Background: an optimization exercise with open tools, aiming at a short achievable clock period and few clock cycles. Do not read the settings as production practice. Where RTL was checked, it was by simulation tests only, not by an equivalence proof against the original. Not every run is shown, and edits may drop behaviour that the tests do not exercise. The RTL of run 6 was laid out without a check of its function. No activity file was given, so power comes from the tool's default toggle rates.

Figure 1. Sequential cells coloured by netlist name (run 1).
Bar = 100 um.
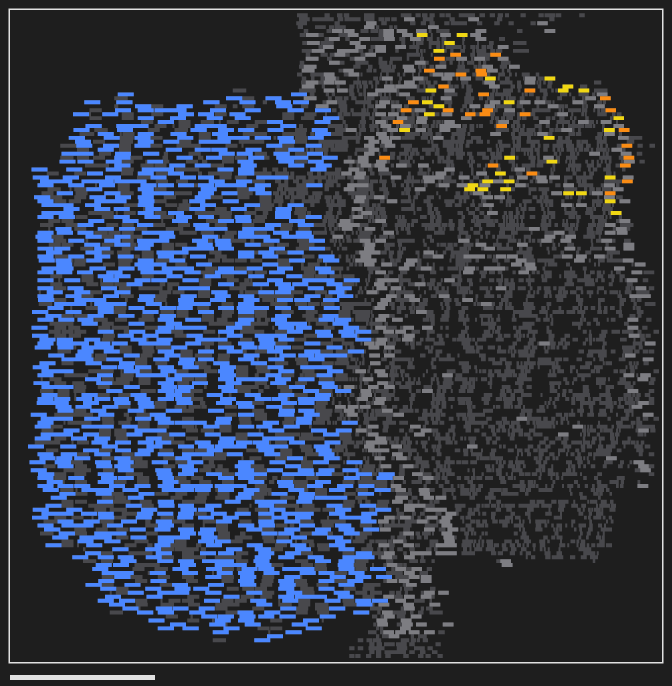
Figure 2. The worst timing path (run 1).
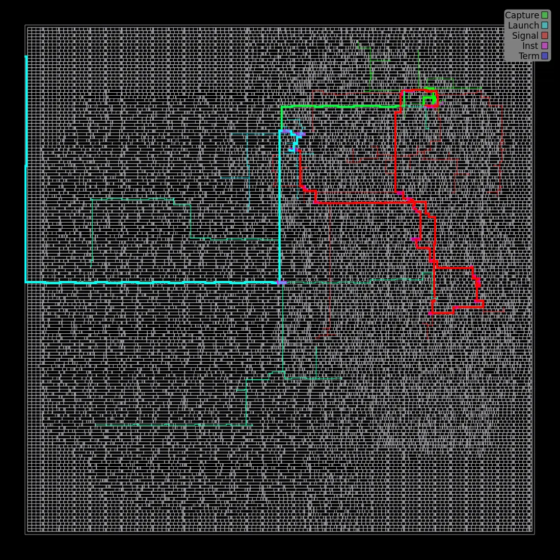
Figure 3. M4 wires (run 1).
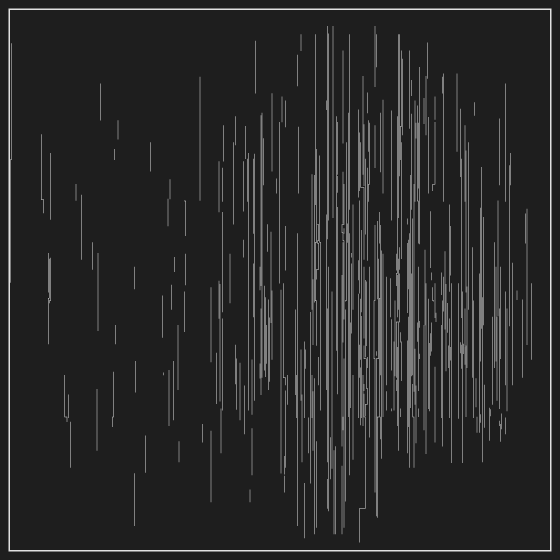
**flow/constraint.sdc**
```tcl
create_clock -name core_clock -period 10.0 [get_ports {clk}]
set_input_delay 2.0000 -clock core_clock [delete_from_list [all_inputs] [get_ports {clk}]]
set_output_delay 2.0000 -clock core_clock [all_outputs]
set_load 0.01 [all_outputs]
```
**flow/run.sh**
```bash
#!/bin/bash
# synth_recipe.tcl (not shown) runs the flow's synth.tcl, then flattens the netlist and writes it again
# the make line also repeats each setting of config.mk as NAME=value (left out here)
make -C /OpenROAD-flow-scripts/flow DESIGN_CONFIG=/design/flow/config.mk WORK_HOME=/design/flow/orfs CLKGATE_MAP_FILE= SYNTH_SCRIPT=/design/flow/synth_recipe.tcl finish
```
**flow/design.v**
```verilog
module alu(
    input signed      [31:0] SrcAE,SrcBE,              
    input             [3:0]  ALUControlE,              
    input             [2:0]  funct3E,
    input                    BranchE,
    output signed [31:0]     ALUResult,                
    output reg               branch_condition          
);
   parameter beq = 3'b000;
   parameter bne = 3'b001;
   parameter blt = 3'b100;
   parameter bge = 3'b101;
   parameter bltu = 3'b110;
   parameter bgeu = 3'b111;
   reg [31:0]		  ResultReg;
   wire [31:0]		temp,Sum;
   wire			      V,slt, sltu;
   assign temp = ALUControlE[0] ? ~SrcBE:SrcBE;
   assign Sum = SrcAE + temp + ALUControlE[0]; 
   assign slt = (SrcAE[31] == SrcBE[31]) ? (SrcAE < SrcBE) : SrcAE[31];  
   assign sltu = $unsigned(SrcAE) < $unsigned(SrcBE); 
   always@(*)
     case(ALUControlE)
       4'b0000: ResultReg <= Sum;  
       4'b0001: ResultReg <= Sum;  
       4'b0010: ResultReg <= SrcAE&SrcBE;  
       4'b0011: ResultReg <= SrcAE|SrcBE;  
       4'b0100: ResultReg <= SrcAE^SrcBE;  
       4'b0101: ResultReg <= {31'b0,slt};  
       4'b0110: ResultReg <= {31'b0,sltu};  
       4'b1000: ResultReg <= SrcAE + (SrcBE <<12);  
       4'b1001: ResultReg <= SrcBE <<12;  
       4'b1010: ResultReg <= SrcAE << SrcBE[4:0];  
       4'b1011: ResultReg <= SrcAE >>> SrcBE[4:0];  
       4'b1100: ResultReg <= SrcAE >> SrcBE[4:0];  
       default:  ResultReg <= 32'b0;
     endcase
   always @(*) begin
    if (BranchE == 1'b1) begin
      case (funct3E)
        beq: branch_condition = (SrcAE == SrcBE); 
        bne: branch_condition = (SrcAE != SrcBE);
        blt: branch_condition = (SrcAE < SrcBE);
        bge: branch_condition = (SrcAE >= SrcBE);         
        bltu: branch_condition = sltu;
        bgeu: branch_condition = !sltu;
        default: branch_condition = 0;
      endcase
    end
    else branch_condition = 0;
   end
  assign ALUResult = ResultReg;
endmodule
module Controller (
    input      [6:0] OP,
    input      [2:0] funct3,
    input            funct7b5,
    output           MemWriteD,
    output           ALUSrcD,
    output           RegWriteD,
    output           BranchD,
    output           JumpD,
    output     [1:0] ResultSrcD,
    output reg [3:0] ALUControlD,
    output     [2:0] ImmSrcD
);
    parameter op_LW_SW   = 2'b00 ;
    parameter op_Btype   = 2'b01 ;
    parameter op_R_Itype = 2'b10 ;
    parameter op_Utype   = 2'b11 ;
    reg [11:0] control_signals;
    wire [1:0]   ALUOP;
    always @(*) begin
        case (OP)
            7'b0000011: control_signals = 12'b1_000_1_0_01_0_00_0; 
            7'b0100011: control_signals = 12'b0_001_1_1_00_0_00_0; 
            7'b0110011: control_signals = 12'b1_000_0_0_00_0_10_0; 
            7'b1100011: control_signals = 12'b0_010_0_0_00_1_01_0; 
            7'b0010011: control_signals = 12'b1_000_1_0_00_0_10_0; 
            7'b1101111: control_signals = 12'b1_011_0_0_10_0_00_1; 
            7'b1100111: control_signals = 12'b1_000_1_0_10_0_00_1; 
            7'b0110111: control_signals = 12'b1_100_1_0_00_0_11_0; 
            7'b0010111: control_signals = 12'b1_100_1_0_00_0_11_0; 
            7'b0000000: control_signals = 12'b0_000_0_0_00_0_00_0; 
            default: control_signals = 12'b0_000_0_0_00_0_00_0;
        endcase
    end
    assign {RegWriteD,ImmSrcD,ALUSrcD,MemWriteD,
	   ResultSrcD,BranchD,ALUOP,JumpD} = control_signals;
    wire RtypeSub = funct7b5 & OP[5];  
    always @(*) begin
	    case(ALUOP)
          op_LW_SW:  ALUControlD = 4'b0000;  
          op_Btype:  ALUControlD = 4'b0001;  
          op_R_Itype:  
            case(funct3) 
                3'b000:    
                    if (RtypeSub) ALUControlD = 4'b0001;  
                    else ALUControlD = 4'b0000;  
                3'b001: ALUControlD = 4'b1010;  
                3'b010: ALUControlD = 4'b0101;  
                3'b011: ALUControlD = 4'b0110;  
                3'b100: ALUControlD = 4'b0100;  
                3'b101: 
                    if (funct7b5) ALUControlD = 4'b1011;  
                    else ALUControlD = 4'b1100;  
                3'b110: ALUControlD = 4'b0011;  
                3'b111: ALUControlD = 4'b0010;  
                default: ALUControlD = 4'b0000;
                endcase
            op_Utype:  
                case(OP[5])
                1'b0: ALUControlD = 4'b1000;  
                1'b1: ALUControlD = 4'b1001;  
                default: ALUControlD = 4'b0000;
                endcase
            default: ALUControlD = 4'b0000;
	    endcase
     end
endmodule
module Register_File (
    input             clk,
    input             rst_n,
    input      [4:0]  A1,
    input      [4:0]  A2,
    input      [4:0]  RdW,
    input      [31:0] ResultW,
    input             RegWriteW,
    output  [31:0] RD1,
    output  [31:0] RD2
);
    reg [31:0] Registers[31:0];
    assign RD1 = (A1 == 0) ? 32'd0: (RegWriteW && RdW == A1)? ResultW:Registers[A1];
    assign RD2 = (A2 == 0) ? 32'd0: (RegWriteW && RdW == A2)? ResultW:Registers[A2];
    always @(posedge clk) begin
        if (RegWriteW && (|RdW)) begin     
            Registers[RdW] <= ResultW;
        end
    end
endmodule
module hazard_unit (
    input      [4:0] Rs1E,
    input      [4:0] Rs2E,
    input      [4:0] RdM,
    input      [4:0] RdW,
    input      [4:0] Rs1D,
    input      [4:0] Rs2D,
    input      [4:0] RdE,
    input      [1:0] ResultSrcE,
    input            RegWriteM,
    input            RegWriteW,
    input            PCSrcE,
    output reg       StallF,
    output reg       StallD,
    output reg       FlushE,
    output reg       FlushD,
    output reg [1:0] ForwardAE,
    output reg [1:0] ForwardBE
);
    reg lwStall;
    always @(*) begin
        if (((Rs1E == RdM) && RegWriteM) && (Rs1E != 0) ) begin
            ForwardAE = 2'b10;
        end
        else if ( ((Rs1E == RdW) && RegWriteW) && (Rs1E != 0) ) begin
            ForwardAE = 2'b01;
        end
        else begin
            ForwardAE = 2'b00;
        end
    end
    always @(*) begin
        if (((Rs2E == RdM) && RegWriteM) && (Rs2E != 0) ) begin
            ForwardBE = 2'b10;
        end
        else if ( ((Rs2E == RdW) && RegWriteW) && (Rs2E != 0) ) begin
            ForwardBE = 2'b01;
        end
        else begin
            ForwardBE = 2'b00;
        end
    end
    always @ (*) begin
        lwStall = (ResultSrcE[0] & ((Rs1D == RdE) | (Rs2D == RdE)));
        StallD  = lwStall;
        FlushE  = lwStall | PCSrcE;
        StallF  = lwStall; 
        FlushD  = PCSrcE;
    end
endmodule
module first_register (
    input             clk,
    input             rst_n,
    input             StallD,
    input             FlushD,
    input      [31:0] instr,
    input      [31:0] PCF,
    input      [31:0] PCPlus4F,
    output reg [31:0] instrD, 
    output reg [31:0] PCD,
    output reg [31:0] PCPlus4D
);
    always @(posedge clk) begin
        if (!rst_n) begin
            instrD    <= 32'd0;
            PCD      <= 32'd0;
            PCPlus4D <= 32'd0;
        end
        else if (StallD) begin
            instrD   <= instrD;
            PCD      <= PCD;
            PCPlus4D <= PCPlus4D;
        end
        else if (FlushD) begin
            instrD   <= 32'd0;
            PCD      <= 32'd0;
            PCPlus4D <= 32'd0;
        end
        else begin
            instrD   <= instr;
            PCD      <= PCF;
            PCPlus4D <= PCPlus4F;
        end
    end
endmodule
module Second_register (
    input [31:0]      PCD, 
    input [31:0]      ImmExtD,
    input [31:0]      PCPlus4D,
    input [31:0]      RD1,
    input [31:0]      RD2,
    input [4:0]       RdD,
    input [4:0]       Rs1D,
    input [4:0]       Rs2D,
    input [2:0]       funct3,
    input             rst_n,
    input             clk,
    input             RegWriteD,
    input             MemWriteD,
    input             JumpD,
    input             BranchD,
    input             ALUSrcD,
    input             branch_condition,
    input             FlushE,
    input [1:0]       ResultSrcD,
    input [3:0]       ALUControlD,
    input [2:0]       ImmSrcD,
    output reg        RegWriteE,
    output reg        MemWriteE,
    output reg        JumpE,
    output reg        BranchE,
    output reg        ALUSrcE,
    output            PCSrcE,
    output reg [1:0]  ResultSrcE,
    output reg [3:0]  ALUControlE,
    output reg [31:0] PCE,
    output reg [31:0] ImmExtE,
    output reg [31:0] PCPlus4E,
    output reg [31:0] RD1E,
    output reg [31:0] RD2E,
    output reg [2:0]  funct3E,
    output reg [4:0]  RdE,
    output reg [4:0]  Rs1E,
    output reg [4:0]  Rs2E,
    output reg [2:0]  ImmSrcE
);
    always @(posedge clk) begin
        if (!rst_n) begin
            RegWriteE   <= 0;
            MemWriteE   <= 0;
            JumpE       <= 0;
            BranchE     <= 0;
            ALUSrcE     <= 0;
            ResultSrcE  <= 2'b00;
            ALUControlE <= 4'b0000;
            PCE         <= 32'd0;
            ImmExtE     <= 32'd0;
            PCPlus4E    <= 32'd0;
            RD1E        <= 32'd0;
            RD2E        <= 32'd0;
            funct3E     <= 3'd0;
            RdE         <= 5'd0;
            Rs1E        <= 5'd0;
            Rs2E        <= 5'd0;
            ImmSrcE     <= 3'b0;
        end
        else if (FlushE) begin
            RegWriteE   <= 0;
            MemWriteE   <= 0;
            JumpE       <= 0;
            BranchE     <= 0;
            ALUSrcE     <= 0;
            ResultSrcE  <= 2'b00;
            ALUControlE <= 4'b0000;
            PCE         <= 32'd0;
            ImmExtE     <= 32'd0;
            PCPlus4E    <= 32'd0;
            RD1E        <= 32'd0;
            RD2E        <= 32'd0;
            funct3E     <= 3'd0;
            RdE         <= 5'd0;
            Rs1E        <= 5'd0;
            Rs2E        <= 5'd0;
            ImmSrcE     <= 3'b0;
        end
        else begin
            RegWriteE   <= RegWriteD;
            MemWriteE   <= MemWriteD;
            JumpE       <= JumpD;
            BranchE     <= BranchD;
            ALUSrcE     <= ALUSrcD;
            ResultSrcE  <= ResultSrcD;
            ALUControlE <= ALUControlD;
            PCE         <= PCD;
            ImmExtE     <= ImmExtD;
            PCPlus4E    <= PCPlus4D;
            RD1E        <= RD1;
            RD2E        <= RD2;
            funct3E     <= funct3;
            RdE         <= RdD;
            Rs1E        <= Rs1D;
            Rs2E        <= Rs2D;
            ImmSrcE     <= ImmSrcD;
        end
    end
    assign PCSrcE = (branch_condition && BranchE) || JumpE;
endmodule
module third_register (
    input      [31:0] WriteDataE,
    input      [31:0] ALUResult,
    input      [31:0] PCPlus4E,
    input      [4:0]  RdE,
    input             clk,
    input             rst_n,
    input             RegWriteE,
    input             MemWriteE,
    input      [1:0]  ResultSrcE,
    input      [2:0]  funct3E,
    output reg [31:0] ALUResultM,
    output reg [31:0] WriteDataM,
    output reg [31:0] PCPlus4M,
    output reg [4:0]  RdM,
    output reg        RegWriteM,
    output reg        MemWriteM,
    output reg [1:0]  ResultSrcM,
    output reg [2:0]  funct3M
);
    always @(posedge clk) begin
        if (!rst_n) begin
           RegWriteM  <= 0;
           MemWriteM  <= 0;
           ResultSrcM <= 2'b00;
           ALUResultM <= 32'd0;
           WriteDataM <= 32'd0;
           RdM        <= 5'd0;
           PCPlus4M   <= 32'd0;
           funct3M    <= 3'b0;
        end
        else begin
           RegWriteM  <= RegWriteE;
           MemWriteM  <= MemWriteE;
           ResultSrcM <= ResultSrcE;
           ALUResultM <= ALUResult;
           WriteDataM <= WriteDataE;
           RdM        <= RdE;
           PCPlus4M   <= PCPlus4E;
           funct3M    <= funct3E;
        end
    end
endmodule
module fourth_register (
    input      [31:0] ALUResultM,
    input      [31:0] ReadData,
    input      [31:0] PCPlus4M,
    input      [4:0]  RdM,
    input             rst_n,
    input             clk,
    input             RegWriteM,
    input      [1:0]  ResultSrcM,
    output reg [31:0] ALUResultW,
    output reg [31:0] ReadDataW,
    output reg [31:0] PCPlus4W,
    output reg [4:0]  RdW,
    output reg [1:0]  ResultSrcW,
    output reg        RegWriteW
);
    always @(posedge clk) begin
        if(!rst_n) begin
            ALUResultW <= 32'd0;
            ReadDataW  <= 32'd0;
            PCPlus4W   <= 32'd0;
            RdW        <= 5'd0;
            ResultSrcW <= 2'd0;
            RegWriteW  <= 1'd0; 
        end
        else begin
            ALUResultW <= ALUResultM;
            ReadDataW  <= ReadData;
            PCPlus4W   <= PCPlus4M;
            RdW        <= RdM;
            ResultSrcW <= ResultSrcM;
            RegWriteW  <= RegWriteM; 
        end
    end
endmodule
module datapath (
    input             clk,rst_n,
    input      [31:0] instr,
    input             MemWriteD,
    input             ALUSrcD,
    input             RegWriteD,
    input             BranchD,
    input             JumpD,
    input      [1:0]  ResultSrcD,
    input      [3:0]  ALUControlD,
    input      [2:0]  ImmSrcD,
    input      [31:0] ReadData,
    input             StallF,
    input             StallD,
    input             FlushE,
    input             FlushD,
    input      [1:0]  ForwardAE,
    input      [1:0]  ForwardBE,
    output            MemWriteM,
    output reg [31:0] PCF,
    output     [4:0]  Rs1E,
    output     [4:0]  Rs2E,
    output     [4:0]  RdM,
    output     [4:0]  RdW,
    output     [4:0]  Rs1D,
    output     [4:0]  Rs2D,
    output     [4:0]  RdE,
    output     [1:0]  ResultSrcE,
    output            RegWriteM,
    output            RegWriteW,
    output            PCSrcE,
    output     [31:0] ALUResultM, WriteDataM,
    output     [31:0] instrD,
    output     [2:0]  funct3M
);
    wire [31:0] PCPlus4F,PCPlus4D, PCPlus4E, PCPlus4M, PCPlus4W;
    wire [31:0] PCD, ResultW, RD1, RD2;
    wire        branch_condition;
    wire        RegWriteE,MemWriteE,JumpE,BranchE,ALUSrcE;
    wire [31:0] PCE,ImmExtE, RD1E,RD2E;
    wire [2:0]  funct3E, ImmSrcE;
    wire [31:0] SrcAE,SrcBE,WriteDataE,ALUResult,ALUResultW;
    wire [3:0]  ALUControlE;
    wire [31:0] PCTargetE;
    wire [31:0] ImmExtD;
    wire [1:0]  ResultSrcM;
    wire [31:0] ReadDataW;
    wire [1:0]  ResultSrcW;
    reg  [31:0] ImmExtD_reg;
    assign      PCPlus4F = PCF + 32'd4;
    wire [31:0] FwdAE, FwdM;
    assign      FwdM = ResultSrcM[1] ? PCPlus4M : ALUResultM;
    assign      FwdAE = ForwardAE[1] ? FwdM : (ForwardAE[0] ? ResultW : RD1E);
    assign      PCTargetE = ALUSrcE ? ((FwdAE + ImmExtE) & 32'hFFFF_FFFE) : (PCE + ImmExtE);
    assign      ImmExtD = ImmExtD_reg;
    assign      Rs1D = instrD[19:15];
    assign      Rs2D = instrD[24:20];
    assign      SrcAE = (ImmSrcE == 3'b100) ? PCE : FwdAE;
    assign      WriteDataE = ForwardBE[1] ? FwdM : (ForwardBE[0] ? ResultW : RD2E);
    assign      SrcBE = ALUSrcE ?  ImmExtE:WriteDataE;
    always @(posedge clk) begin 
        if (!rst_n) begin
            PCF <= 32'd0;
        end
        else if(StallF) begin
             PCF <= PCF;   
        end
        else begin
            PCF <= PCSrcE ? PCTargetE : PCPlus4F;
        end
    end 
    first_register first_register_i (.clk(clk),
                                     .rst_n(rst_n),
                                     .StallD(StallD),
                                     .FlushD(FlushD),
                                     .instr(instr),
                                     .PCF(PCF),
                                     .PCPlus4F(PCPlus4F),
                                     .instrD(instrD),
                                     .PCD(PCD),
                                     .PCPlus4D(PCPlus4D)
                                     );
    always @(*) begin
      case(ImmSrcD)
        3'b000: ImmExtD_reg = {{20{instrD[31]}},instrD[31:20]}; 
        3'b001: ImmExtD_reg = {{20{instrD[31]}},instrD[31:25],instrD[11:7]}; 
        3'b010: ImmExtD_reg = {{20{instrD[31]}},instrD[7],instrD[30:25],instrD[11:8],1'b0}; 
        3'b011: ImmExtD_reg = {{12{instrD[31]}},instrD[19:12],instrD[20],instrD[30:21],1'b0}; 
        3'b100: ImmExtD_reg = {{12{instrD[31]}},instrD[31:12]}; 
        default: ImmExtD_reg = 32'b0;
      endcase
	end
    Register_File RF (.clk(clk),
                      .rst_n(rst_n),
                      .A1(instrD[19:15]),
                      .A2(instrD[24:20]),
                      .RdW(RdW),
                      .ResultW(ResultW),
                      .RegWriteW(RegWriteW),
                      .RD1(RD1),
                      .RD2(RD2)
                      );
    Second_register Second_register_i (.PCD(PCD),
                                       .ImmExtD(ImmExtD),
                                       .PCPlus4D(PCPlus4D),
                                       .RD1(RD1),
                                       .RD2(RD2),
                                       .RdD(instrD[11:7]),
                                       .Rs1D(Rs1D),
                                       .Rs2D(Rs2D),
                                       .funct3(instrD[14:12]),
                                       .rst_n(rst_n),
                                       .clk(clk),
                                       .RegWriteD(RegWriteD),
                                       .MemWriteD(MemWriteD),
                                       .JumpD(JumpD),
                                       .BranchD(BranchD),
                                       .ALUSrcD(ALUSrcD),
                                       .branch_condition(branch_condition),
                                       .FlushE(FlushE),
                                       .ResultSrcD(ResultSrcD),
                                       .ALUControlD(ALUControlD),
                                       .ImmSrcD(ImmSrcD),
                                       .RegWriteE(RegWriteE),
                                       .MemWriteE(MemWriteE),
                                       .JumpE(JumpE),
                                       .BranchE(BranchE),
                                       .ALUSrcE(ALUSrcE),
                                       .PCSrcE(PCSrcE),
                                       .ResultSrcE(ResultSrcE),
                                       .ALUControlE(ALUControlE),
                                       .PCE(PCE),
                                       .ImmExtE(ImmExtE),
                                       .PCPlus4E(PCPlus4E),
                                       .RD1E(RD1E),
                                       .RD2E(RD2E),
                                       .funct3E(funct3E),
                                       .RdE(RdE),
                                       .Rs1E(Rs1E),
                                       .Rs2E(Rs2E),
                                       .ImmSrcE(ImmSrcE)
                                       );
    alu alu_i (.SrcAE(SrcAE),
               .SrcBE(SrcBE),
               .ALUControlE(ALUControlE),
               .funct3E(funct3E),
               .BranchE(BranchE),
               .ALUResult(ALUResult),
               .branch_condition(branch_condition)
               );
    third_register third_register_i (.WriteDataE(WriteDataE),
                                     .ALUResult(ALUResult),
                                     .PCPlus4E(PCPlus4E),
                                     .RdE(RdE),
                                     .clk(clk),
                                     .rst_n(rst_n),
                                     .RegWriteE(RegWriteE),
                                     .MemWriteE(MemWriteE),
                                     .ResultSrcE(ResultSrcE),
                                     .funct3E(funct3E),
                                     .ALUResultM(ALUResultM),
                                     .WriteDataM(WriteDataM),
                                     .PCPlus4M(PCPlus4M),
                                     .RdM(RdM),
                                     .RegWriteM(RegWriteM),
                                     .MemWriteM(MemWriteM),
                                     .ResultSrcM(ResultSrcM),
                                     .funct3M(funct3M)
                                     );
    fourth_register fourth_register_i (.ALUResultM(ALUResultM),
                                       .ReadData(ReadData),
                                       .PCPlus4M(PCPlus4M),
                                       .RdM(RdM),
                                       .rst_n(rst_n),
                                       .clk(clk),
                                       .RegWriteM(RegWriteM),
                                       .ResultSrcM(ResultSrcM),
                                       .ALUResultW(ALUResultW),
                                       .ReadDataW(ReadDataW),
                                       .PCPlus4W(PCPlus4W),
                                       .RdW(RdW),
                                       .ResultSrcW(ResultSrcW),
                                       .RegWriteW(RegWriteW)
                                       );
     assign ResultW = ResultSrcW[1] ? PCPlus4W : (ResultSrcW[0] ? ReadDataW : ALUResultW);
endmodule
module riscv_core (
    input         clk,rst_n,
    input  [31:0] instr,  
    input  [31:0] ReadData,  
    output [31:0] PCF,  
    output        MemWriteM,     
    output [31:0] ALUResultM,  
    output [31:0] WriteDataM,  
    output [2:0]  funct3M
);
    wire       MemWriteD, ALUSrcD, RegWriteD,BranchD,JumpD;
    wire [1:0] ResultSrcD;
    wire [2:0] ImmSrcD;
    wire [3:0] ALUControlD;
    wire       StallF,StallD,FlushE,FlushD;
    wire [1:0] ForwardAE,ForwardBE;
    wire [4:0] Rs1E,Rs2E, RdM,RdW,Rs1D,Rs2D,RdE;
    wire [1:0] ResultSrcE;
    wire       RegWriteM, RegWriteW, PCSrcE;
    wire [31:0]instrD;
    Controller Controller_i (.OP(instrD[6:0]),
                             .funct3(instrD[14:12]),
                             .funct7b5(instrD[30]),
                             .MemWriteD(MemWriteD),
                             .ALUSrcD(ALUSrcD),
                             .RegWriteD(RegWriteD),
                             .BranchD(BranchD),
                             .JumpD(JumpD),
                             .ResultSrcD(ResultSrcD),
                             .ALUControlD(ALUControlD),
                             .ImmSrcD(ImmSrcD));
    datapath datapath_i (.clk(clk),
                         .rst_n(rst_n),
                         .instr(instr),
                         .MemWriteD(MemWriteD),
                         .ALUSrcD(ALUSrcD),
                         .RegWriteD(RegWriteD),
                         .BranchD(BranchD),
                         .JumpD(JumpD),
                         .ResultSrcD(ResultSrcD),
                         .ALUControlD(ALUControlD),
                         .ImmSrcD(ImmSrcD),
                         .ReadData(ReadData),
                         .StallF(StallF),
                         .StallD(StallD),
                         .FlushE(FlushE),
                         .FlushD(FlushD),
                         .ForwardAE(ForwardAE),
                         .ForwardBE(ForwardBE), 
                         .MemWriteM(MemWriteM),
                         .PCF(PCF),
                         .Rs1E(Rs1E),
                         .Rs2E(Rs2E),
                         .RdM(RdM),
                         .RdW(RdW),
                         .Rs1D(Rs1D),
                         .Rs2D(Rs2D),
                         .RdE(RdE),
                         .ResultSrcE(ResultSrcE),
                         .RegWriteM(RegWriteM),
                         .RegWriteW(RegWriteW),
                         .PCSrcE(PCSrcE),
                         .ALUResultM(ALUResultM),
                         .WriteDataM(WriteDataM),
                         .instrD(instrD),
                         .funct3M(funct3M));
    hazard_unit hazard_unit_i ( .Rs1E(Rs1E),
                                .Rs2E(Rs2E),
                                .RdM(RdM),
                                .RdW(RdW),
                                .Rs1D(Rs1D),
                                .Rs2D(Rs2D),
                                .RdE(RdE),
                                .ResultSrcE(ResultSrcE),
                                .RegWriteM(RegWriteM),
                                .RegWriteW(RegWriteW),
                                .PCSrcE(PCSrcE),
                                .StallF(StallF),
                                .StallD(StallD),
                                .FlushE(FlushE),
                                .FlushD(FlushD),
                                .ForwardAE(ForwardAE),
                                .ForwardBE(ForwardBE));
endmodule
```
**flow/config.mk**
```make
export PLATFORM = sky130hd
export DESIGN_NAME = riscv_core
export DESIGN_NICKNAME = riscv_core
export VERILOG_FILES = /design/flow/design.v
export SDC_FILE = /design/flow/constraint.sdc
export NUM_CORES = 4
export LEC_CHECK = 0
export CAP_MARGIN = 20
export CORE_MARGIN = 2
export CORE_UTILIZATION = 40
export SLEW_MARGIN = 20
```
==> flow_summary_export.csv, run 1 <==
group,metric,value,unit
worst_setup_path,cp.required,10.76,ns
timing,slew_viol_final,0,
worst_setup_path,crit_chain,"xnor2_1 -> nand4_1 -> nor2_4 -> mux2i_1 -> a211oi_1 -> ha_1 -> nor2b_1 -> o21ai_0 -> nand2b_1 -> a211oi_1 -> o21ai_0 -> nor3_1 -> nand2_1 -> fa_1 -> nor4_1 -> nor3_1 -> a41o_2 -> nor3_4 -> buf_4 -> a22o_1",
route,wl_per_cell,32.9,um
place,io_buffers,165,
timing,worst_pin_slew,1.23,ns
place,numPlacedInstances,8532,
finish,nets,6337,
power,powerDensity,171,mW/mm2
timing,finalHoldViolCount,0,
finish,num-multi-input-gates,3906,
clocking,cts_resized,0,
clocking,cts_max_level,4,
clocking,clock_sinks,1540,
global_routing,antenna_found_initial,14,
route,via_per_inst,6.20,
job,cap_violations,0,
finish,regArea,0.0411,mm2
global_routing,grt_pass1_vias,53900,
synth,synth_top_flop_cell,"edfxtp_1",
clocking,path_clk_slew,0.06,ns
die,fp.dieW,448,um
finish,final_util,0.456,
status,outcome,"finished clean",
power,p_leak,0.0310,uW
timing,fmax,128,MHz
die,die_h,448,um
timing,tns,0,ns
finish,num-clock-buffers,223,
worst_setup_path,r2r_end,"datapath_i.first_register_i.PCD[21]",
route,drc,0,
clocking,cts_buffer_depth,3,
finish,area_growth,13.7,%
finish,seq_share,0.458,
synth,synthCells,5938,
worst_setup_path,critPathSlowestCell,"nor2_4",
route,drtIter0Drc,6850,
global_routing,grt_pass1_wl,408000,um
worst_hold_path,hold_end,"datapath_i.Second_register_i.PCPlus4E[21]",
die,fp-row-count,163,
clocking,worstSkewPairLatency,0.85,ns
Testbench counts for the RTL of run 1, summed over its fixed seeds: cycles 123,150.
## Picture notes: Figure 1
[datapath_i.first_register_i.PCPlus4D] yellow | flops: 32 | where: north-east
[datapath_i.RF.Registers] blue | flops: 1024
[datapath_i.first_register_i.PCD] orange | flops: 30

## Picture notes: Figure 2
Non-Filler Instances: 8842
Period minus WS final: 7.80 ns

## Picture notes: Figure 3
wire length on this layer: 22.1 mm
main direction: vertical
nets with wire on the layer: 219
share of all routed wire: 7.6%
longest straight run: 252 um
Routed WL: 291000 um
DR vias: 54800

[run 1: sequential cells by signal (all words and copies together) (netlist names), 4 cells and up]
| name | cells |
|---|---|
| datapath_i.RF.Registers | 1024 |
| datapath_i.Second_register_i.ALUControlE | 4 |
| datapath_i.Second_register_i.RD2E | 32 |
| datapath_i.PCF | 32 |
| datapath_i.fourth_register_i.RdW | 5 |
| datapath_i.Second_register_i.Rs2E | 5 |
| datapath_i.Second_register_i.ImmExtE | 21 |
| datapath_i.fourth_register_i.ReadDataW | 32 |
| datapath_i.fourth_register_i.ALUResultW | 32 |
| datapath_i.Second_register_i.PCE | 30 |
| datapath_i.Second_register_i.Rs1E | 5 |
| datapath_i.third_register_i.RdM | 5 |
| datapath_i.fourth_register_i.PCPlus4W | 32 |
| datapath_i.first_register_i.PCD | 30 |
| datapath_i.first_register_i.PCPlus4D | 32 |
| datapath_i.third_register_i.ALUResultM | 32 |
| datapath_i.third_register_i.PCPlus4M | 32 |
| datapath_i.third_register_i.WriteDataM | 32 |
| datapath_i.first_register_i.instrD | 32 |
| datapath_i.Second_register_i.PCPlus4E | 32 |
| datapath_i.Second_register_i.RD1E | 32 |
| datapath_i.Second_register_i.RdE | 5 |
[run 1: synth_stat cells, types with 29 or more instances]
master | number | area (um2)
a22o_1 | 63 | 552
mux4_2 | 640 | 14400
o21ai_0 | 194 | 971
edfxtp_1 | 1024 | 30700
a21oi_1 | 378 | 1890
inv_1 | 97 | 364
mux2i_1 | 302 | 3020
nand2_1 | 308 | 1160
buf_1 | 76 | 285
nand3_1 | 88 | 440
a31oi_1 | 50 | 313
nor2_1 | 460 | 1730
dfxtp_1 | 516 | 10300
a211oi_1 | 59 | 443
o21ai_1 | 36 | 180
a21o_1 | 55 | 413
xnor2_1 | 136 | 1190
mux2_2 | 53 | 597
and3_1 | 29 | 181
clkbuf_1 | 294 | 1100
xor2_1 | 53 | 464
nor3_1 | 105 | 526
ha_1 | 203 | 2540
o22ai_1 | 39 | 244
and2_1 | 248 | 1550
buf_2 | 46 | 230
[run 1: placed cells by master, fill, tap and decap left out, types with 96 or more instances in the layout]
cell,count
edfxtp_1,1024
mux4_2,640
dfxtp_1,501
nor2_1,426
a21oi_1,378
nand2_1,307
mux2i_1,300
and2_1,247
ha_1,203
o21ai_0,192
buf_4,172
clkbuf_16,169
clkdlybuf4s50_1,164
xnor2_1,136
nor3_1,100
inv_1,96
[run 1: cell families after synthesis]
logic type,count (synthesis),share of synthesized area
AND/OR/NAND/NOR,1381,0.0833
multiplexers,995,0.228
AO/OA/AOI/OAI,1098,0.0877
adder cells (fa/ha/maj),211,0.0338
flip-flops,1540,0.520
other,1,0.0000475
buffers and inverters,523,0.0257
XOR/XNOR,189,0.0210
[run 1: power by group]
group	internal, uW	total, uW	leakage [uW]	switching [uW]
registers	6930	7110	0.0137	181
clock network	3470	6140	0.00262	2670
logic	825	2140	0.0146	1310
[run 1: worst max-delay path by stage]
stage | cells past startpoint | to | slack (ns) | from
floorplan | 30 | datapath_i.first_register_i.instrD[17] | 3.07 | datapath_i.fourth_register_i.ResultSrcW[0]
global placement | 21 | datapath_i.first_register_i.PCD[29] | 2.38 | datapath_i.fourth_register_i.RdW[3]
detailed placement | 21 | datapath_i.first_register_i.PCD[24] | 2.34 | datapath_i.fourth_register_i.RdW[2]
CTS | 21 | datapath_i.first_register_i.PCD[15] | 2.33 | datapath_i.fourth_register_i.RdW[3]
global route | 21 | datapath_i.first_register_i.PCD[23] | 1.64 | datapath_i.fourth_register_i.RdW[3]
finish | 20 | datapath_i.first_register_i.PCD[21] | 2.20 | datapath_i.fourth_register_i.RdW[2]
[run 1: metal layers]
layer,vias to the layer above,global-route usage,routed length (um)
li1,23200,-,-
met1,28000,0.358,108000
met2,2824,0.454,136000
met3,753,0.0552,23900
met4,12,0.190,22100
met5,-,0,90
[run 1: worst max-delay path: cells and delay by family, from the launching register on]
| kind | cells | cell delay [ns] |
|---|---|---|
| flip-flops | 1 | 0.62 |
| XOR/XNOR | 1 | 0.22 |
| buffers and inverters | 1 | 0.58 |
| multiplexers | 1 | 0.25 |
| AO/OA/AOI/OAI | 6 | 1.98 |
| AND/OR/NAND/NOR | 9 | 3.07 |
| adder cells (fa/ha/maj) | 2 | 0.95 |
Figure 4. Clock distribution (run 1).
Bar = 100 um.
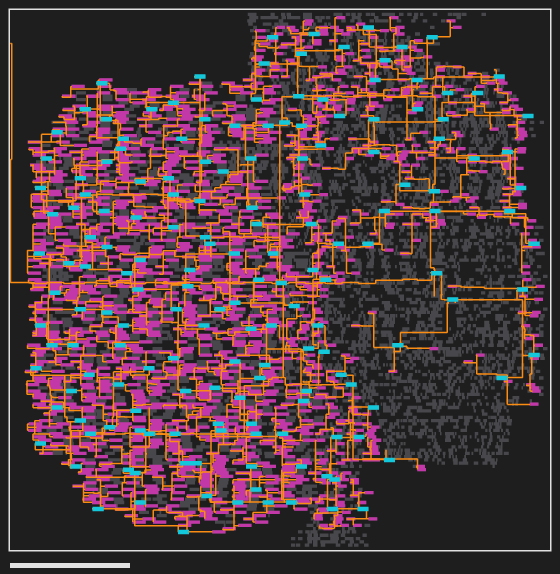

## Run 2: files that changed since run 1, shown whole
removed: flow/run.sh
==> flow/design.v <==
module riscv_core (
    input         clk,rst_n,
    input  [31:0] instr,  
    input  [31:0] ReadData,  
    output [31:0] PCF,  
    output        MemWriteM,     
    output [31:0] ALUResultM,  
    output [31:0] WriteDataM,  
    output [2:0]  funct3M
);
    reg  [31:0] pc_q;
    reg  [31:0] rf [1:31];
    reg         vE;
    reg         brE, jalrE, ldE, stE, wrE, cstE, predE, retE, fuseE;
    reg  [4:0]  rdE;
    reg  [2:0]  f3E;
    reg  [3:0]  bixE;
    reg  [31:0] A, B, S, cnstE, altE;          
    reg         auiE;                          
    reg  [19:0] uimmE;
    reg         opAdd, opSub, opSll, opSlt, opSltu, opXor, opSrl, opSra, opOr, opAnd;
    reg         jrPend;
    reg  [31:0] jrTgt;
    reg         memWM, ldM, wrM;
    reg  [4:0]  rdM;
    reg  [2:0]  f3M;
    reg  [31:0] resM, wdM;
    reg  [31:0] ras0, ras1, ras2, ras3;
    reg         pushP, popP;
    reg  [31:0] pushV;
    reg  [15:0] bhtV, bhtT;
    reg         bhtWe, bhtD;
    reg  [3:0]  bhtI;
    assign PCF        = pc_q;
    assign MemWriteM  = memWM;
    assign ALUResultM = resM;
    assign WriteDataM = wdM;
    assign funct3M    = f3M;
    wire [4:0]  op   = instr[6:2];
    wire [4:0]  rs1  = instr[19:15];
    wire [4:0]  rs2  = instr[24:20];
    wire [4:0]  rd   = instr[11:7];
    wire [2:0]  f3   = instr[14:12];
    wire        isLUI  = (op == 5'b01101);
    wire        isAUI  = (op == 5'b00101);
    wire        isJAL  = (op == 5'b11011);
    wire        isJALR = (op == 5'b11001);
    wire        isBR   = (op == 5'b11000);
    wire        isLD   = (op == 5'b00000);
    wire        isST   = (op == 5'b01000);
    wire        isOPI  = (op == 5'b00100);
    wire        isOP   = (op == 5'b01100);
    wire        use1 = isJALR | isBR | isLD | isST | isOPI | isOP;
    wire        use2 = isBR | isST | isOP;
    wire        wrD  = (isLUI | isAUI | isJAL | isJALR | isLD | isOPI | isOP) & (rd != 5'd0);
    wire [31:0] immI = {{20{instr[31]}}, instr[31:20]};
    wire [31:0] immS = {{20{instr[31]}}, instr[31:25], instr[11:7]};
    wire [31:0] immB = {{20{instr[31]}}, instr[7], instr[30:25], instr[11:8], 1'b0};
    wire [31:0] immJ = {{12{instr[31]}}, instr[19:12], instr[20], instr[30:21], 1'b0};
    wire [31:0] immU = {instr[31:12], 12'b0};
    wire [31:0] pc4  = pc_q + 32'd4;
    wire [19:0] c0H  = cnstE[31:12];
    wire [19:0] auH  = c0H + uimmE;
    wire [19:0] auHp = c0H + uimmE + 20'd1;
    wire [19:0] auHm = c0H + uimmE + 20'hFFFFF;
    wire [31:0] cval = {auiE ? auH : c0H, cnstE[11:0]};
    wire        sgn  = instr[31];
    wire [19:0] pcH  = pc_q[31:12];
    wire [19:0] pcHp = pcH + 20'd1;
    wire [19:0] pcHm = pcH - 20'd1;
    wire [11:0] pcJ  = pc_q[31:20];
    wire [11:0] pcJp = pcJ + 12'd1;
    wire [11:0] pcJm = pcJ - 12'd1;
    wire [19:0] cH   = cval[31:12];
    wire [19:0] cHp  = auiE ? auHp : c0H + 20'd1;
    wire [19:0] cHm  = auiE ? auHm : c0H - 20'd1;
    wire [12:0] loB  = {1'b0, pc_q[11:0]} + {1'b0, immB[11:0]};
    wire [20:0] loJ  = {1'b0, pc_q[19:0]} + {1'b0, immJ[19:0]};
    wire [12:0] loR  = {1'b0, cnstE[11:0]} + {1'b0, immI[11:0]};
    wire [31:0] tB   = {sgn ? (loB[12] ? pcH : pcHm) : (loB[12] ? pcHp : pcH), loB[11:0]};
    wire [31:0] tJ   = {sgn ? (loJ[20] ? pcJ : pcJm) : (loJ[20] ? pcJp : pcJ), loJ[19:0]};
    wire [31:0] tR   = {sgn ? (loR[12] ? cH : cHm) : (loR[12] ? cHp : cH), loR[11:0]};
    wire        rs1link = (rs1 == 5'd1) | (rs1 == 5'd5);
    wire        rdlink  = (rd  == 5'd1) | (rd  == 5'd5);
    wire        push    = (isJAL | isJALR) & rdlink;
    wire        pop     = isJALR & rs1link & ~rdlink;
    wire        ret     = pop;
    wire [31:0] rtop    = pushP ? pushV : (popP ? ras1 : ras0);
    wire [3:0]  bix     = pc_q[5:2];
    wire        bhit    = bhtV[bix];
    wire        bpred   = bhit ? bhtT[bix] : instr[31];
    reg  [31:0] rd1, rd2;
    integer k;
    always @(*) begin
        rd1 = 32'd0;
        rd2 = 32'd0;
        for (k = 1; k < 32; k = k + 1) begin
            rd1 = rd1 | ({32{rs1 == k}} & rf[k]);
            rd2 = rd2 | ({32{rs2 == k}} & rf[k]);
        end
    end
    wire        exE = vE & ~jrPend;            
    wire        fE1 = exE & wrE & (rdE == rs1);
    wire        fM1 = wrM & (rdM == rs1);
    wire        fE2 = exE & wrE & (rdE == rs2);
    wire        fM2 = wrM & (rdM == rs2);
    wire        fuse = isJALR & exE & cstE & fE1;
    wire [31:0] resMW = ldM ? ReadData : resM;
    wire        stall = exE & ldE & ((use1 & fE1) | (use2 & fE2));
    wire [31:0] sum  = A + (opSub ? ~B : B) + {31'd0, opSub};
    wire        ltu  = A < B;
    wire        lt   = (A[31] ^ B[31]) ? A[31] : ltu;
    wire        eq   = (A == B);
    wire [31:0] shl  = A << B[4:0];
    wire signed [32:0] shx = {opSra & A[31], A};
    wire [32:0] shr  = shx >>> B[4:0];
    wire [31:0] res = ({32{opAdd | opSub}} & sum)
                    | ({32{opSll}} & shl)
                    | ({32{opSrl | opSra}} & shr[31:0])
                    | ({32{opSlt}} & {31'd0, lt})
                    | ({32{opSltu}} & {31'd0, ltu})
                    | ({32{opXor}} & (A ^ B))
                    | ({32{opOr}} & (A | B))
                    | ({32{opAnd}} & (A & B))
                    | ({32{cstE}} & cval);
    wire        cmp    = f3E[2] ? (f3E[1] ? ltu : lt) : eq;
    wire        taken  = cmp ^ f3E[0];
    wire        mispBr = exE & brE & (taken ^ predE);
    wire        jrBad  = exE & jalrE & ~(fuseE | (retE & (sum[31:1] == altE[31:1])));
    wire        kill   = mispBr | jrPend;      
    wire        selJ = ~stall & isJAL;
    wire        selB = ~stall & isBR & bpred;
    wire        selR = ~stall & fuse;
    wire        selT = ~stall & ret & ~fuse;
    wire        sel4 = ~stall & ~(isJAL | (isBR & bpred) | fuse | ret);
    wire [31:0] npcFD = ({32{selJ}} & tJ)
                      | ({32{selB}} & tB)
                      | ({32{selR}} & {tR[31:1], 1'b0})
                      | ({32{selT}} & rtop)
                      | ({32{sel4}} & pc4)
                      | ({32{stall}} & pc_q);
    always @(posedge clk) begin
        if (!rst_n)
            pc_q <= 32'd0;
        else if (jrPend)
            pc_q <= jrTgt;
        else if (mispBr)
            pc_q <= altE;
        else
            pc_q <= npcFD;
    end
    always @(posedge clk) begin
        if (!rst_n)
            jrPend <= 1'b0;
        else
            jrPend <= jrBad;
        jrTgt <= {sum[31:1], 1'b0};
    end
    always @(posedge clk) begin
        if (!rst_n) begin
            pushP <= 1'b0;
            popP  <= 1'b0;
        end else begin
            pushP <= push & ~stall & ~kill;
            popP  <= pop & ~stall & ~kill;
        end
        pushV <= pc4;
        if (!rst_n) begin
            ras0 <= 32'd0; ras1 <= 32'd0; ras2 <= 32'd0; ras3 <= 32'd0;
        end else if (pushP) begin
            ras0 <= pushV; ras1 <= ras0; ras2 <= ras1; ras3 <= ras2;
        end else if (popP) begin
            ras0 <= ras1; ras1 <= ras2; ras2 <= ras3;
        end
    end
    always @(posedge clk) begin
        if (!rst_n)
            bhtWe <= 1'b0;
        else
            bhtWe <= exE & brE;
        bhtI <= bixE;
        bhtD <= taken;
        if (!rst_n) begin
            bhtV <= 16'd0;
            bhtT <= 16'd0;
        end else if (bhtWe) begin
            bhtV[bhtI] <= 1'b1;
            bhtT[bhtI] <= bhtD;
        end
    end
    always @(posedge clk) begin
        if (!rst_n)
            vE <= 1'b0;
        else
            vE <= ~kill & ~stall;
        brE   <= isBR;
        jalrE <= isJALR;
        ldE   <= isLD;
        stE   <= isST;
        wrE   <= wrD;
        cstE  <= isLUI | isAUI | isJAL | isJALR;
        predE <= bpred;
        retE  <= ret;
        fuseE <= fuse;
        rdE   <= rd;
        f3E   <= f3;
        bixE  <= bix;
        A     <= fE1 ? res : (fM1 ? resMW : rd1);
        S     <= fE2 ? res : (fM2 ? resMW : rd2);
        B     <= (isOP | isBR) ? (fE2 ? res : (fM2 ? resMW : rd2)) : (isST ? immS : immI);
        cnstE <= isLUI ? immU : (isAUI ? pc_q : pc4);
        auiE  <= isAUI;
        uimmE <= instr[31:12];
        altE  <= isBR ? (bpred ? pc4 : tB) : rtop;
        opAdd  <= isLD | isST | ((isOP | isOPI) & (f3 == 3'b000) & ~(isOP & instr[30]));
        opSub  <= isOP & (f3 == 3'b000) & instr[30];
        opSll  <= (isOP | isOPI) & (f3 == 3'b001);
        opSlt  <= (isOP | isOPI) & (f3 == 3'b010);
        opSltu <= (isOP | isOPI) & (f3 == 3'b011);
        opXor  <= (isOP | isOPI) & (f3 == 3'b100);
        opSrl  <= (isOP | isOPI) & (f3 == 3'b101) & ~instr[30];
        opSra  <= (isOP | isOPI) & (f3 == 3'b101) & instr[30];
        opOr   <= (isOP | isOPI) & (f3 == 3'b110);
        opAnd  <= (isOP | isOPI) & (f3 == 3'b111);
    end
    always @(posedge clk) begin
        if (!rst_n) begin
            memWM <= 1'b0;
            wrM   <= 1'b0;
        end else begin
            memWM <= exE & stE;
            wrM   <= exE & wrE;
        end
        ldM  <= ldE;
        rdM  <= rdE;
        f3M  <= f3E;
        resM <= res;
        wdM  <= S;
    end
    always @(posedge clk) begin
        if (wrM)
            rf[rdM] <= resMW;
    end
endmodule
==> flow/flow/run.sh <==
#!/bin/bash
# Layout flow: the standard flow (standard.sh: ORFS synthesis and layout
# steps, the standard flow's SDC unchanged) with two changes to how the layout is made:
#  - the resizer repairs setup towards a tighter target than the 10 ns clock
#    (SETUP_SLACK_MARGIN 7), so the achieved period is as short as it can get;
#  - the slow OR3/OR4 cells are kept out of technology mapping (added to the
#    platform's own don't-use list), so abc builds carry chains from faster gates.
# The full output of the flow goes to standard_flow.log in this folder.
set -euo pipefail
here=$(pwd)
DU=" sky130_fd_sc_hd__probe_p_8 sky130_fd_sc_hd__probec_p_8 sky130_fd_sc_hd__lpflow_bleeder_1 sky130_fd_sc_hd__lpflow_clkbufkapwr_1 sky130_fd_sc_hd__lpflow_clkbufkapwr_16 sky130_fd_sc_hd__lpflow_clkbufkapwr_2 sky130_fd_sc_hd__lpflow_clkbufkapwr_4 sky130_fd_sc_hd__lpflow_clkbufkapwr_8 sky130_fd_sc_hd__lpflow_clkinvkapwr_1 sky130_fd_sc_hd__lpflow_clkinvkapwr_16 sky130_fd_sc_hd__lpflow_clkinvkapwr_2 sky130_fd_sc_hd__lpflow_clkinvkapwr_4 sky130_fd_sc_hd__lpflow_clkinvkapwr_8 sky130_fd_sc_hd__lpflow_decapkapwr_12 sky130_fd_sc_hd__lpflow_decapkapwr_3 sky130_fd_sc_hd__lpflow_decapkapwr_4 sky130_fd_sc_hd__lpflow_decapkapwr_6 sky130_fd_sc_hd__lpflow_decapkapwr_8 sky130_fd_sc_hd__lpflow_inputiso0n_1 sky130_fd_sc_hd__lpflow_inputiso0p_1 sky130_fd_sc_hd__lpflow_inputiso1n_1 sky130_fd_sc_hd__lpflow_inputiso1p_1 sky130_fd_sc_hd__lpflow_inputisolatch_1 sky130_fd_sc_hd__lpflow_isobufsrc_1 sky130_fd_sc_hd__lpflow_isobufsrc_16 sky130_fd_sc_hd__lpflow_isobufsrc_2 sky130_fd_sc_hd__lpflow_isobufsrc_4 sky130_fd_sc_hd__lpflow_isobufsrc_8 sky130_fd_sc_hd__lpflow_isobufsrckapwr_16 sky130_fd_sc_hd__lpflow_lsbuf_lh_hl_isowell_tap_1 sky130_fd_sc_hd__lpflow_lsbuf_lh_hl_isowell_tap_2 sky130_fd_sc_hd__lpflow_lsbuf_lh_hl_isowell_tap_4 sky130_fd_sc_hd__lpflow_lsbuf_lh_isowell_4 sky130_fd_sc_hd__lpflow_lsbuf_lh_isowell_tap_1 sky130_fd_sc_hd__lpflow_lsbuf_lh_isowell_tap_2 sky130_fd_sc_hd__lpflow_lsbuf_lh_isowell_tap_4  sky130_fd_sc_hd__or3_1 sky130_fd_sc_hd__or3_2 sky130_fd_sc_hd__or3_4 sky130_fd_sc_hd__or3b_1 sky130_fd_sc_hd__or3b_2 sky130_fd_sc_hd__or3b_4 sky130_fd_sc_hd__or4_1 sky130_fd_sc_hd__or4_2 sky130_fd_sc_hd__or4_4 sky130_fd_sc_hd__or4b_1 sky130_fd_sc_hd__or4b_2 sky130_fd_sc_hd__or4b_4 sky130_fd_sc_hd__or4bb_1 sky130_fd_sc_hd__or4bb_2 sky130_fd_sc_hd__or4bb_4"
bash standard.sh SETUP_SLACK_MARGIN=7 "DONT_USE_CELLS=$DU" finish > "$here/standard_flow.log" 2>&1
==> flow/standard.sh <==
#!/bin/bash
# synth_recipe.tcl (not shown) runs the flow's synth.tcl, then flattens the netlist and writes it again
# the make line also repeats each setting of config.mk as NAME=value (left out here)
make -C /OpenROAD-flow-scripts/flow DESIGN_CONFIG=/design/flow/config.mk WORK_HOME=/design/flow/orfs CLKGATE_MAP_FILE= SYNTH_SCRIPT=/design/flow/synth_recipe.tcl "${@:-finish}"
==> flow/config.mk <==
export PLATFORM = sky130hd
export DESIGN_NAME = riscv_core
export DESIGN_NICKNAME = riscv_core
export VERILOG_FILES = /design/flow/design.v
export SDC_FILE = /design/flow/constraint.sdc
export NUM_CORES = 4
export LEC_CHECK = 0
export ABC_CLOCK_PERIOD_IN_PS = 2500
export CAP_MARGIN = 20
export CORE_MARGIN = 2
export CORE_UTILIZATION = 40
export PLACE_DENSITY = 0.5
export SETUP_SLACK_MARGIN = 5
export SLEW_MARGIN = 20
export TNS_END_PERCENT = 100
Figure 5. Clock distribution (run 2).
Bar = 100 um.
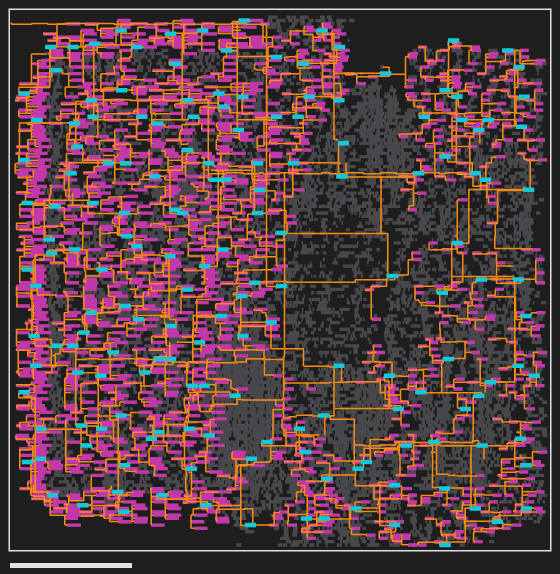
[cells driving clock nets] cyan | count: 170
[flip-flops] magenta | count: 1541
[clock wires] orange | length: 21.3 mm
flops lie: all over the die
routed clock nets: 171

Figure 6. The worst timing path (run 2).
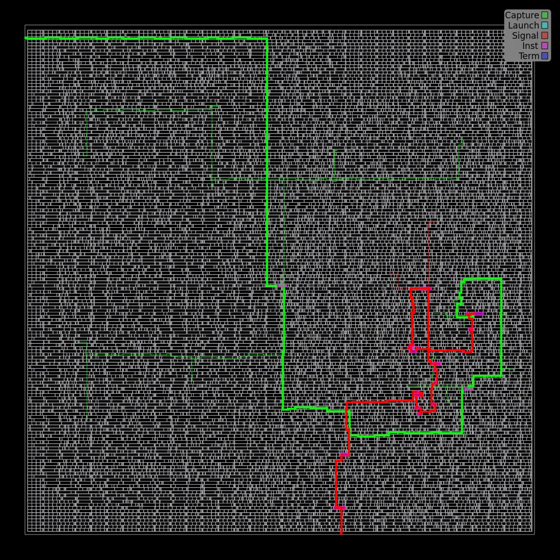
Final Worst Setup Slack: 5.60 ns
Period minus WS final: 4.40 ns

==> run 2 against run 1 <==
  * Still clean
  * Total power increased by 16%
  * Count of clock-buffer cells in the layout decreased by 10
  * Core utilization increased by 11 points
  * Sequential power increased by 2%
  * Routed wire length increased by 56%
  * Critical path type is now in2reg
==> flow_summary_export.csv, run 2 <==
group,metric,value,unit
power,p_clk_frac,0.379,
route,highest_layer,"met5",
route,wl_per_cell,42.6,um
finish,largest_register_ffs,992,
finish,drive_gt1_frac,0.349,
global_routing,grtUsageTotal,0.438,
synth,synthTopCellsByArea,"edfxtp_1, dfxtp_1, a22oi_1",
power,powerDensity,165,mW/mm2
clocking,clock_sinks,1541,
job,cap_violations,0,
global_routing,grt_pass1_vias,69700,
power,comb_power_share,0.215,
die,fp-row-count,160,
timing,slew_viol_final,0,
route,drc,0,
power,power.switching,5400,uW
power,p_sw_frac,0.303,
route,via_count,75800,
place,io_buffers,163,
synth,synth_edf_count,992,
clocking,cts-root-buf,"clkbuf_16",
power,seqPwrFrac,0.406,
global_routing,grt_overflow,0,
worst_setup_path,cp.required,10.73,ns
route,met2_length,192000,um
power,p_leak,0.0392,uW
finish,final_cells,10700,
finish,regMostFlops,"rf",
finish,area_growth,40.1,%
worst_setup_path,crit_chain,"buf_16 -> buf_12 -> and2_4 -> fa_2 -> a211oi_2 -> o21bai_1 -> o41a_1 -> o211ai_1 -> nand2_2 -> buf_12 -> buf_16 -> buf_6 -> nand2_4 -> xnor2_2 -> o211ai_1 -> nand3_1 -> o22ai_2 -> o21ai_1",
timing,finalHoldViolCount,0,
global_routing,grt_pass1_wl,594000,um
die,core_area,0.191,mm2
route,drtIter0Drc,13900,
clocking,path_clk_slew,0.06,ns
synth,synth_top_flop_cell,"edfxtp_1",
synth,netlist.area_leader.share,0.387,
worst_setup_path,criticalPathCategory,"in2reg",
synth,yosysMostFrequentCell,"edfxtp_1",
place,numPlacedInstances,9345,
route,postRouteWirelength,454000,um
timing,fmax,227,MHz
status,outcome,"finished clean",
finish,final_util,0.565,
clocking,cts_max_level,4,
worst_setup_path,cp_top_family,"compound AO/OA/AOI/OAI gates",
clocking,worstSkewPairLatency,0.89,ns
finish,final_cell_mix,"edfxtp_1, buf_4, a22oi_1",
synth,synthCells,6960,
worst_setup_path,critPathSlowestCell,"o41a_1",
finish,nets,8244,
die,die_h,442,um
route,via_per_inst,7.12,
synth,netlist_top_cells_count,"edfxtp_1, dfxtp_1, nor2_1, nand2_1, a22oi_1",
finish,layout_commonest_cell,"edfxtp_1",
die,fp.dieW,442,um
worst_setup_path,cp-end-kind,"flip-flop",
global_routing,antenna_found_initial,24,
timing,worst_pin_slew,1.25,ns
route,drt-met1-wl,146000,um
Testbench counts for the RTL of run 2, summed over its fixed seeds: cycles 90,405.
==> run 2: cells by family (layout without fill, tap and decap cells) <==
| logic type | Yosys count | count (layout) | share of synthesized area |
|---|---|---|---|
| AOI/OAI and AO/OA | 2114 | 2114 | 0.201 |
| xor gates and xnor gates | 265 | 265 | 0.0307 |
| adders and majority gates | 198 | 198 | 0.0327 |
| buffers and inverters | 678 | 1838 | 0.0349 |
| DFF | 1541 | 1541 | 0.530 |
| muxes | 338 | 338 | 0.0552 |
| other | 0 | 15 | 0 |
| and+or+nand+nor | 1826 | 1830 | 0.115 |
==> run 2: final timing paths <==
| kind | from | endpoint | slack [ns] | depth (start not counted) |
|---|---|---|---|---|
| worst min-delay path | bixE[2] | bhtI[2] | 0.32 | 0 |
| worst max-delay path | instr[20] | pc_q[14] | 5.60 | 18 |
| worst max register to register | opSub | jrPend | 5.67 | 15 |
| worst min register to register | bixE[2] | bhtI[2] | 0.32 | 0 |
==> run 2: cell type report <==
class | instances | area (um2) | share of cell area
Timing Repair Buffer | 1358 | 16400 | 0.152
Clock buffer | 213 | 4580 | 0.0425
Antenna cell | 15 | 37.5 | 0.000348
Multi-Input combinational cell | 4745 | 40500 | 0.376
Sequential cell | 1541 | 41100 | 0.381
Clock inverter | 103 | 1330 | 0.0124
Inverter | 164 | 667 | 0.00619
Tap cell | 2511 | 3140 | 0.0292
==> run 2: power groups by stage <==
stage / logic [uW] / registers (uW) / clock network [uW]
6_report: 3830 / 7240 / 6750
5_1_grt: 3930 / 7250 / 7000
4_1_cts: 3380 / 7230 / 6750
3_5_place_dp: 2520 / 7370 / 0
3_3_place_gp: 2520 / 7370 / 0
2_1_floorplan: 1560 / 7260 / 0
==> run 2: metal layers <==
layer	track usage	vias to the layer above
li1	-	29200
met1	0.486	36600
met2	0.652	7431
met3	0.165	2541
met4	0.399	14
met5	0.000733	-
==> run 2: metrics by stage <==
| stage | worst slack, ns | total power, uW |
|---|---|---|
| floorplan | 5.05 | 8820 |
| global placement | 3.21 | 9890 |
| detailed placement | 3.24 | 9890 |
| CTS | 5.55 | 17400 |
| global route | 5.55 | 18200 |
| finish | 5.60 | 17800 |
==> run 2: what timing repair did <==
action | 4_1_cts | 5_1_grt
endpoints found under the setup margin | 402 | 419
gates cloned | 59 | 12
pin swaps | 381 | 337
hold buffers | 0 | 0
gates resized for setup | 2043 | 444
buffers inserted | 668 | 235
Figure 7. Layout detail (run 2).
Bar = 10 um. Window x 91 to 131, y 312 to 352 um. Cells in grey, sequential cells in the stronger grey; small squares are vias.
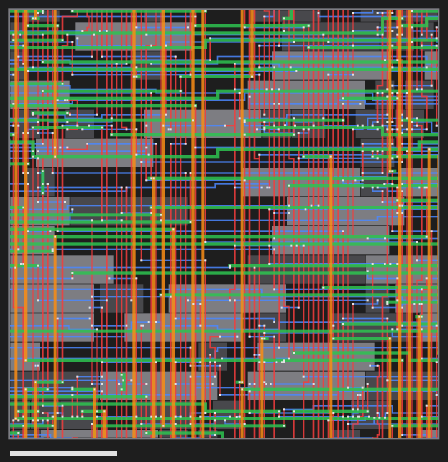

==> inputs of run 3 (changes only) <==
--- a/flow/design.v
+++ b/flow/design.v
@@ -128,23 +128,24 @@
     wire        mispBr = exE & brE & (taken ^ predE);
     wire        jrBad  = exE & jalrE & ~(fuseE | (retE & (sum[31:1] == altE[31:1])));
     wire        kill   = mispBr | jrPend;      
-    wire        selJ = ~stall & isJAL;
-    wire        selB = ~stall & isBR & bpred;
-    wire        selR = ~stall & fuse;
-    wire        selT = ~stall & ret & ~fuse;
-    wire        sel4 = ~stall & ~(isJAL | (isBR & bpred) | fuse | ret);
+    wire        hold = ~jrPend & stall;
+    wire        go   = ~jrPend & ~stall;
+    wire        selJ = go & isJAL;
+    wire        selB = go & isBR & bpred;
+    wire        selR = go & fuse;
+    wire        selT = go & ret & ~fuse;
+    wire        sel4 = go & ~(isJAL | (isBR & bpred) | fuse | ret);
     wire [31:0] npcFD = ({32{selJ}} & tJ)
                       | ({32{selB}} & tB)
                       | ({32{selR}} & {tR[31:1], 1'b0})
                       | ({32{selT}} & rtop)
                       | ({32{sel4}} & pc4)
-                      | ({32{stall}} & pc_q);
+                      | ({32{hold}} & pc_q)
+                      | ({32{jrPend}} & jrTgt);
     always @(posedge clk) begin
         if (!rst_n)
             pc_q <= 32'd0;
-        else if (jrPend)
-            pc_q <= jrTgt;
-        else if (mispBr)
+        else if (mispBr)                       
             pc_q <= altE;
         else
             pc_q <= npcFD;
Figure 8. Layout detail (run 3).
Bar = 10 um. Window x 91 to 131, y 312 to 352 um. Cells in grey, sequential cells in the stronger grey; small squares are vias.
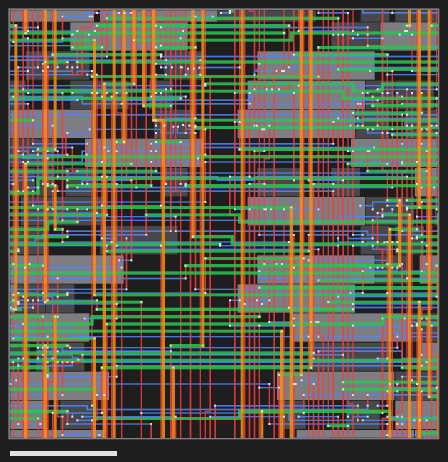
[met2] red
[met3] green
[met4] orange
[met1] blue
sequential cells in the window: 15
cells with their middle in the window: 48
most frequent: edfxtp_1 (15), a22oi_1 (6), a22o_1 (5)
netlist names of flops here include: rf (15)

Figure 9. The worst timing path (run 3).
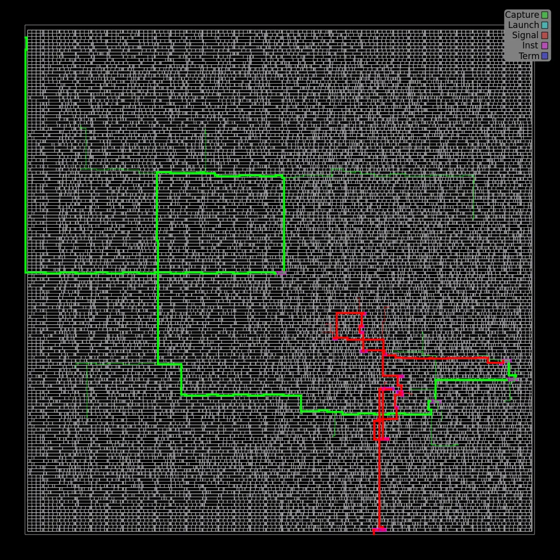
final core occ: 0.563
Final Worst Setup Slack: 5.70 ns
Non-Filler Instances: 10600
Period minus WS final: 4.30 ns
Setup TNS: 0 ns

==> run 3 against run 2 <==
  * Combinational power increased by 1%
  * Synthesized cell count decreased by 0.76%
  * Clock skew increased by 0.021 ns
  * Flip-flop and latch count unchanged
  * Routed wire length decreased by 1.8%
==> flow_summary_export.csv, run 3 <==
group,metric,value,unit
die,fp.dieW,442,um
die,fp-row-count,160,
worst_setup_path,cp_top_family,"compound AO/OA/AOI/OAI gates",
route,postRouteWirelength,446000,um
global_routing,grt_pass1_vias,69400,
route,drc,0,
synth,synthXorXnorAreaFrac,0.0319,
synth,synth_fa_ha_area_frac,0.0330,
worst_setup_path,crit_chain,"buf_6 -> buf_12 -> and2_4 -> fa_2 -> a211oi_4 -> o21a_1 -> o31a_1 -> buf_4 -> o21ai_4 -> buf_8 -> and3_4 -> buf_4 -> buf_6 -> nand2_4 -> xnor2_2 -> o211ai_1 -> a31oi_1",
power,p_leak,0.0388,uW
worst_hold_path,hold_end,"wdM[28]",
clocking,cts_max_level,4,
finish,drive_gt1_frac,0.353,
route,wl_per_cell,42.1,um
synth,synth_top_flop_cell,"edfxtp_1",
synth,synth_top_family_by_area,"compound AO/OA/AOI/OAI gates",
worst_hold_path,hold_start,"S[28]",
worst_setup_path,critPathSlowestCell,"o211ai_1",
worst_setup_path,rrSetupSlack,5.84,ns
worst_setup_path,path_buf_inv,6,
worst_setup_path,rr_worst_depth,12,
die,die_h,442,um
finish,final_cell_mix,"edfxtp_1, buf_4, a22oi_1",
synth,synthTopCellsByArea,"edfxtp_1, dfxtp_1, a22oi_1",
place,io_buffers,163,
finish,largest_register_ffs,992,
route,drtIter0Drc,13500,
finish,area_growth,39.6,%
synth,yosys.area_share.simple,0.110,
worst_setup_path,r2r_end,"pc_q[27]",
worst_setup_path,criticalPathCategory,"in2reg",
global_routing,grtUsageTotal,0.429,
clocking,path_clk_slew,0.06,ns
worst_hold_path,whs_path_depth,0,
clocking,clock_sinks,1541,
place,pre_cts_ws,2.78,ns
job,cap_violations,0,
power,finalPower,17900,uW
timing,worst_pin_slew,1.23,ns
timing,finalHoldViolCount,0,
worst_setup_path,cp.required,10.72,ns
clocking,cts-root-buf,"clkbuf_16",
synth,synth-compound-area-share,0.205,
synth,netlist.area_leader.share,0.387,
synth,yosys.area.top_type,"edfxtp_1",
synth,yosys-mux-area-fraction,0.0539,
clocking,worstSkewPairLatency,0.90,ns
global_routing,grt_overflow,0,
global_routing,antenna_found_initial,32,
worst_hold_path,min-delay-path-class,"reg2reg",
route,via_count,74700,
die,core_area,0.191,mm2
status,outcome,"finished clean",
worst_setup_path,cp-end-kind,"flip-flop",
synth,synth_edf_count,992,
worst_setup_path,timing.rr.start,"uimmE[0]",
Testbench counts for the RTL of run 3, summed over its fixed seeds: cycles 90,405.
-- run 3: cell count changes after synthesis, sizes merged, moves of 13 or more --
| cell | delta |
|---|---|
| nor2 | -49 |
| mux2i | +23 |
| a22oi | +37 |
| mux4 | -15 |
| o21a | +23 |
| clkbuf | -20 |
| xnor2 | +15 |
| a221oi | -13 |
| o211ai | -23 |
| nor3 | -30 |
| xor2 | -14 |
| o21ai | +27 |
| buf | +16 |
| nand2 | -63 |
-- run 3: how the worst max path moves through the flow --
stage	slack, ns	depth (start not counted)	to	from
2_1_floorplan	5.46	14	pc_q[26]	instr[20]
3_3_place_gp	2.76	13	pc_q[30]	instr[16]
3_5_place_dp	2.78	13	pc_q[30]	instr[16]
4_1_cts	5.82	15	pc_q[26]	instr[20]
5_1_grt	5.69	15	pc_q[26]	instr[20]
6_report	5.70	17	pc_q[19]	instr[20]
-- run 3: logic make-up after synthesis --
group	Yosys count
AO/OA/AOI/OAI	2163
XOR/XNOR	269
adder cells (fa/ha/maj)	200
buffers and inverters	679
flip-flops	1541
multiplexers	347
AND/OR/NAND/NOR	1708
-- run 3: through the flow --
stage	cells	utilization	hold WS, ns	instance area, um2
4_1_cts	10300	0.535	0.323	102000
3_3_place_gp	9308	0.438	0.312	83500
3_5_place_dp	9308	0.438	0.312	83500
5_1_grt	10600	0.563	0.324	107000
2_1_floorplan	6907	-	0.310	79800
6_report	10600	0.563	0.324	107000
-- run 3: final cells by class --
class | instances | area [um2]
Timing Repair inverter | 1 | 7.51
Timing Repair Buffer | 1332 | 15500
Inverter | 169 | 674
Sequential cell | 1541 | 41100
Antenna cell | 19 | 47.5
Clock buffer | 216 | 4660
Tap cell | 2511 | 3140
Fill cell | 15700 | 83200
Multi-Input combinational cell | 4696 | 40800
Clock inverter | 102 | 1340
-- run 3: worst reg2reg max path: stages, from the launching register on --
cell	delay, ns
dfxtp_2	0.40
ha_1	0.28
fa_1	0.46
a211oi_4	0.36
o21ai_1	0.14
xor2_1	0.42
nand2_1	0.14
a221oi_2	0.68
and3_4	0.31
nand4_1	0.22
xnor2_2	0.25
a221oi_2	0.29
a21oi_1	0.10
-- run 3: metal layers --
metal / track usage / share of wire / up-vias
met2: 0.626 / 0.41 / 7044
met4: 0.390 / 0.12 / 32
li1: - / - / 29000
met3: 0.155 / 0.14 / 2344
met1: 0.490 / 0.33 / 36300
met5: 0.00391 / 0.00043 / -
-- run 3: what timing repair did --
action	CTS	global route
resized for setup	1918	568
endpoints found under the setup margin	565	956
pin swaps	396	353
setup buffers	588	287
hold buffers	0	0
hold endpoints to repair	0	0
cloned	46	21
-- run 3: report_power, final --
group / leakage, uW / switching, uW / internal, uW
clock: 0.00289 / 2850 / 3950
sequential: 0.0137 / 240 / 7010
combinational: 0.0222 / 2300 / 1580
total: 0.0388 / 5390 / 12500
Figure 10. Sequential cells coloured by netlist name (run 3).
Bar = 100 um.
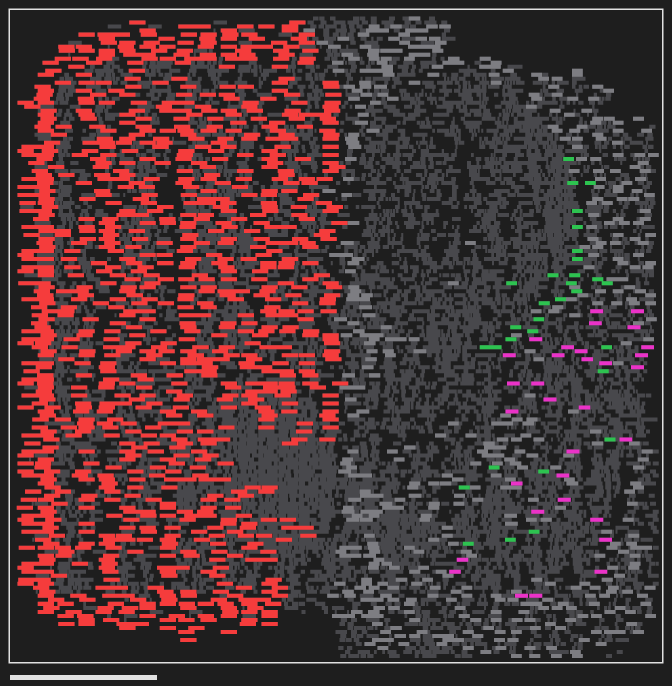

==> inputs of run 4 (changes only) <==
--- a/flow/config.mk
+++ b/flow/config.mk
@@ -8,8 +8,8 @@
 export ABC_CLOCK_PERIOD_IN_PS = 2500
 export CAP_MARGIN = 20
 export CORE_MARGIN = 2
-export CORE_UTILIZATION = 40
-export PLACE_DENSITY = 0.5
+export CORE_UTILIZATION = 45
+export PLACE_DENSITY = 0.55
 export SETUP_SLACK_MARGIN = 5
 export SLEW_MARGIN = 20
 export TNS_END_PERCENT = 100
Figure 11. Sequential cells coloured by netlist name (run 4).
Bar = 100 um.
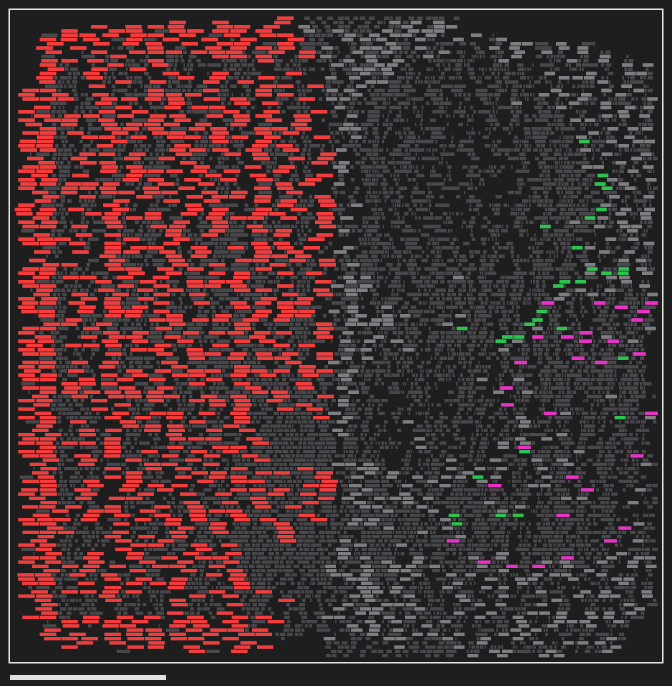
[pc_q] magenta | flops: 32
[rf] red | flops: 992
[jrTgt] green | flops: 31

==> run 4 against run 3 <==
  * Register-to-register slack better by 0.02 ns
  * Non-clock buffer count decreased by 71
  * Critical path depth shrank 2
  * Routed wire length down 1.7%
  * Count of clock-buffer cells in the layout decreased by 7
  * Cell area fell by 1.5%
  * First-iteration DRC count is 15% higher
  * Flip-flop and latch count did not move
  * Cell count shrank 3.5%
  * Sequential share of layout area grew 0.53 points
  * Critical path type unchanged
  * Largest cell class unchanged
==> flow_summary_export.csv, run 4 <==
group,metric,value,unit
die,die_h,417,um
worst_setup_path,rrSetupSlack,5.86,ns
worst_setup_path,setup.worst_path.start,"instr[20]",
route,wl_per_cell,42.8,um
timing,fmax,237,MHz
worst_hold_path,min-delay-path-class,"reg2reg",
clocking,cts_max_level,4,
status,outcome,"finished clean",
route,drc,0,
clocking,cts_buffer_depth,3,
timing,worst_pin_slew,1.35,ns
timing,finalHoldViolCount,0,
finish,final_cell_mix,"edfxtp_1, buf_4, a22oi_1",
finish,fill_cells,13200,
place,dpl_cell_area,0.0832,mm2
die,core_area,0.169,mm2
clocking,worstSkewPairLatency,0.87,ns
timing,slew_viol_final,0,
worst_setup_path,critPathSlowestCell,"fa_2",
place,numPlacedInstances,9018,
route,postRouteWirelength,438000,um
worst_setup_path,cp-end-kind,"flip-flop",
job,cap_violations,0,
synth,yosys.area.top_type,"edfxtp_1",
route,drtIter0Drc,15500,
global_routing,grt_pass1_vias,69400,
route,via_per_inst,7.37,
synth,synthCells,6907,
worst_setup_path,criticalPathCategory,"in2reg",
timing,tns,0,ns
finish,drive_gt1_frac,0.342,
finish,regMostFlops,"rf",
global_routing,grt_overflow,0,
worst_setup_path,endpoint,"pc_q[26]",
die,fp-row-count,151,
power,p_leak,0.0383,uW
clocking,hold_buffers,0,
clocking,clock_sinks,1541,
synth,netlist_top_cells_count,"edfxtp_1, dfxtp_1, a22oi_1, nor2_1, nand2_1",
worst_setup_path,cp.required,10.78,ns
finish,final_cells,10200,
place,io_buffers,163,
clocking,cts-root-buf,"clkbuf_16",
global_routing,grtUsageTotal,0.481,
synth,synth_edf_count,992,
Figure 12. The worst timing path (run 4).
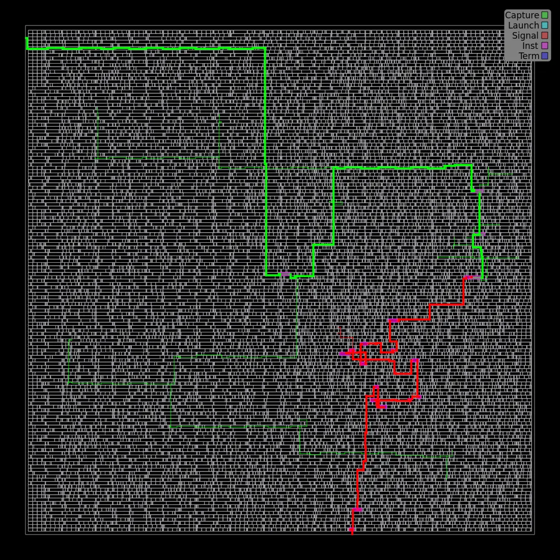
final core occ: 0.624
Period minus WS final: 4.23 ns

run 4: cell count changes in the layout (fill, tap and decap cells not counted), moves of 9 or more:
| cell | change |
|---|---|
| ha_1 | +14 |
| dfxtp_1 | +26 |
| dfxtp_4 | -13 |
| xor2_2 | -10 |
| buf_4 | -49 |
| diode_2 | +9 |
| ha_4 | -16 |
| buf_12 | -25 |
| dfxtp_2 | -13 |
| clkbuf_16 | -9 |
| bufbuf_16 | +15 |
run 4: what timing repair did:
| item | in CTS | in global routing |
|---|---|---|
| buffers inserted | 618 | 172 |
| setup endpoints to repair | 446 | 423 |
| resized for setup | 2015 | 360 |
| pin swaps | 448 | 311 |
| gates cloned | 63 | 12 |
run 4: worst min path at each step:
stage | from | cells after the start | slack [ns] | to
global placement | bixE[1] | 0 | 0.31 | bhtI[1]
CTS | S[19] | 0 | 0.33 | wdM[19]
global route | S[2] | 0 | 0.33 | wdM[2]
detailed placement | S[11] | 0 | 0.31 | wdM[11]
finish | bixE[2] | 0 | 0.33 | bhtI[2]
floorplan | bixE[0] | 0 | 0.31 | bhtI[0]
run 4: final cells by class:
cell class | count | area, um2 | share of cell area
diodes | 28 | 70.1 | 0.000663
clock buffers | 209 | 4580 | 0.0433
clock inverters | 98 | 1170 | 0.0111
inverters | 169 | 661 | 0.00625
multi-input cells | 4693 | 40500 | 0.383
flip-flops and latches | 1541 | 41100 | 0.388
well taps | 2218 | 2780 | 0.0263
repair buffers | 1261 | 14900 | 0.141
repair inverters | 1 | 7.51 | 0.0000710
run 4: logic make-up after synthesis:
| logic type | after synthesis | share of synthesized area |
|---|---|---|
| compound gates | 2163 | 0.205 |
| xor+xnor | 269 | 0.0319 |
| fa+ha+maj | 200 | 0.0330 |
| simple gates | 1708 | 0.110 |
| mux | 347 | 0.0539 |
| buf+inv | 679 | 0.0352 |
| flops | 1541 | 0.530 |
run 4: through the flow:
stage          worst slack (ns)  hold slack (ns)
2_1_floorplan              5.46            0.310
3_3_place_gp               3.06            0.310
3_5_place_dp               2.94            0.312
4_1_cts                    5.87            0.327
5_1_grt                    5.80            0.330
6_report                   5.77            0.327
run 4: power by group:
| group | leakage [uW] | internal, uW | switching (uW) |
|---|---|---|---|
| logic | 0.0218 | 1500 | 2250 |
| registers | 0.0137 | 7000 | 222 |
| clock network | 0.00278 | 3760 | 2830 |
run 4: layer usage:
layer	global-route usage	part of all wire	vias to the layer above
li1	-	-	28800
met1	0.544	0.32	36200
met2	0.691	0.41	7489
met3	0.200	0.15	2666
met4	0.435	0.12	34
met5	0.0153	0.0014	-
run 4: worst max-delay path, delay by kind of cell:
family	cells	cell delay (ns)
buf+inv	2	0.22
compound gates	7	1.51
xor+xnor	1	0.20
simple gates	4	0.69
fa+ha+maj	1	0.36
Figure 13. Clock distribution (run 4).
Bar = 100 um.
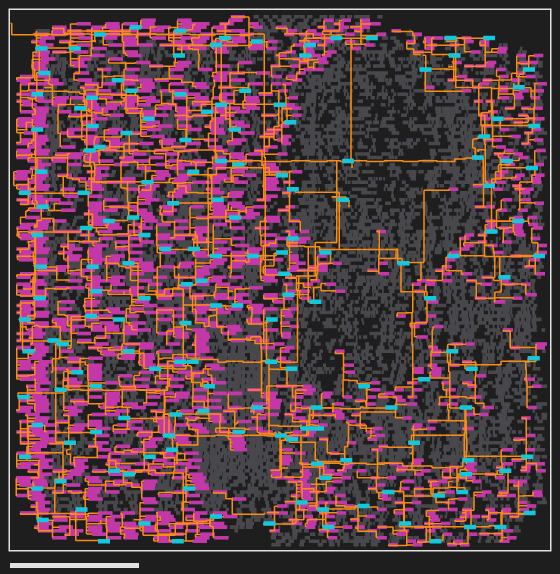

==> inputs of run 5 (changes only) <==
--- a/flow/design.v
+++ b/flow/design.v
@@ -128,24 +128,23 @@
     wire        mispBr = exE & brE & (taken ^ predE);
     wire        jrBad  = exE & jalrE & ~(fuseE | (retE & (sum[31:1] == altE[31:1])));
     wire        kill   = mispBr | jrPend;      
-    wire        hold = ~jrPend & stall;
-    wire        go   = ~jrPend & ~stall;
-    wire        selJ = go & isJAL;
-    wire        selB = go & isBR & bpred;
-    wire        selR = go & fuse;
-    wire        selT = go & ret & ~fuse;
-    wire        sel4 = go & ~(isJAL | (isBR & bpred) | fuse | ret);
+    wire        selJ = ~stall & isJAL;
+    wire        selB = ~stall & isBR & bpred;
+    wire        selR = ~stall & fuse;
+    wire        selT = ~stall & ret & ~fuse;
+    wire        sel4 = ~stall & ~(isJAL | (isBR & bpred) | fuse | ret);
     wire [31:0] npcFD = ({32{selJ}} & tJ)
                       | ({32{selB}} & tB)
                       | ({32{selR}} & {tR[31:1], 1'b0})
                       | ({32{selT}} & rtop)
                       | ({32{sel4}} & pc4)
-                      | ({32{hold}} & pc_q)
-                      | ({32{jrPend}} & jrTgt);
+                      | ({32{stall}} & pc_q);
     always @(posedge clk) begin
         if (!rst_n)
             pc_q <= 32'd0;
-        else if (mispBr)                       
+        else if (jrPend)
+            pc_q <= jrTgt;
+        else if (mispBr)
             pc_q <= altE;
         else
             pc_q <= npcFD;
==> flow/run.sh (new file) <==
#!/bin/bash
# synth_recipe.tcl (not shown) runs the flow's synth.tcl, then flattens the netlist and writes it again
# the make line also repeats each setting of config.mk as NAME=value (left out here)
make -C /OpenROAD-flow-scripts/flow DESIGN_CONFIG=/design/flow/config.mk WORK_HOME=/design/flow/orfs CLKGATE_MAP_FILE= SYNTH_SCRIPT=/design/flow/synth_recipe.tcl finish
--- a/flow/config.mk
+++ b/flow/config.mk
@@ -8,8 +8,8 @@
 export ABC_CLOCK_PERIOD_IN_PS = 2500
 export CAP_MARGIN = 20
 export CORE_MARGIN = 2
-export CORE_UTILIZATION = 45
-export PLACE_DENSITY = 0.55
+export CORE_UTILIZATION = 40
+export PLACE_DENSITY = 0.5
 export SETUP_SLACK_MARGIN = 5
 export SLEW_MARGIN = 20
 export TNS_END_PERCENT = 100
removed: flow/flow/run.sh
removed: flow/standard.sh
Figure 14. Clock distribution (run 5).
Bar = 100 um.
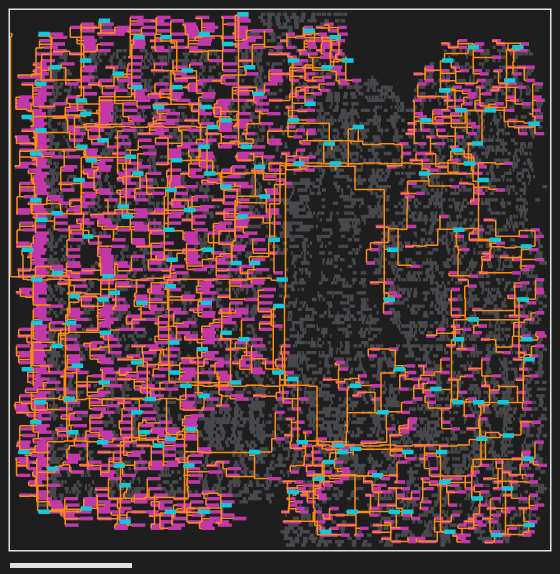
[clock wires] orange | length: 21.0 mm
[flip-flops] magenta | count: 1541
[cells driving clock nets] cyan | count: 171
routed clock nets: 172
flops lie: all over the die
clk pwr: 6640 uW
setup clock skew after layout: 0.0447 ns

Figure 15. The worst timing path (run 5).
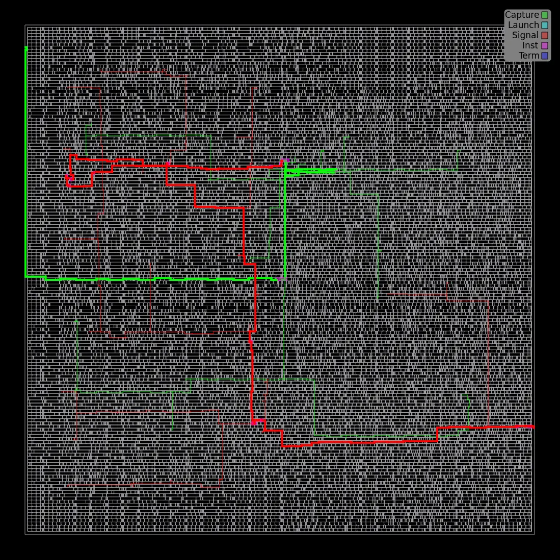
final core occ: 0.467
Final Worst Setup Slack: 4.92 ns

==> run 5 against run 4 <==
  * Hold slack got worse by 0.0056 ns
  * Register-to-register slack got worse by 0.82 ns
  * Via count fell by 9.7%
  * Cell area fell by 15%
  * Total power fell by 6.1%
  * Flip-flop and latch count did not move
  * Non-clock buffer count fell by 775
  * Critical path depth fell by 3
  * Sequential share of layout area rose by 6.8 points
  * First-iteration DRC count fell by 23%
  * Combinational power fell by about 30%
  * Synthesized cell count rose by 1.5%
==> flow_summary_export.csv, run 5 <==
group,metric,value,unit
status,outcome,"finished clean",
timing,fin_crit,5.08,ns
worst_setup_path,criticalPathCategory,"in2reg",
power,powerDensity,184,mW/mm2
die,fp-row-count,161,
global_routing,antenna_found_initial,13,
route,drtIter0Drc,12000,
clocking,cts-root-buf,"clkbuf_16",
finish,drive_gt1_frac,0.132,
clocking,cts_buffer_depth,3,
finish,final_cell_mix,"edfxtp_1, a22oi_1, dfxtp_1",
finish,regMostFlops,"rf",
synth,yosys.area.top_type,"edfxtp_1",
synth,synthTopCellsByArea,"edfxtp_1, dfxtp_1, a22oi_1",
global_routing,grtUsageTotal,0.389,
synth,yosysMostFrequentCell,"edfxtp_1",
finish,area_growth,16.3,%
worst_setup_path,cp.required,10.77,ns
worst_setup_path,cp-end-kind,"flip-flop",
clocking,clock_sinks,1541,
global_routing,grt_pass1_vias,64400,
finish,largest_register_ffs,992,
finish,nets,7419,
route,drc,0,
route,via_count,68000,
power,finalPower,16500,uW
place,numPlacedInstances,9430,
clocking,worstSkewPairLatency,0.86,ns
synth,synth_edf_count,992,
finish,layout_commonest_cell,"edfxtp_1",
power,p_leak,0.0315,uW
timing,worst_pin_slew,1.26,ns
route,wl_per_cell,40.1,um
clocking,cts_max_level,4,
clocking,hold_buffers,0,
job,cap_violations,0,
Testbench counts for the RTL of run 5, summed over its fixed seeds: cycles 90,405.
-- run 5: logic make-up (layout without fill, tap and decap cells) --
logic type,Yosys count,count (layout),share of synthesized area
AO/OA/AOI/OAI,2124,2124,0.197
AND/OR/NAND/NOR,1853,1854,0.118
flip-flops,1541,1541,0.530
buffers and inverters,683,970,0.0341
multiplexers,341,341,0.0566
XOR/XNOR,267,267,0.0311
adder cells (fa/ha/maj),199,199,0.0328
other,0,7,0
-- run 5: metal layers --
layer | vias up | GRT usage | wire [um]
li1 | 27400 | - | -
met1 | 33200 | 0.456 | 136000
met2 | 5663 | 0.604 | 174000
met3 | 1628 | 0.118 | 48500
met4 | 8 | 0.281 | 35700
met5 | - | 0 | 46
-- run 5: worst max-delay path: stages --
cell and delay (ns):
clkdlybuf4s50_1 0.41, buf_4 0.26, or3b_2 0.63, nor2_4 0.64
buf_4 0.62, buf_4 0.36, a22oi_1 0.13, nand4_1 0.15
nor3_1 0.08, nand2_1 0.28, o211ai_1 0.15, o21ai_0 0.10
-- run 5: final cells by class --
cell class / count / area [um2] / share of cell area
antenna: 7 / 17.5 / 0.000196
sequential: 1541 / 40800 / 0.456
tap: 2526 / 3160 / 0.0353
multi-input combinational: 4785 / 34800 / 0.389
timing repair buffer: 486 / 4290 / 0.0479
inverter: 170 / 641 / 0.00716
clock buffer: 212 / 4590 / 0.0513
clock inverter: 102 / 1210 / 0.0135
-- run 5: repair_timing --
action	in CTS	in global routing
pin swaps	18	15
buffers inserted	45	31
setup endpoints to repair	148	84
cloned	1	0
gates resized for setup	78	77
-- run 5: per-stage QoR --
stage / hold WS (ns) / instance area, um2 / util / setup WS (ns)
6_report: 0.321 / 89500 / 0.467 / 4.92
5_1_grt: 0.323 / 89500 / 0.467 / 4.86
4_1_cts: 0.322 / 88900 / 0.464 / 4.81
3_5_place_dp: 0.312 / 82500 / 0.430 / 3.07
3_3_place_gp: 0.310 / 82500 / 0.430 / 3.06
2_1_floorplan: 0.310 / 77000 / - / 5.01
-- run 5: report_power, final --
group,leakage [uW],switching [uW],internal [uW],total (uW)
logic,0.0150,1720,897,2620
registers,0.0137,232,7010,7240
clock network,0.00282,2800,3840,6640
-- run 5: final timing paths --
path                  to  startpoint  depth (start not counted)  slack (ns)
hold reg to reg   wdM[0]        S[0]                          0        0.32
hold / removal    wdM[0]        S[0]                          0        0.32
setup / recovery   A[27]   instr[17]                         12        4.92
setup reg to reg   B[29]       opSub                         14        5.04
Figure 16. M4 wires (run 5).
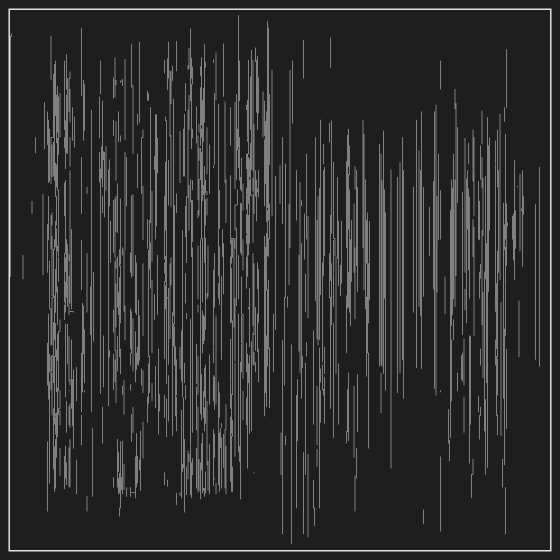

## Run 6: files that changed since run 5, shown whole
==> flow/design.v <==
module riscv_core (
    input         clk,rst_n,
    input  [31:0] instr,  
    input  [31:0] ReadData,  
    output [31:0] PCF,  
    output        MemWriteM,     
    output [31:0] ALUResultM,  
    output [31:0] WriteDataM,  
    output [2:0]  funct3M
);
    reg  [31:0] pc_q;
    reg  [31:0] rf [1:31];
    reg         vE;
    reg         brE, jalrE, ldE, stE, wrE, cstE, predE, retE;
    reg  [4:0]  rdE;
    reg  [2:0]  f3E;
    reg  [31:0] rf1E, rf2E, immE, cnstE, altE;
    reg         aM1, aW1, aX1, aR1;            
    reg         bM1, bW1, bX1, bR1, bI1;       
    reg         sM2, sW2, sX2, sR2;            
    reg         opAdd, opSub, opSll, opSlt, opSltu, opXor, opSrl, opSra, opOr, opAnd;
    reg         memWM, ldM, wrM;
    reg  [4:0]  rdM;
    reg  [2:0]  f3M;
    reg  [31:0] resM, wdM;
    reg         wrW, wrX;
    reg  [4:0]  rdW, rdX;
    reg  [31:0] resW, resX;
    reg  [31:0] ras0, ras1, ras2, ras3;
    assign PCF        = pc_q;
    assign MemWriteM  = memWM;
    assign ALUResultM = resM;
    assign WriteDataM = wdM;
    assign funct3M    = f3M;
    wire [4:0]  op   = instr[6:2];
    wire [4:0]  rs1  = instr[19:15];
    wire [4:0]  rs2  = instr[24:20];
    wire [4:0]  rd   = instr[11:7];
    wire [2:0]  f3   = instr[14:12];
    wire        isLUI  = (op == 5'b01101);
    wire        isAUI  = (op == 5'b00101);
    wire        isJAL  = (op == 5'b11011);
    wire        isJALR = (op == 5'b11001);
    wire        isBR   = (op == 5'b11000);
    wire        isLD   = (op == 5'b00000);
    wire        isST   = (op == 5'b01000);
    wire        isOPI  = (op == 5'b00100);
    wire        isOP   = (op == 5'b01100);
    wire        use1 = isJALR | isBR | isLD | isST | isOPI | isOP;
    wire        use2 = isBR | isST | isOP;
    wire        wrD  = (isLUI | isAUI | isJAL | isJALR | isLD | isOPI | isOP) & (rd != 5'd0);
    wire [31:0] immI = {{20{instr[31]}}, instr[31:20]};
    wire [31:0] immS = {{20{instr[31]}}, instr[31:25], instr[11:7]};
    wire [31:0] immB = {{20{instr[31]}}, instr[7], instr[30:25], instr[11:8], 1'b0};
    wire [31:0] immJ = {{12{instr[31]}}, instr[19:12], instr[20], instr[30:21], 1'b0};
    wire [31:0] immU = {instr[31:12], 12'b0};
    wire [31:0] pc4  = pc_q + 32'd4;
    wire [31:0] tJ   = pc_q + immJ;
    wire [31:0] tB   = pc_q + immB;
    wire [31:0] tU   = pc_q + immU;
    wire        rs1link = (rs1 == 5'd1) | (rs1 == 5'd5);
    wire        rdlink  = (rd  == 5'd1) | (rd  == 5'd5);
    wire        push    = (isJAL | isJALR) & rdlink;
    wire        pop     = isJALR & rs1link & ~rdlink;
    wire        ret     = pop & (instr[31:20] == 12'd0);
    wire        bback   = isBR & instr[31];
    wire [31:0] rd1 = (rs1 == 5'd0) ? 32'd0 : rf[rs1];
    wire [31:0] rd2 = (rs2 == 5'd0) ? 32'd0 : rf[rs2];
    wire        fE1 = vE & wrE & (rdE == rs1);
    wire        fM1 = wrM & (rdM == rs1);
    wire        fW1 = wrW & (rdW == rs1);
    wire        fE2 = vE & wrE & (rdE == rs2);
    wire        fM2 = wrM & (rdM == rs2);
    wire        fW2 = wrW & (rdW == rs2);
    wire        stall = vE & ldE & ((use1 & fE1) | (use2 & fE2));
    wire [31:0] A = ({32{aM1}} & resM) | ({32{aW1}} & resW) | ({32{aX1}} & resX) | ({32{aR1}} & rf1E);
    wire [31:0] B = ({32{bM1}} & resM) | ({32{bW1}} & resW) | ({32{bX1}} & resX) | ({32{bR1}} & rf2E)
                  | ({32{bI1}} & immE);
    wire [31:0] S = ({32{sM2}} & resM) | ({32{sW2}} & resW) | ({32{sX2}} & resX) | ({32{sR2}} & rf2E);
    wire [31:0] sum  = A + (opSub ? ~B : B) + {31'd0, opSub};
    wire        lt   = $signed(A) < $signed(B);
    wire        ltu  = A < B;
    wire        eq   = (A == B);
    wire [31:0] shl  = A << B[4:0];
    wire [31:0] shr  = $signed({opSra & A[31], A}) >>> B[4:0];
    wire [31:0] res = ({32{opAdd | opSub}} & sum)
                    | ({32{opSll}} & shl)
                    | ({32{opSrl | opSra}} & shr)
                    | ({32{opSlt}} & {31'd0, lt})
                    | ({32{opSltu}} & {31'd0, ltu})
                    | ({32{opXor}} & (A ^ B))
                    | ({32{opOr}} & (A | B))
                    | ({32{opAnd}} & (A & B))
                    | ({32{cstE}} & cnstE);
    wire        cmp    = f3E[2] ? (f3E[1] ? ltu : lt) : eq;
    wire        taken  = cmp ^ f3E[0];
    wire        mispBr = brE & (taken ^ predE);
    wire        mispJr = jalrE & ~(retE & (A[31:1] == altE[31:1]));
    wire        redir  = vE & (mispBr | mispJr);
    wire [31:0] redirPC = jalrE ? {sum[31:1], 1'b0} : altE;
    wire        acc   = ~redir & ~stall;       
    wire        predT = isJAL | bback | ret;
    wire [31:0] predPC = isJAL ? tJ : (isBR ? tB : ras0);
    always @(posedge clk) begin
        if (!rst_n)
            pc_q <= 32'd0;
        else if (redir)
            pc_q <= redirPC;
        else if (!stall)
            pc_q <= predT ? predPC : pc4;
    end
    always @(posedge clk) begin
        if (!rst_n) begin
            ras0 <= 32'd0; ras1 <= 32'd0; ras2 <= 32'd0; ras3 <= 32'd0;
        end else if (acc & push) begin
            ras0 <= pc4; ras1 <= ras0; ras2 <= ras1; ras3 <= ras2;
        end else if (acc & pop) begin
            ras0 <= ras1; ras1 <= ras2; ras2 <= ras3;
        end
    end
    always @(posedge clk) begin
        if (!rst_n)
            vE <= 1'b0;
        else
            vE <= acc;
        brE   <= isBR;
        jalrE <= isJALR;
        ldE   <= isLD;
        stE   <= isST;
        wrE   <= wrD;
        cstE  <= isLUI | isAUI | isJAL | isJALR;
        predE <= bback;
        retE  <= ret;
        rdE   <= rd;
        f3E   <= f3;
        rf1E  <= rd1;
        rf2E  <= rd2;
        immE  <= isST ? immS : immI;
        cnstE <= isLUI ? immU : (isAUI ? tU : pc4);
        altE  <= ret ? ras0 : (instr[31] ? pc4 : tB);
        aM1 <= fE1;
        aW1 <= ~fE1 & fM1;
        aX1 <= ~fE1 & ~fM1 & fW1;
        aR1 <= ~fE1 & ~fM1 & ~fW1;
        bI1 <= ~(isOP | isBR);
        bM1 <= (isOP | isBR) & fE2;
        bW1 <= (isOP | isBR) & ~fE2 & fM2;
        bX1 <= (isOP | isBR) & ~fE2 & ~fM2 & fW2;
        bR1 <= (isOP | isBR) & ~fE2 & ~fM2 & ~fW2;
        sM2 <= fE2;
        sW2 <= ~fE2 & fM2;
        sX2 <= ~fE2 & ~fM2 & fW2;
        sR2 <= ~fE2 & ~fM2 & ~fW2;
        opAdd  <= isLD | isST | ((isOP | isOPI) & (f3 == 3'b000) & ~(isOP & instr[30]));
        opSub  <= isOP & (f3 == 3'b000) & instr[30];
        opSll  <= (isOP | isOPI) & (f3 == 3'b001);
        opSlt  <= (isOP | isOPI) & (f3 == 3'b010);
        opSltu <= (isOP | isOPI) & (f3 == 3'b011);
        opXor  <= (isOP | isOPI) & (f3 == 3'b100);
        opSrl  <= (isOP | isOPI) & (f3 == 3'b101) & ~instr[30];
        opSra  <= (isOP | isOPI) & (f3 == 3'b101) & instr[30];
        opOr   <= (isOP | isOPI) & (f3 == 3'b110);
        opAnd  <= (isOP | isOPI) & (f3 == 3'b111);
    end
    always @(posedge clk) begin
        if (!rst_n) begin
            memWM <= 1'b0;
            wrM   <= 1'b0;
        end else begin
            memWM <= vE & stE;
            wrM   <= vE & wrE;
        end
        ldM  <= ldE;
        rdM  <= rdE;
        f3M  <= f3E;
        resM <= res;
        wdM  <= S;
    end
    always @(posedge clk) begin
        if (!rst_n) begin
            wrW <= 1'b0;
            wrX <= 1'b0;
        end else begin
            wrW <= wrM;
            wrX <= wrW;
        end
        rdW  <= rdM;
        resW <= ldM ? ReadData : resM;
        rdX  <= rdW;
        resX <= resW;
    end
    always @(posedge clk) begin
        if (wrW)
            rf[rdW] <= resW;
    end
endmodule
==> flow/config.mk <==
export PLATFORM = sky130hd
export DESIGN_NAME = riscv_core
export DESIGN_NICKNAME = riscv_core
export VERILOG_FILES = /design/flow/design.v
export SDC_FILE = /design/flow/constraint.sdc
export NUM_CORES = 4
export LEC_CHECK = 0
export ABC_CLOCK_PERIOD_IN_PS = 3000
export CAP_MARGIN = 20
export CORE_MARGIN = 2
export CORE_UTILIZATION = 40
export SETUP_SLACK_MARGIN = 5
export SLEW_MARGIN = 20
export TNS_END_PERCENT = 100
Figure 17. M4 wires (run 6).
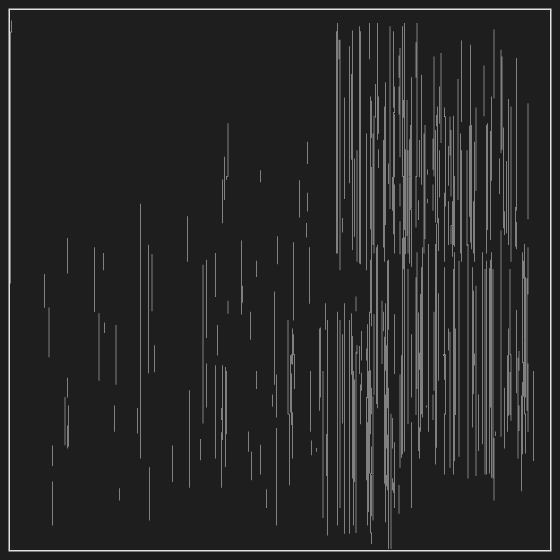
share of all routed wire: 7.6%
nets with wire on the layer: 233
DR vias: 54600
Routed WL: 284000 um

Figure 18. Sequential cells coloured by netlist name (run 6).
Bar = 100 um.
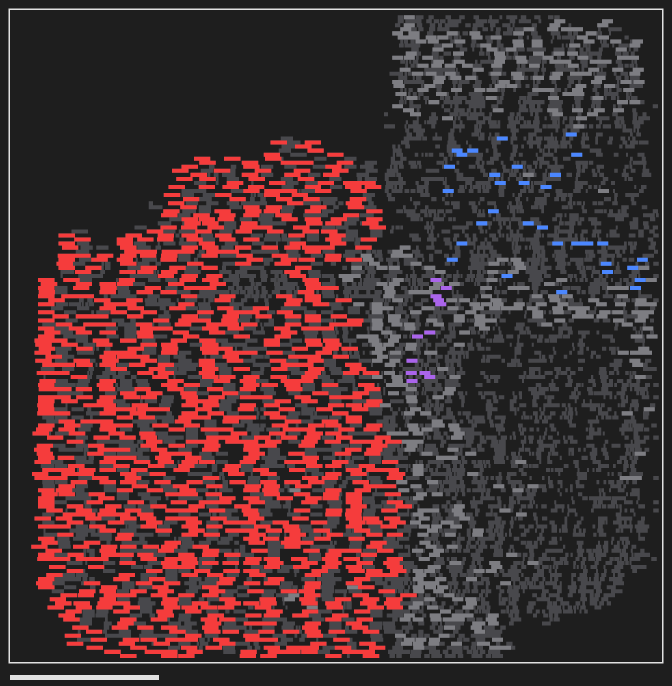
[immE] purple | flops: 12
[pc_q] blue | flops: 32
[rf] red | flops: 992

==> run 6 against run 5 <==
  * Critical path depth is 4 higher
  * Non-clock buffer count is 115 lower
  * Synthesized area is 1.8% lower
  * Worst setup slack worse by 0.061 ns
  * Synthesized cell count is 17% lower
  * Largest cell class unchanged
  * Clock power is 9.9% lower
  * Critical path type unchanged
  * Fmax is 1.2% lower
  * Cell area is 2.6% lower
  * Sequential share of layout area is 0.23 points lower
  * Total power is 8.0% lower
  * Cell count is 13% lower
==> flow_summary_export.csv, run 6 <==
group,metric,value,unit
clocking,clock_sinks,1477,
route,drtIter0Drc,6867,
timing,finalHoldViolCount,0,
synth,synthCells,5831,
worst_setup_path,cp_top_family,"compound AO/OA/AOI/OAI gates",
power,powerDensity,174,mW/mm2
timing,tns,0,ns
clocking,cts_max_level,4,
clocking,hold_buffers,0,
global_routing,grtUsageTotal,0.289,
route,via_per_inst,6.37,
finish,nets,6197,
status,outcome,"finished clean",
worst_setup_path,rrSetupSlack,4.99,ns
worst_setup_path,path_buf_inv,4,
global_routing,antenna_found_initial,11,
timing,worst_pin_slew,1.12,ns
synth,synthTopCellsByArea,"edfxtp_1, mux4_2, dfxtp_1",
job,cap_violations,0,
worst_setup_path,timing.rr.start,"aW1",
synth,yosysMostFrequentCell,"edfxtp_1",
global_routing,grt_overflow,0,
finish,final_cells,8573,
power,seqPwrFrac,0.452,
finish,largest_register_ffs,992,
route,drc,0,
synth,netlist.area_leader.share,0.394,
worst_hold_path,min-delay-path-class,"reg2reg",
synth,yosys.area.top_type,"edfxtp_1",
worst_setup_path,criticalPathCategory,"in2reg",
die,die_h,439,um
power,power.switching,4280,uW
finish,drive_gt1_frac,0.215,
finish,regMostFlops,"rf",
finish,finalInstanceArea,0.0872,mm2
finish,area_growth,15.3,%
global_routing,grt_pass1_vias,53100,
power,intPower,10900,uW
worst_hold_path,hold_start,"ldE",
place,numPlacedInstances,8221,
clocking,path_clk_slew,0.07,ns
timing,skew,0.0575,ns
-- run 6: cell count changes after synthesis, sizes merged, moves of 71 or more --
cell and delta:
mux4 +506, a22oi -382, a221oi -153, a22o -129, clkbuf -106, nand4 -103
nor2b -90, nand3 -88, o21ai -84, and2 -81, a21oi +75, nor2 -71
-- run 6: worst paths after layout --
path | to | cells after the start
max | pc_q[28] | 16
min | ldM | 0
min reg2reg | ldM | 0
max reg2reg | ras2[13] | 20
-- run 6: cell type report --
| cell class | instances | area [um2] |
|---|---|---|
| Timing Repair Buffer | 371 | 3620 |
| Fill cell | 16700 | 101000 |
| Clock inverter | 87 | 1020 |
| Sequential cell | 1477 | 39500 |
| Multi-Input combinational cell | 3773 | 35000 |
| Tap cell | 2495 | 3120 |
| Clock buffer | 203 | 4270 |
| Antenna cell | 4 | 10.0 |
| Inverter | 163 | 636 |
-- run 6: power by group through the flow --
stage / clock [uW] / sequential (uW) / combinational (uW)
after CTS: 6050 / 6850 / 2250
final: 5980 / 6860 / 2340
after detailed placement: 0 / 6980 / 2180
after global routing: 6290 / 6860 / 2460
after global placement: 0 / 6980 / 2180
after floorplan: 0 / 6930 / 1270
-- run 6: stage by stage --
step	setup WS [ns]	utilization	hold WS [ns]
floorplan	5.02	-	0.331
detailed placement	2.47	0.427	0.346
global route	4.81	0.464	0.361
CTS	4.78	0.460	0.355
global placement	2.49	0.427	0.333
finish	4.86	0.464	0.357
-- run 6: what timing repair did --
action,in CTS,in global routing
pin swaps,14,17
gates cloned,3,7
buffers inserted,15,33
resized for setup,186,108
endpoints found under the setup margin,223,171
endpoints found under the hold margin,0,0
-- run 6: layer usage --
layer | vias up | global-route usage | part of all wire
li1 | 23100 | - | -
met1 | 27900 | 0.365 | 0.38
met2 | 2973 | 0.461 | 0.47
met3 | 684 | 0.0490 | 0.080
met4 | 4 | 0.187 | 0.076
met5 | - | 0 | 0.000091
-- run 6: cell families after synthesis --
kind of cell | synth area share
flops | 0.523
simple gates | 0.0710
mux | 0.208
xor+xnor | 0.0202
buf+inv | 0.0295
compound gates | 0.118
fa+ha+maj | 0.0312

re-timing with driven ports:
The flow's constraints put no driver on any port. The routed layouts listed below were extracted and timed again, unchanged, in two steps. Step 1: set_driving_cell puts a clkbuf_16 on clk and a buf_2 on each other input, an assumption about the parent block. Step 2 moves the port delays by t, midway between the first and last clock arrival at a register: inputs arrive t later, outputs are due t later. That takes back most of the time a late clock gives input paths. Slacks: ideal ports / drivers / drivers and shift; pairs: ideal ports / drivers.
run	shift t [ns]	slack for setup (ns)	worst setup path at the end
run 1	0.897	2.203 / 2.203 / 2.203	register to register
run 2	0.961	5.601 / 5.631 / 4.670	input to register
run 3	0.953	5.696 / 5.755 / 4.802	input to register
run 4	0.942	5.774 / 5.839 / 4.898	input to register
run 5	0.925	4.918 / 4.983 / 4.057	input to register
run 6	0.901	4.857 / 4.916 / 4.015	input to register
After both steps setup and hold are still met in every run listed. The setup slack of run 2, which loses most, moves by +0.030 ns with the drivers and by -0.931 ns with both steps.
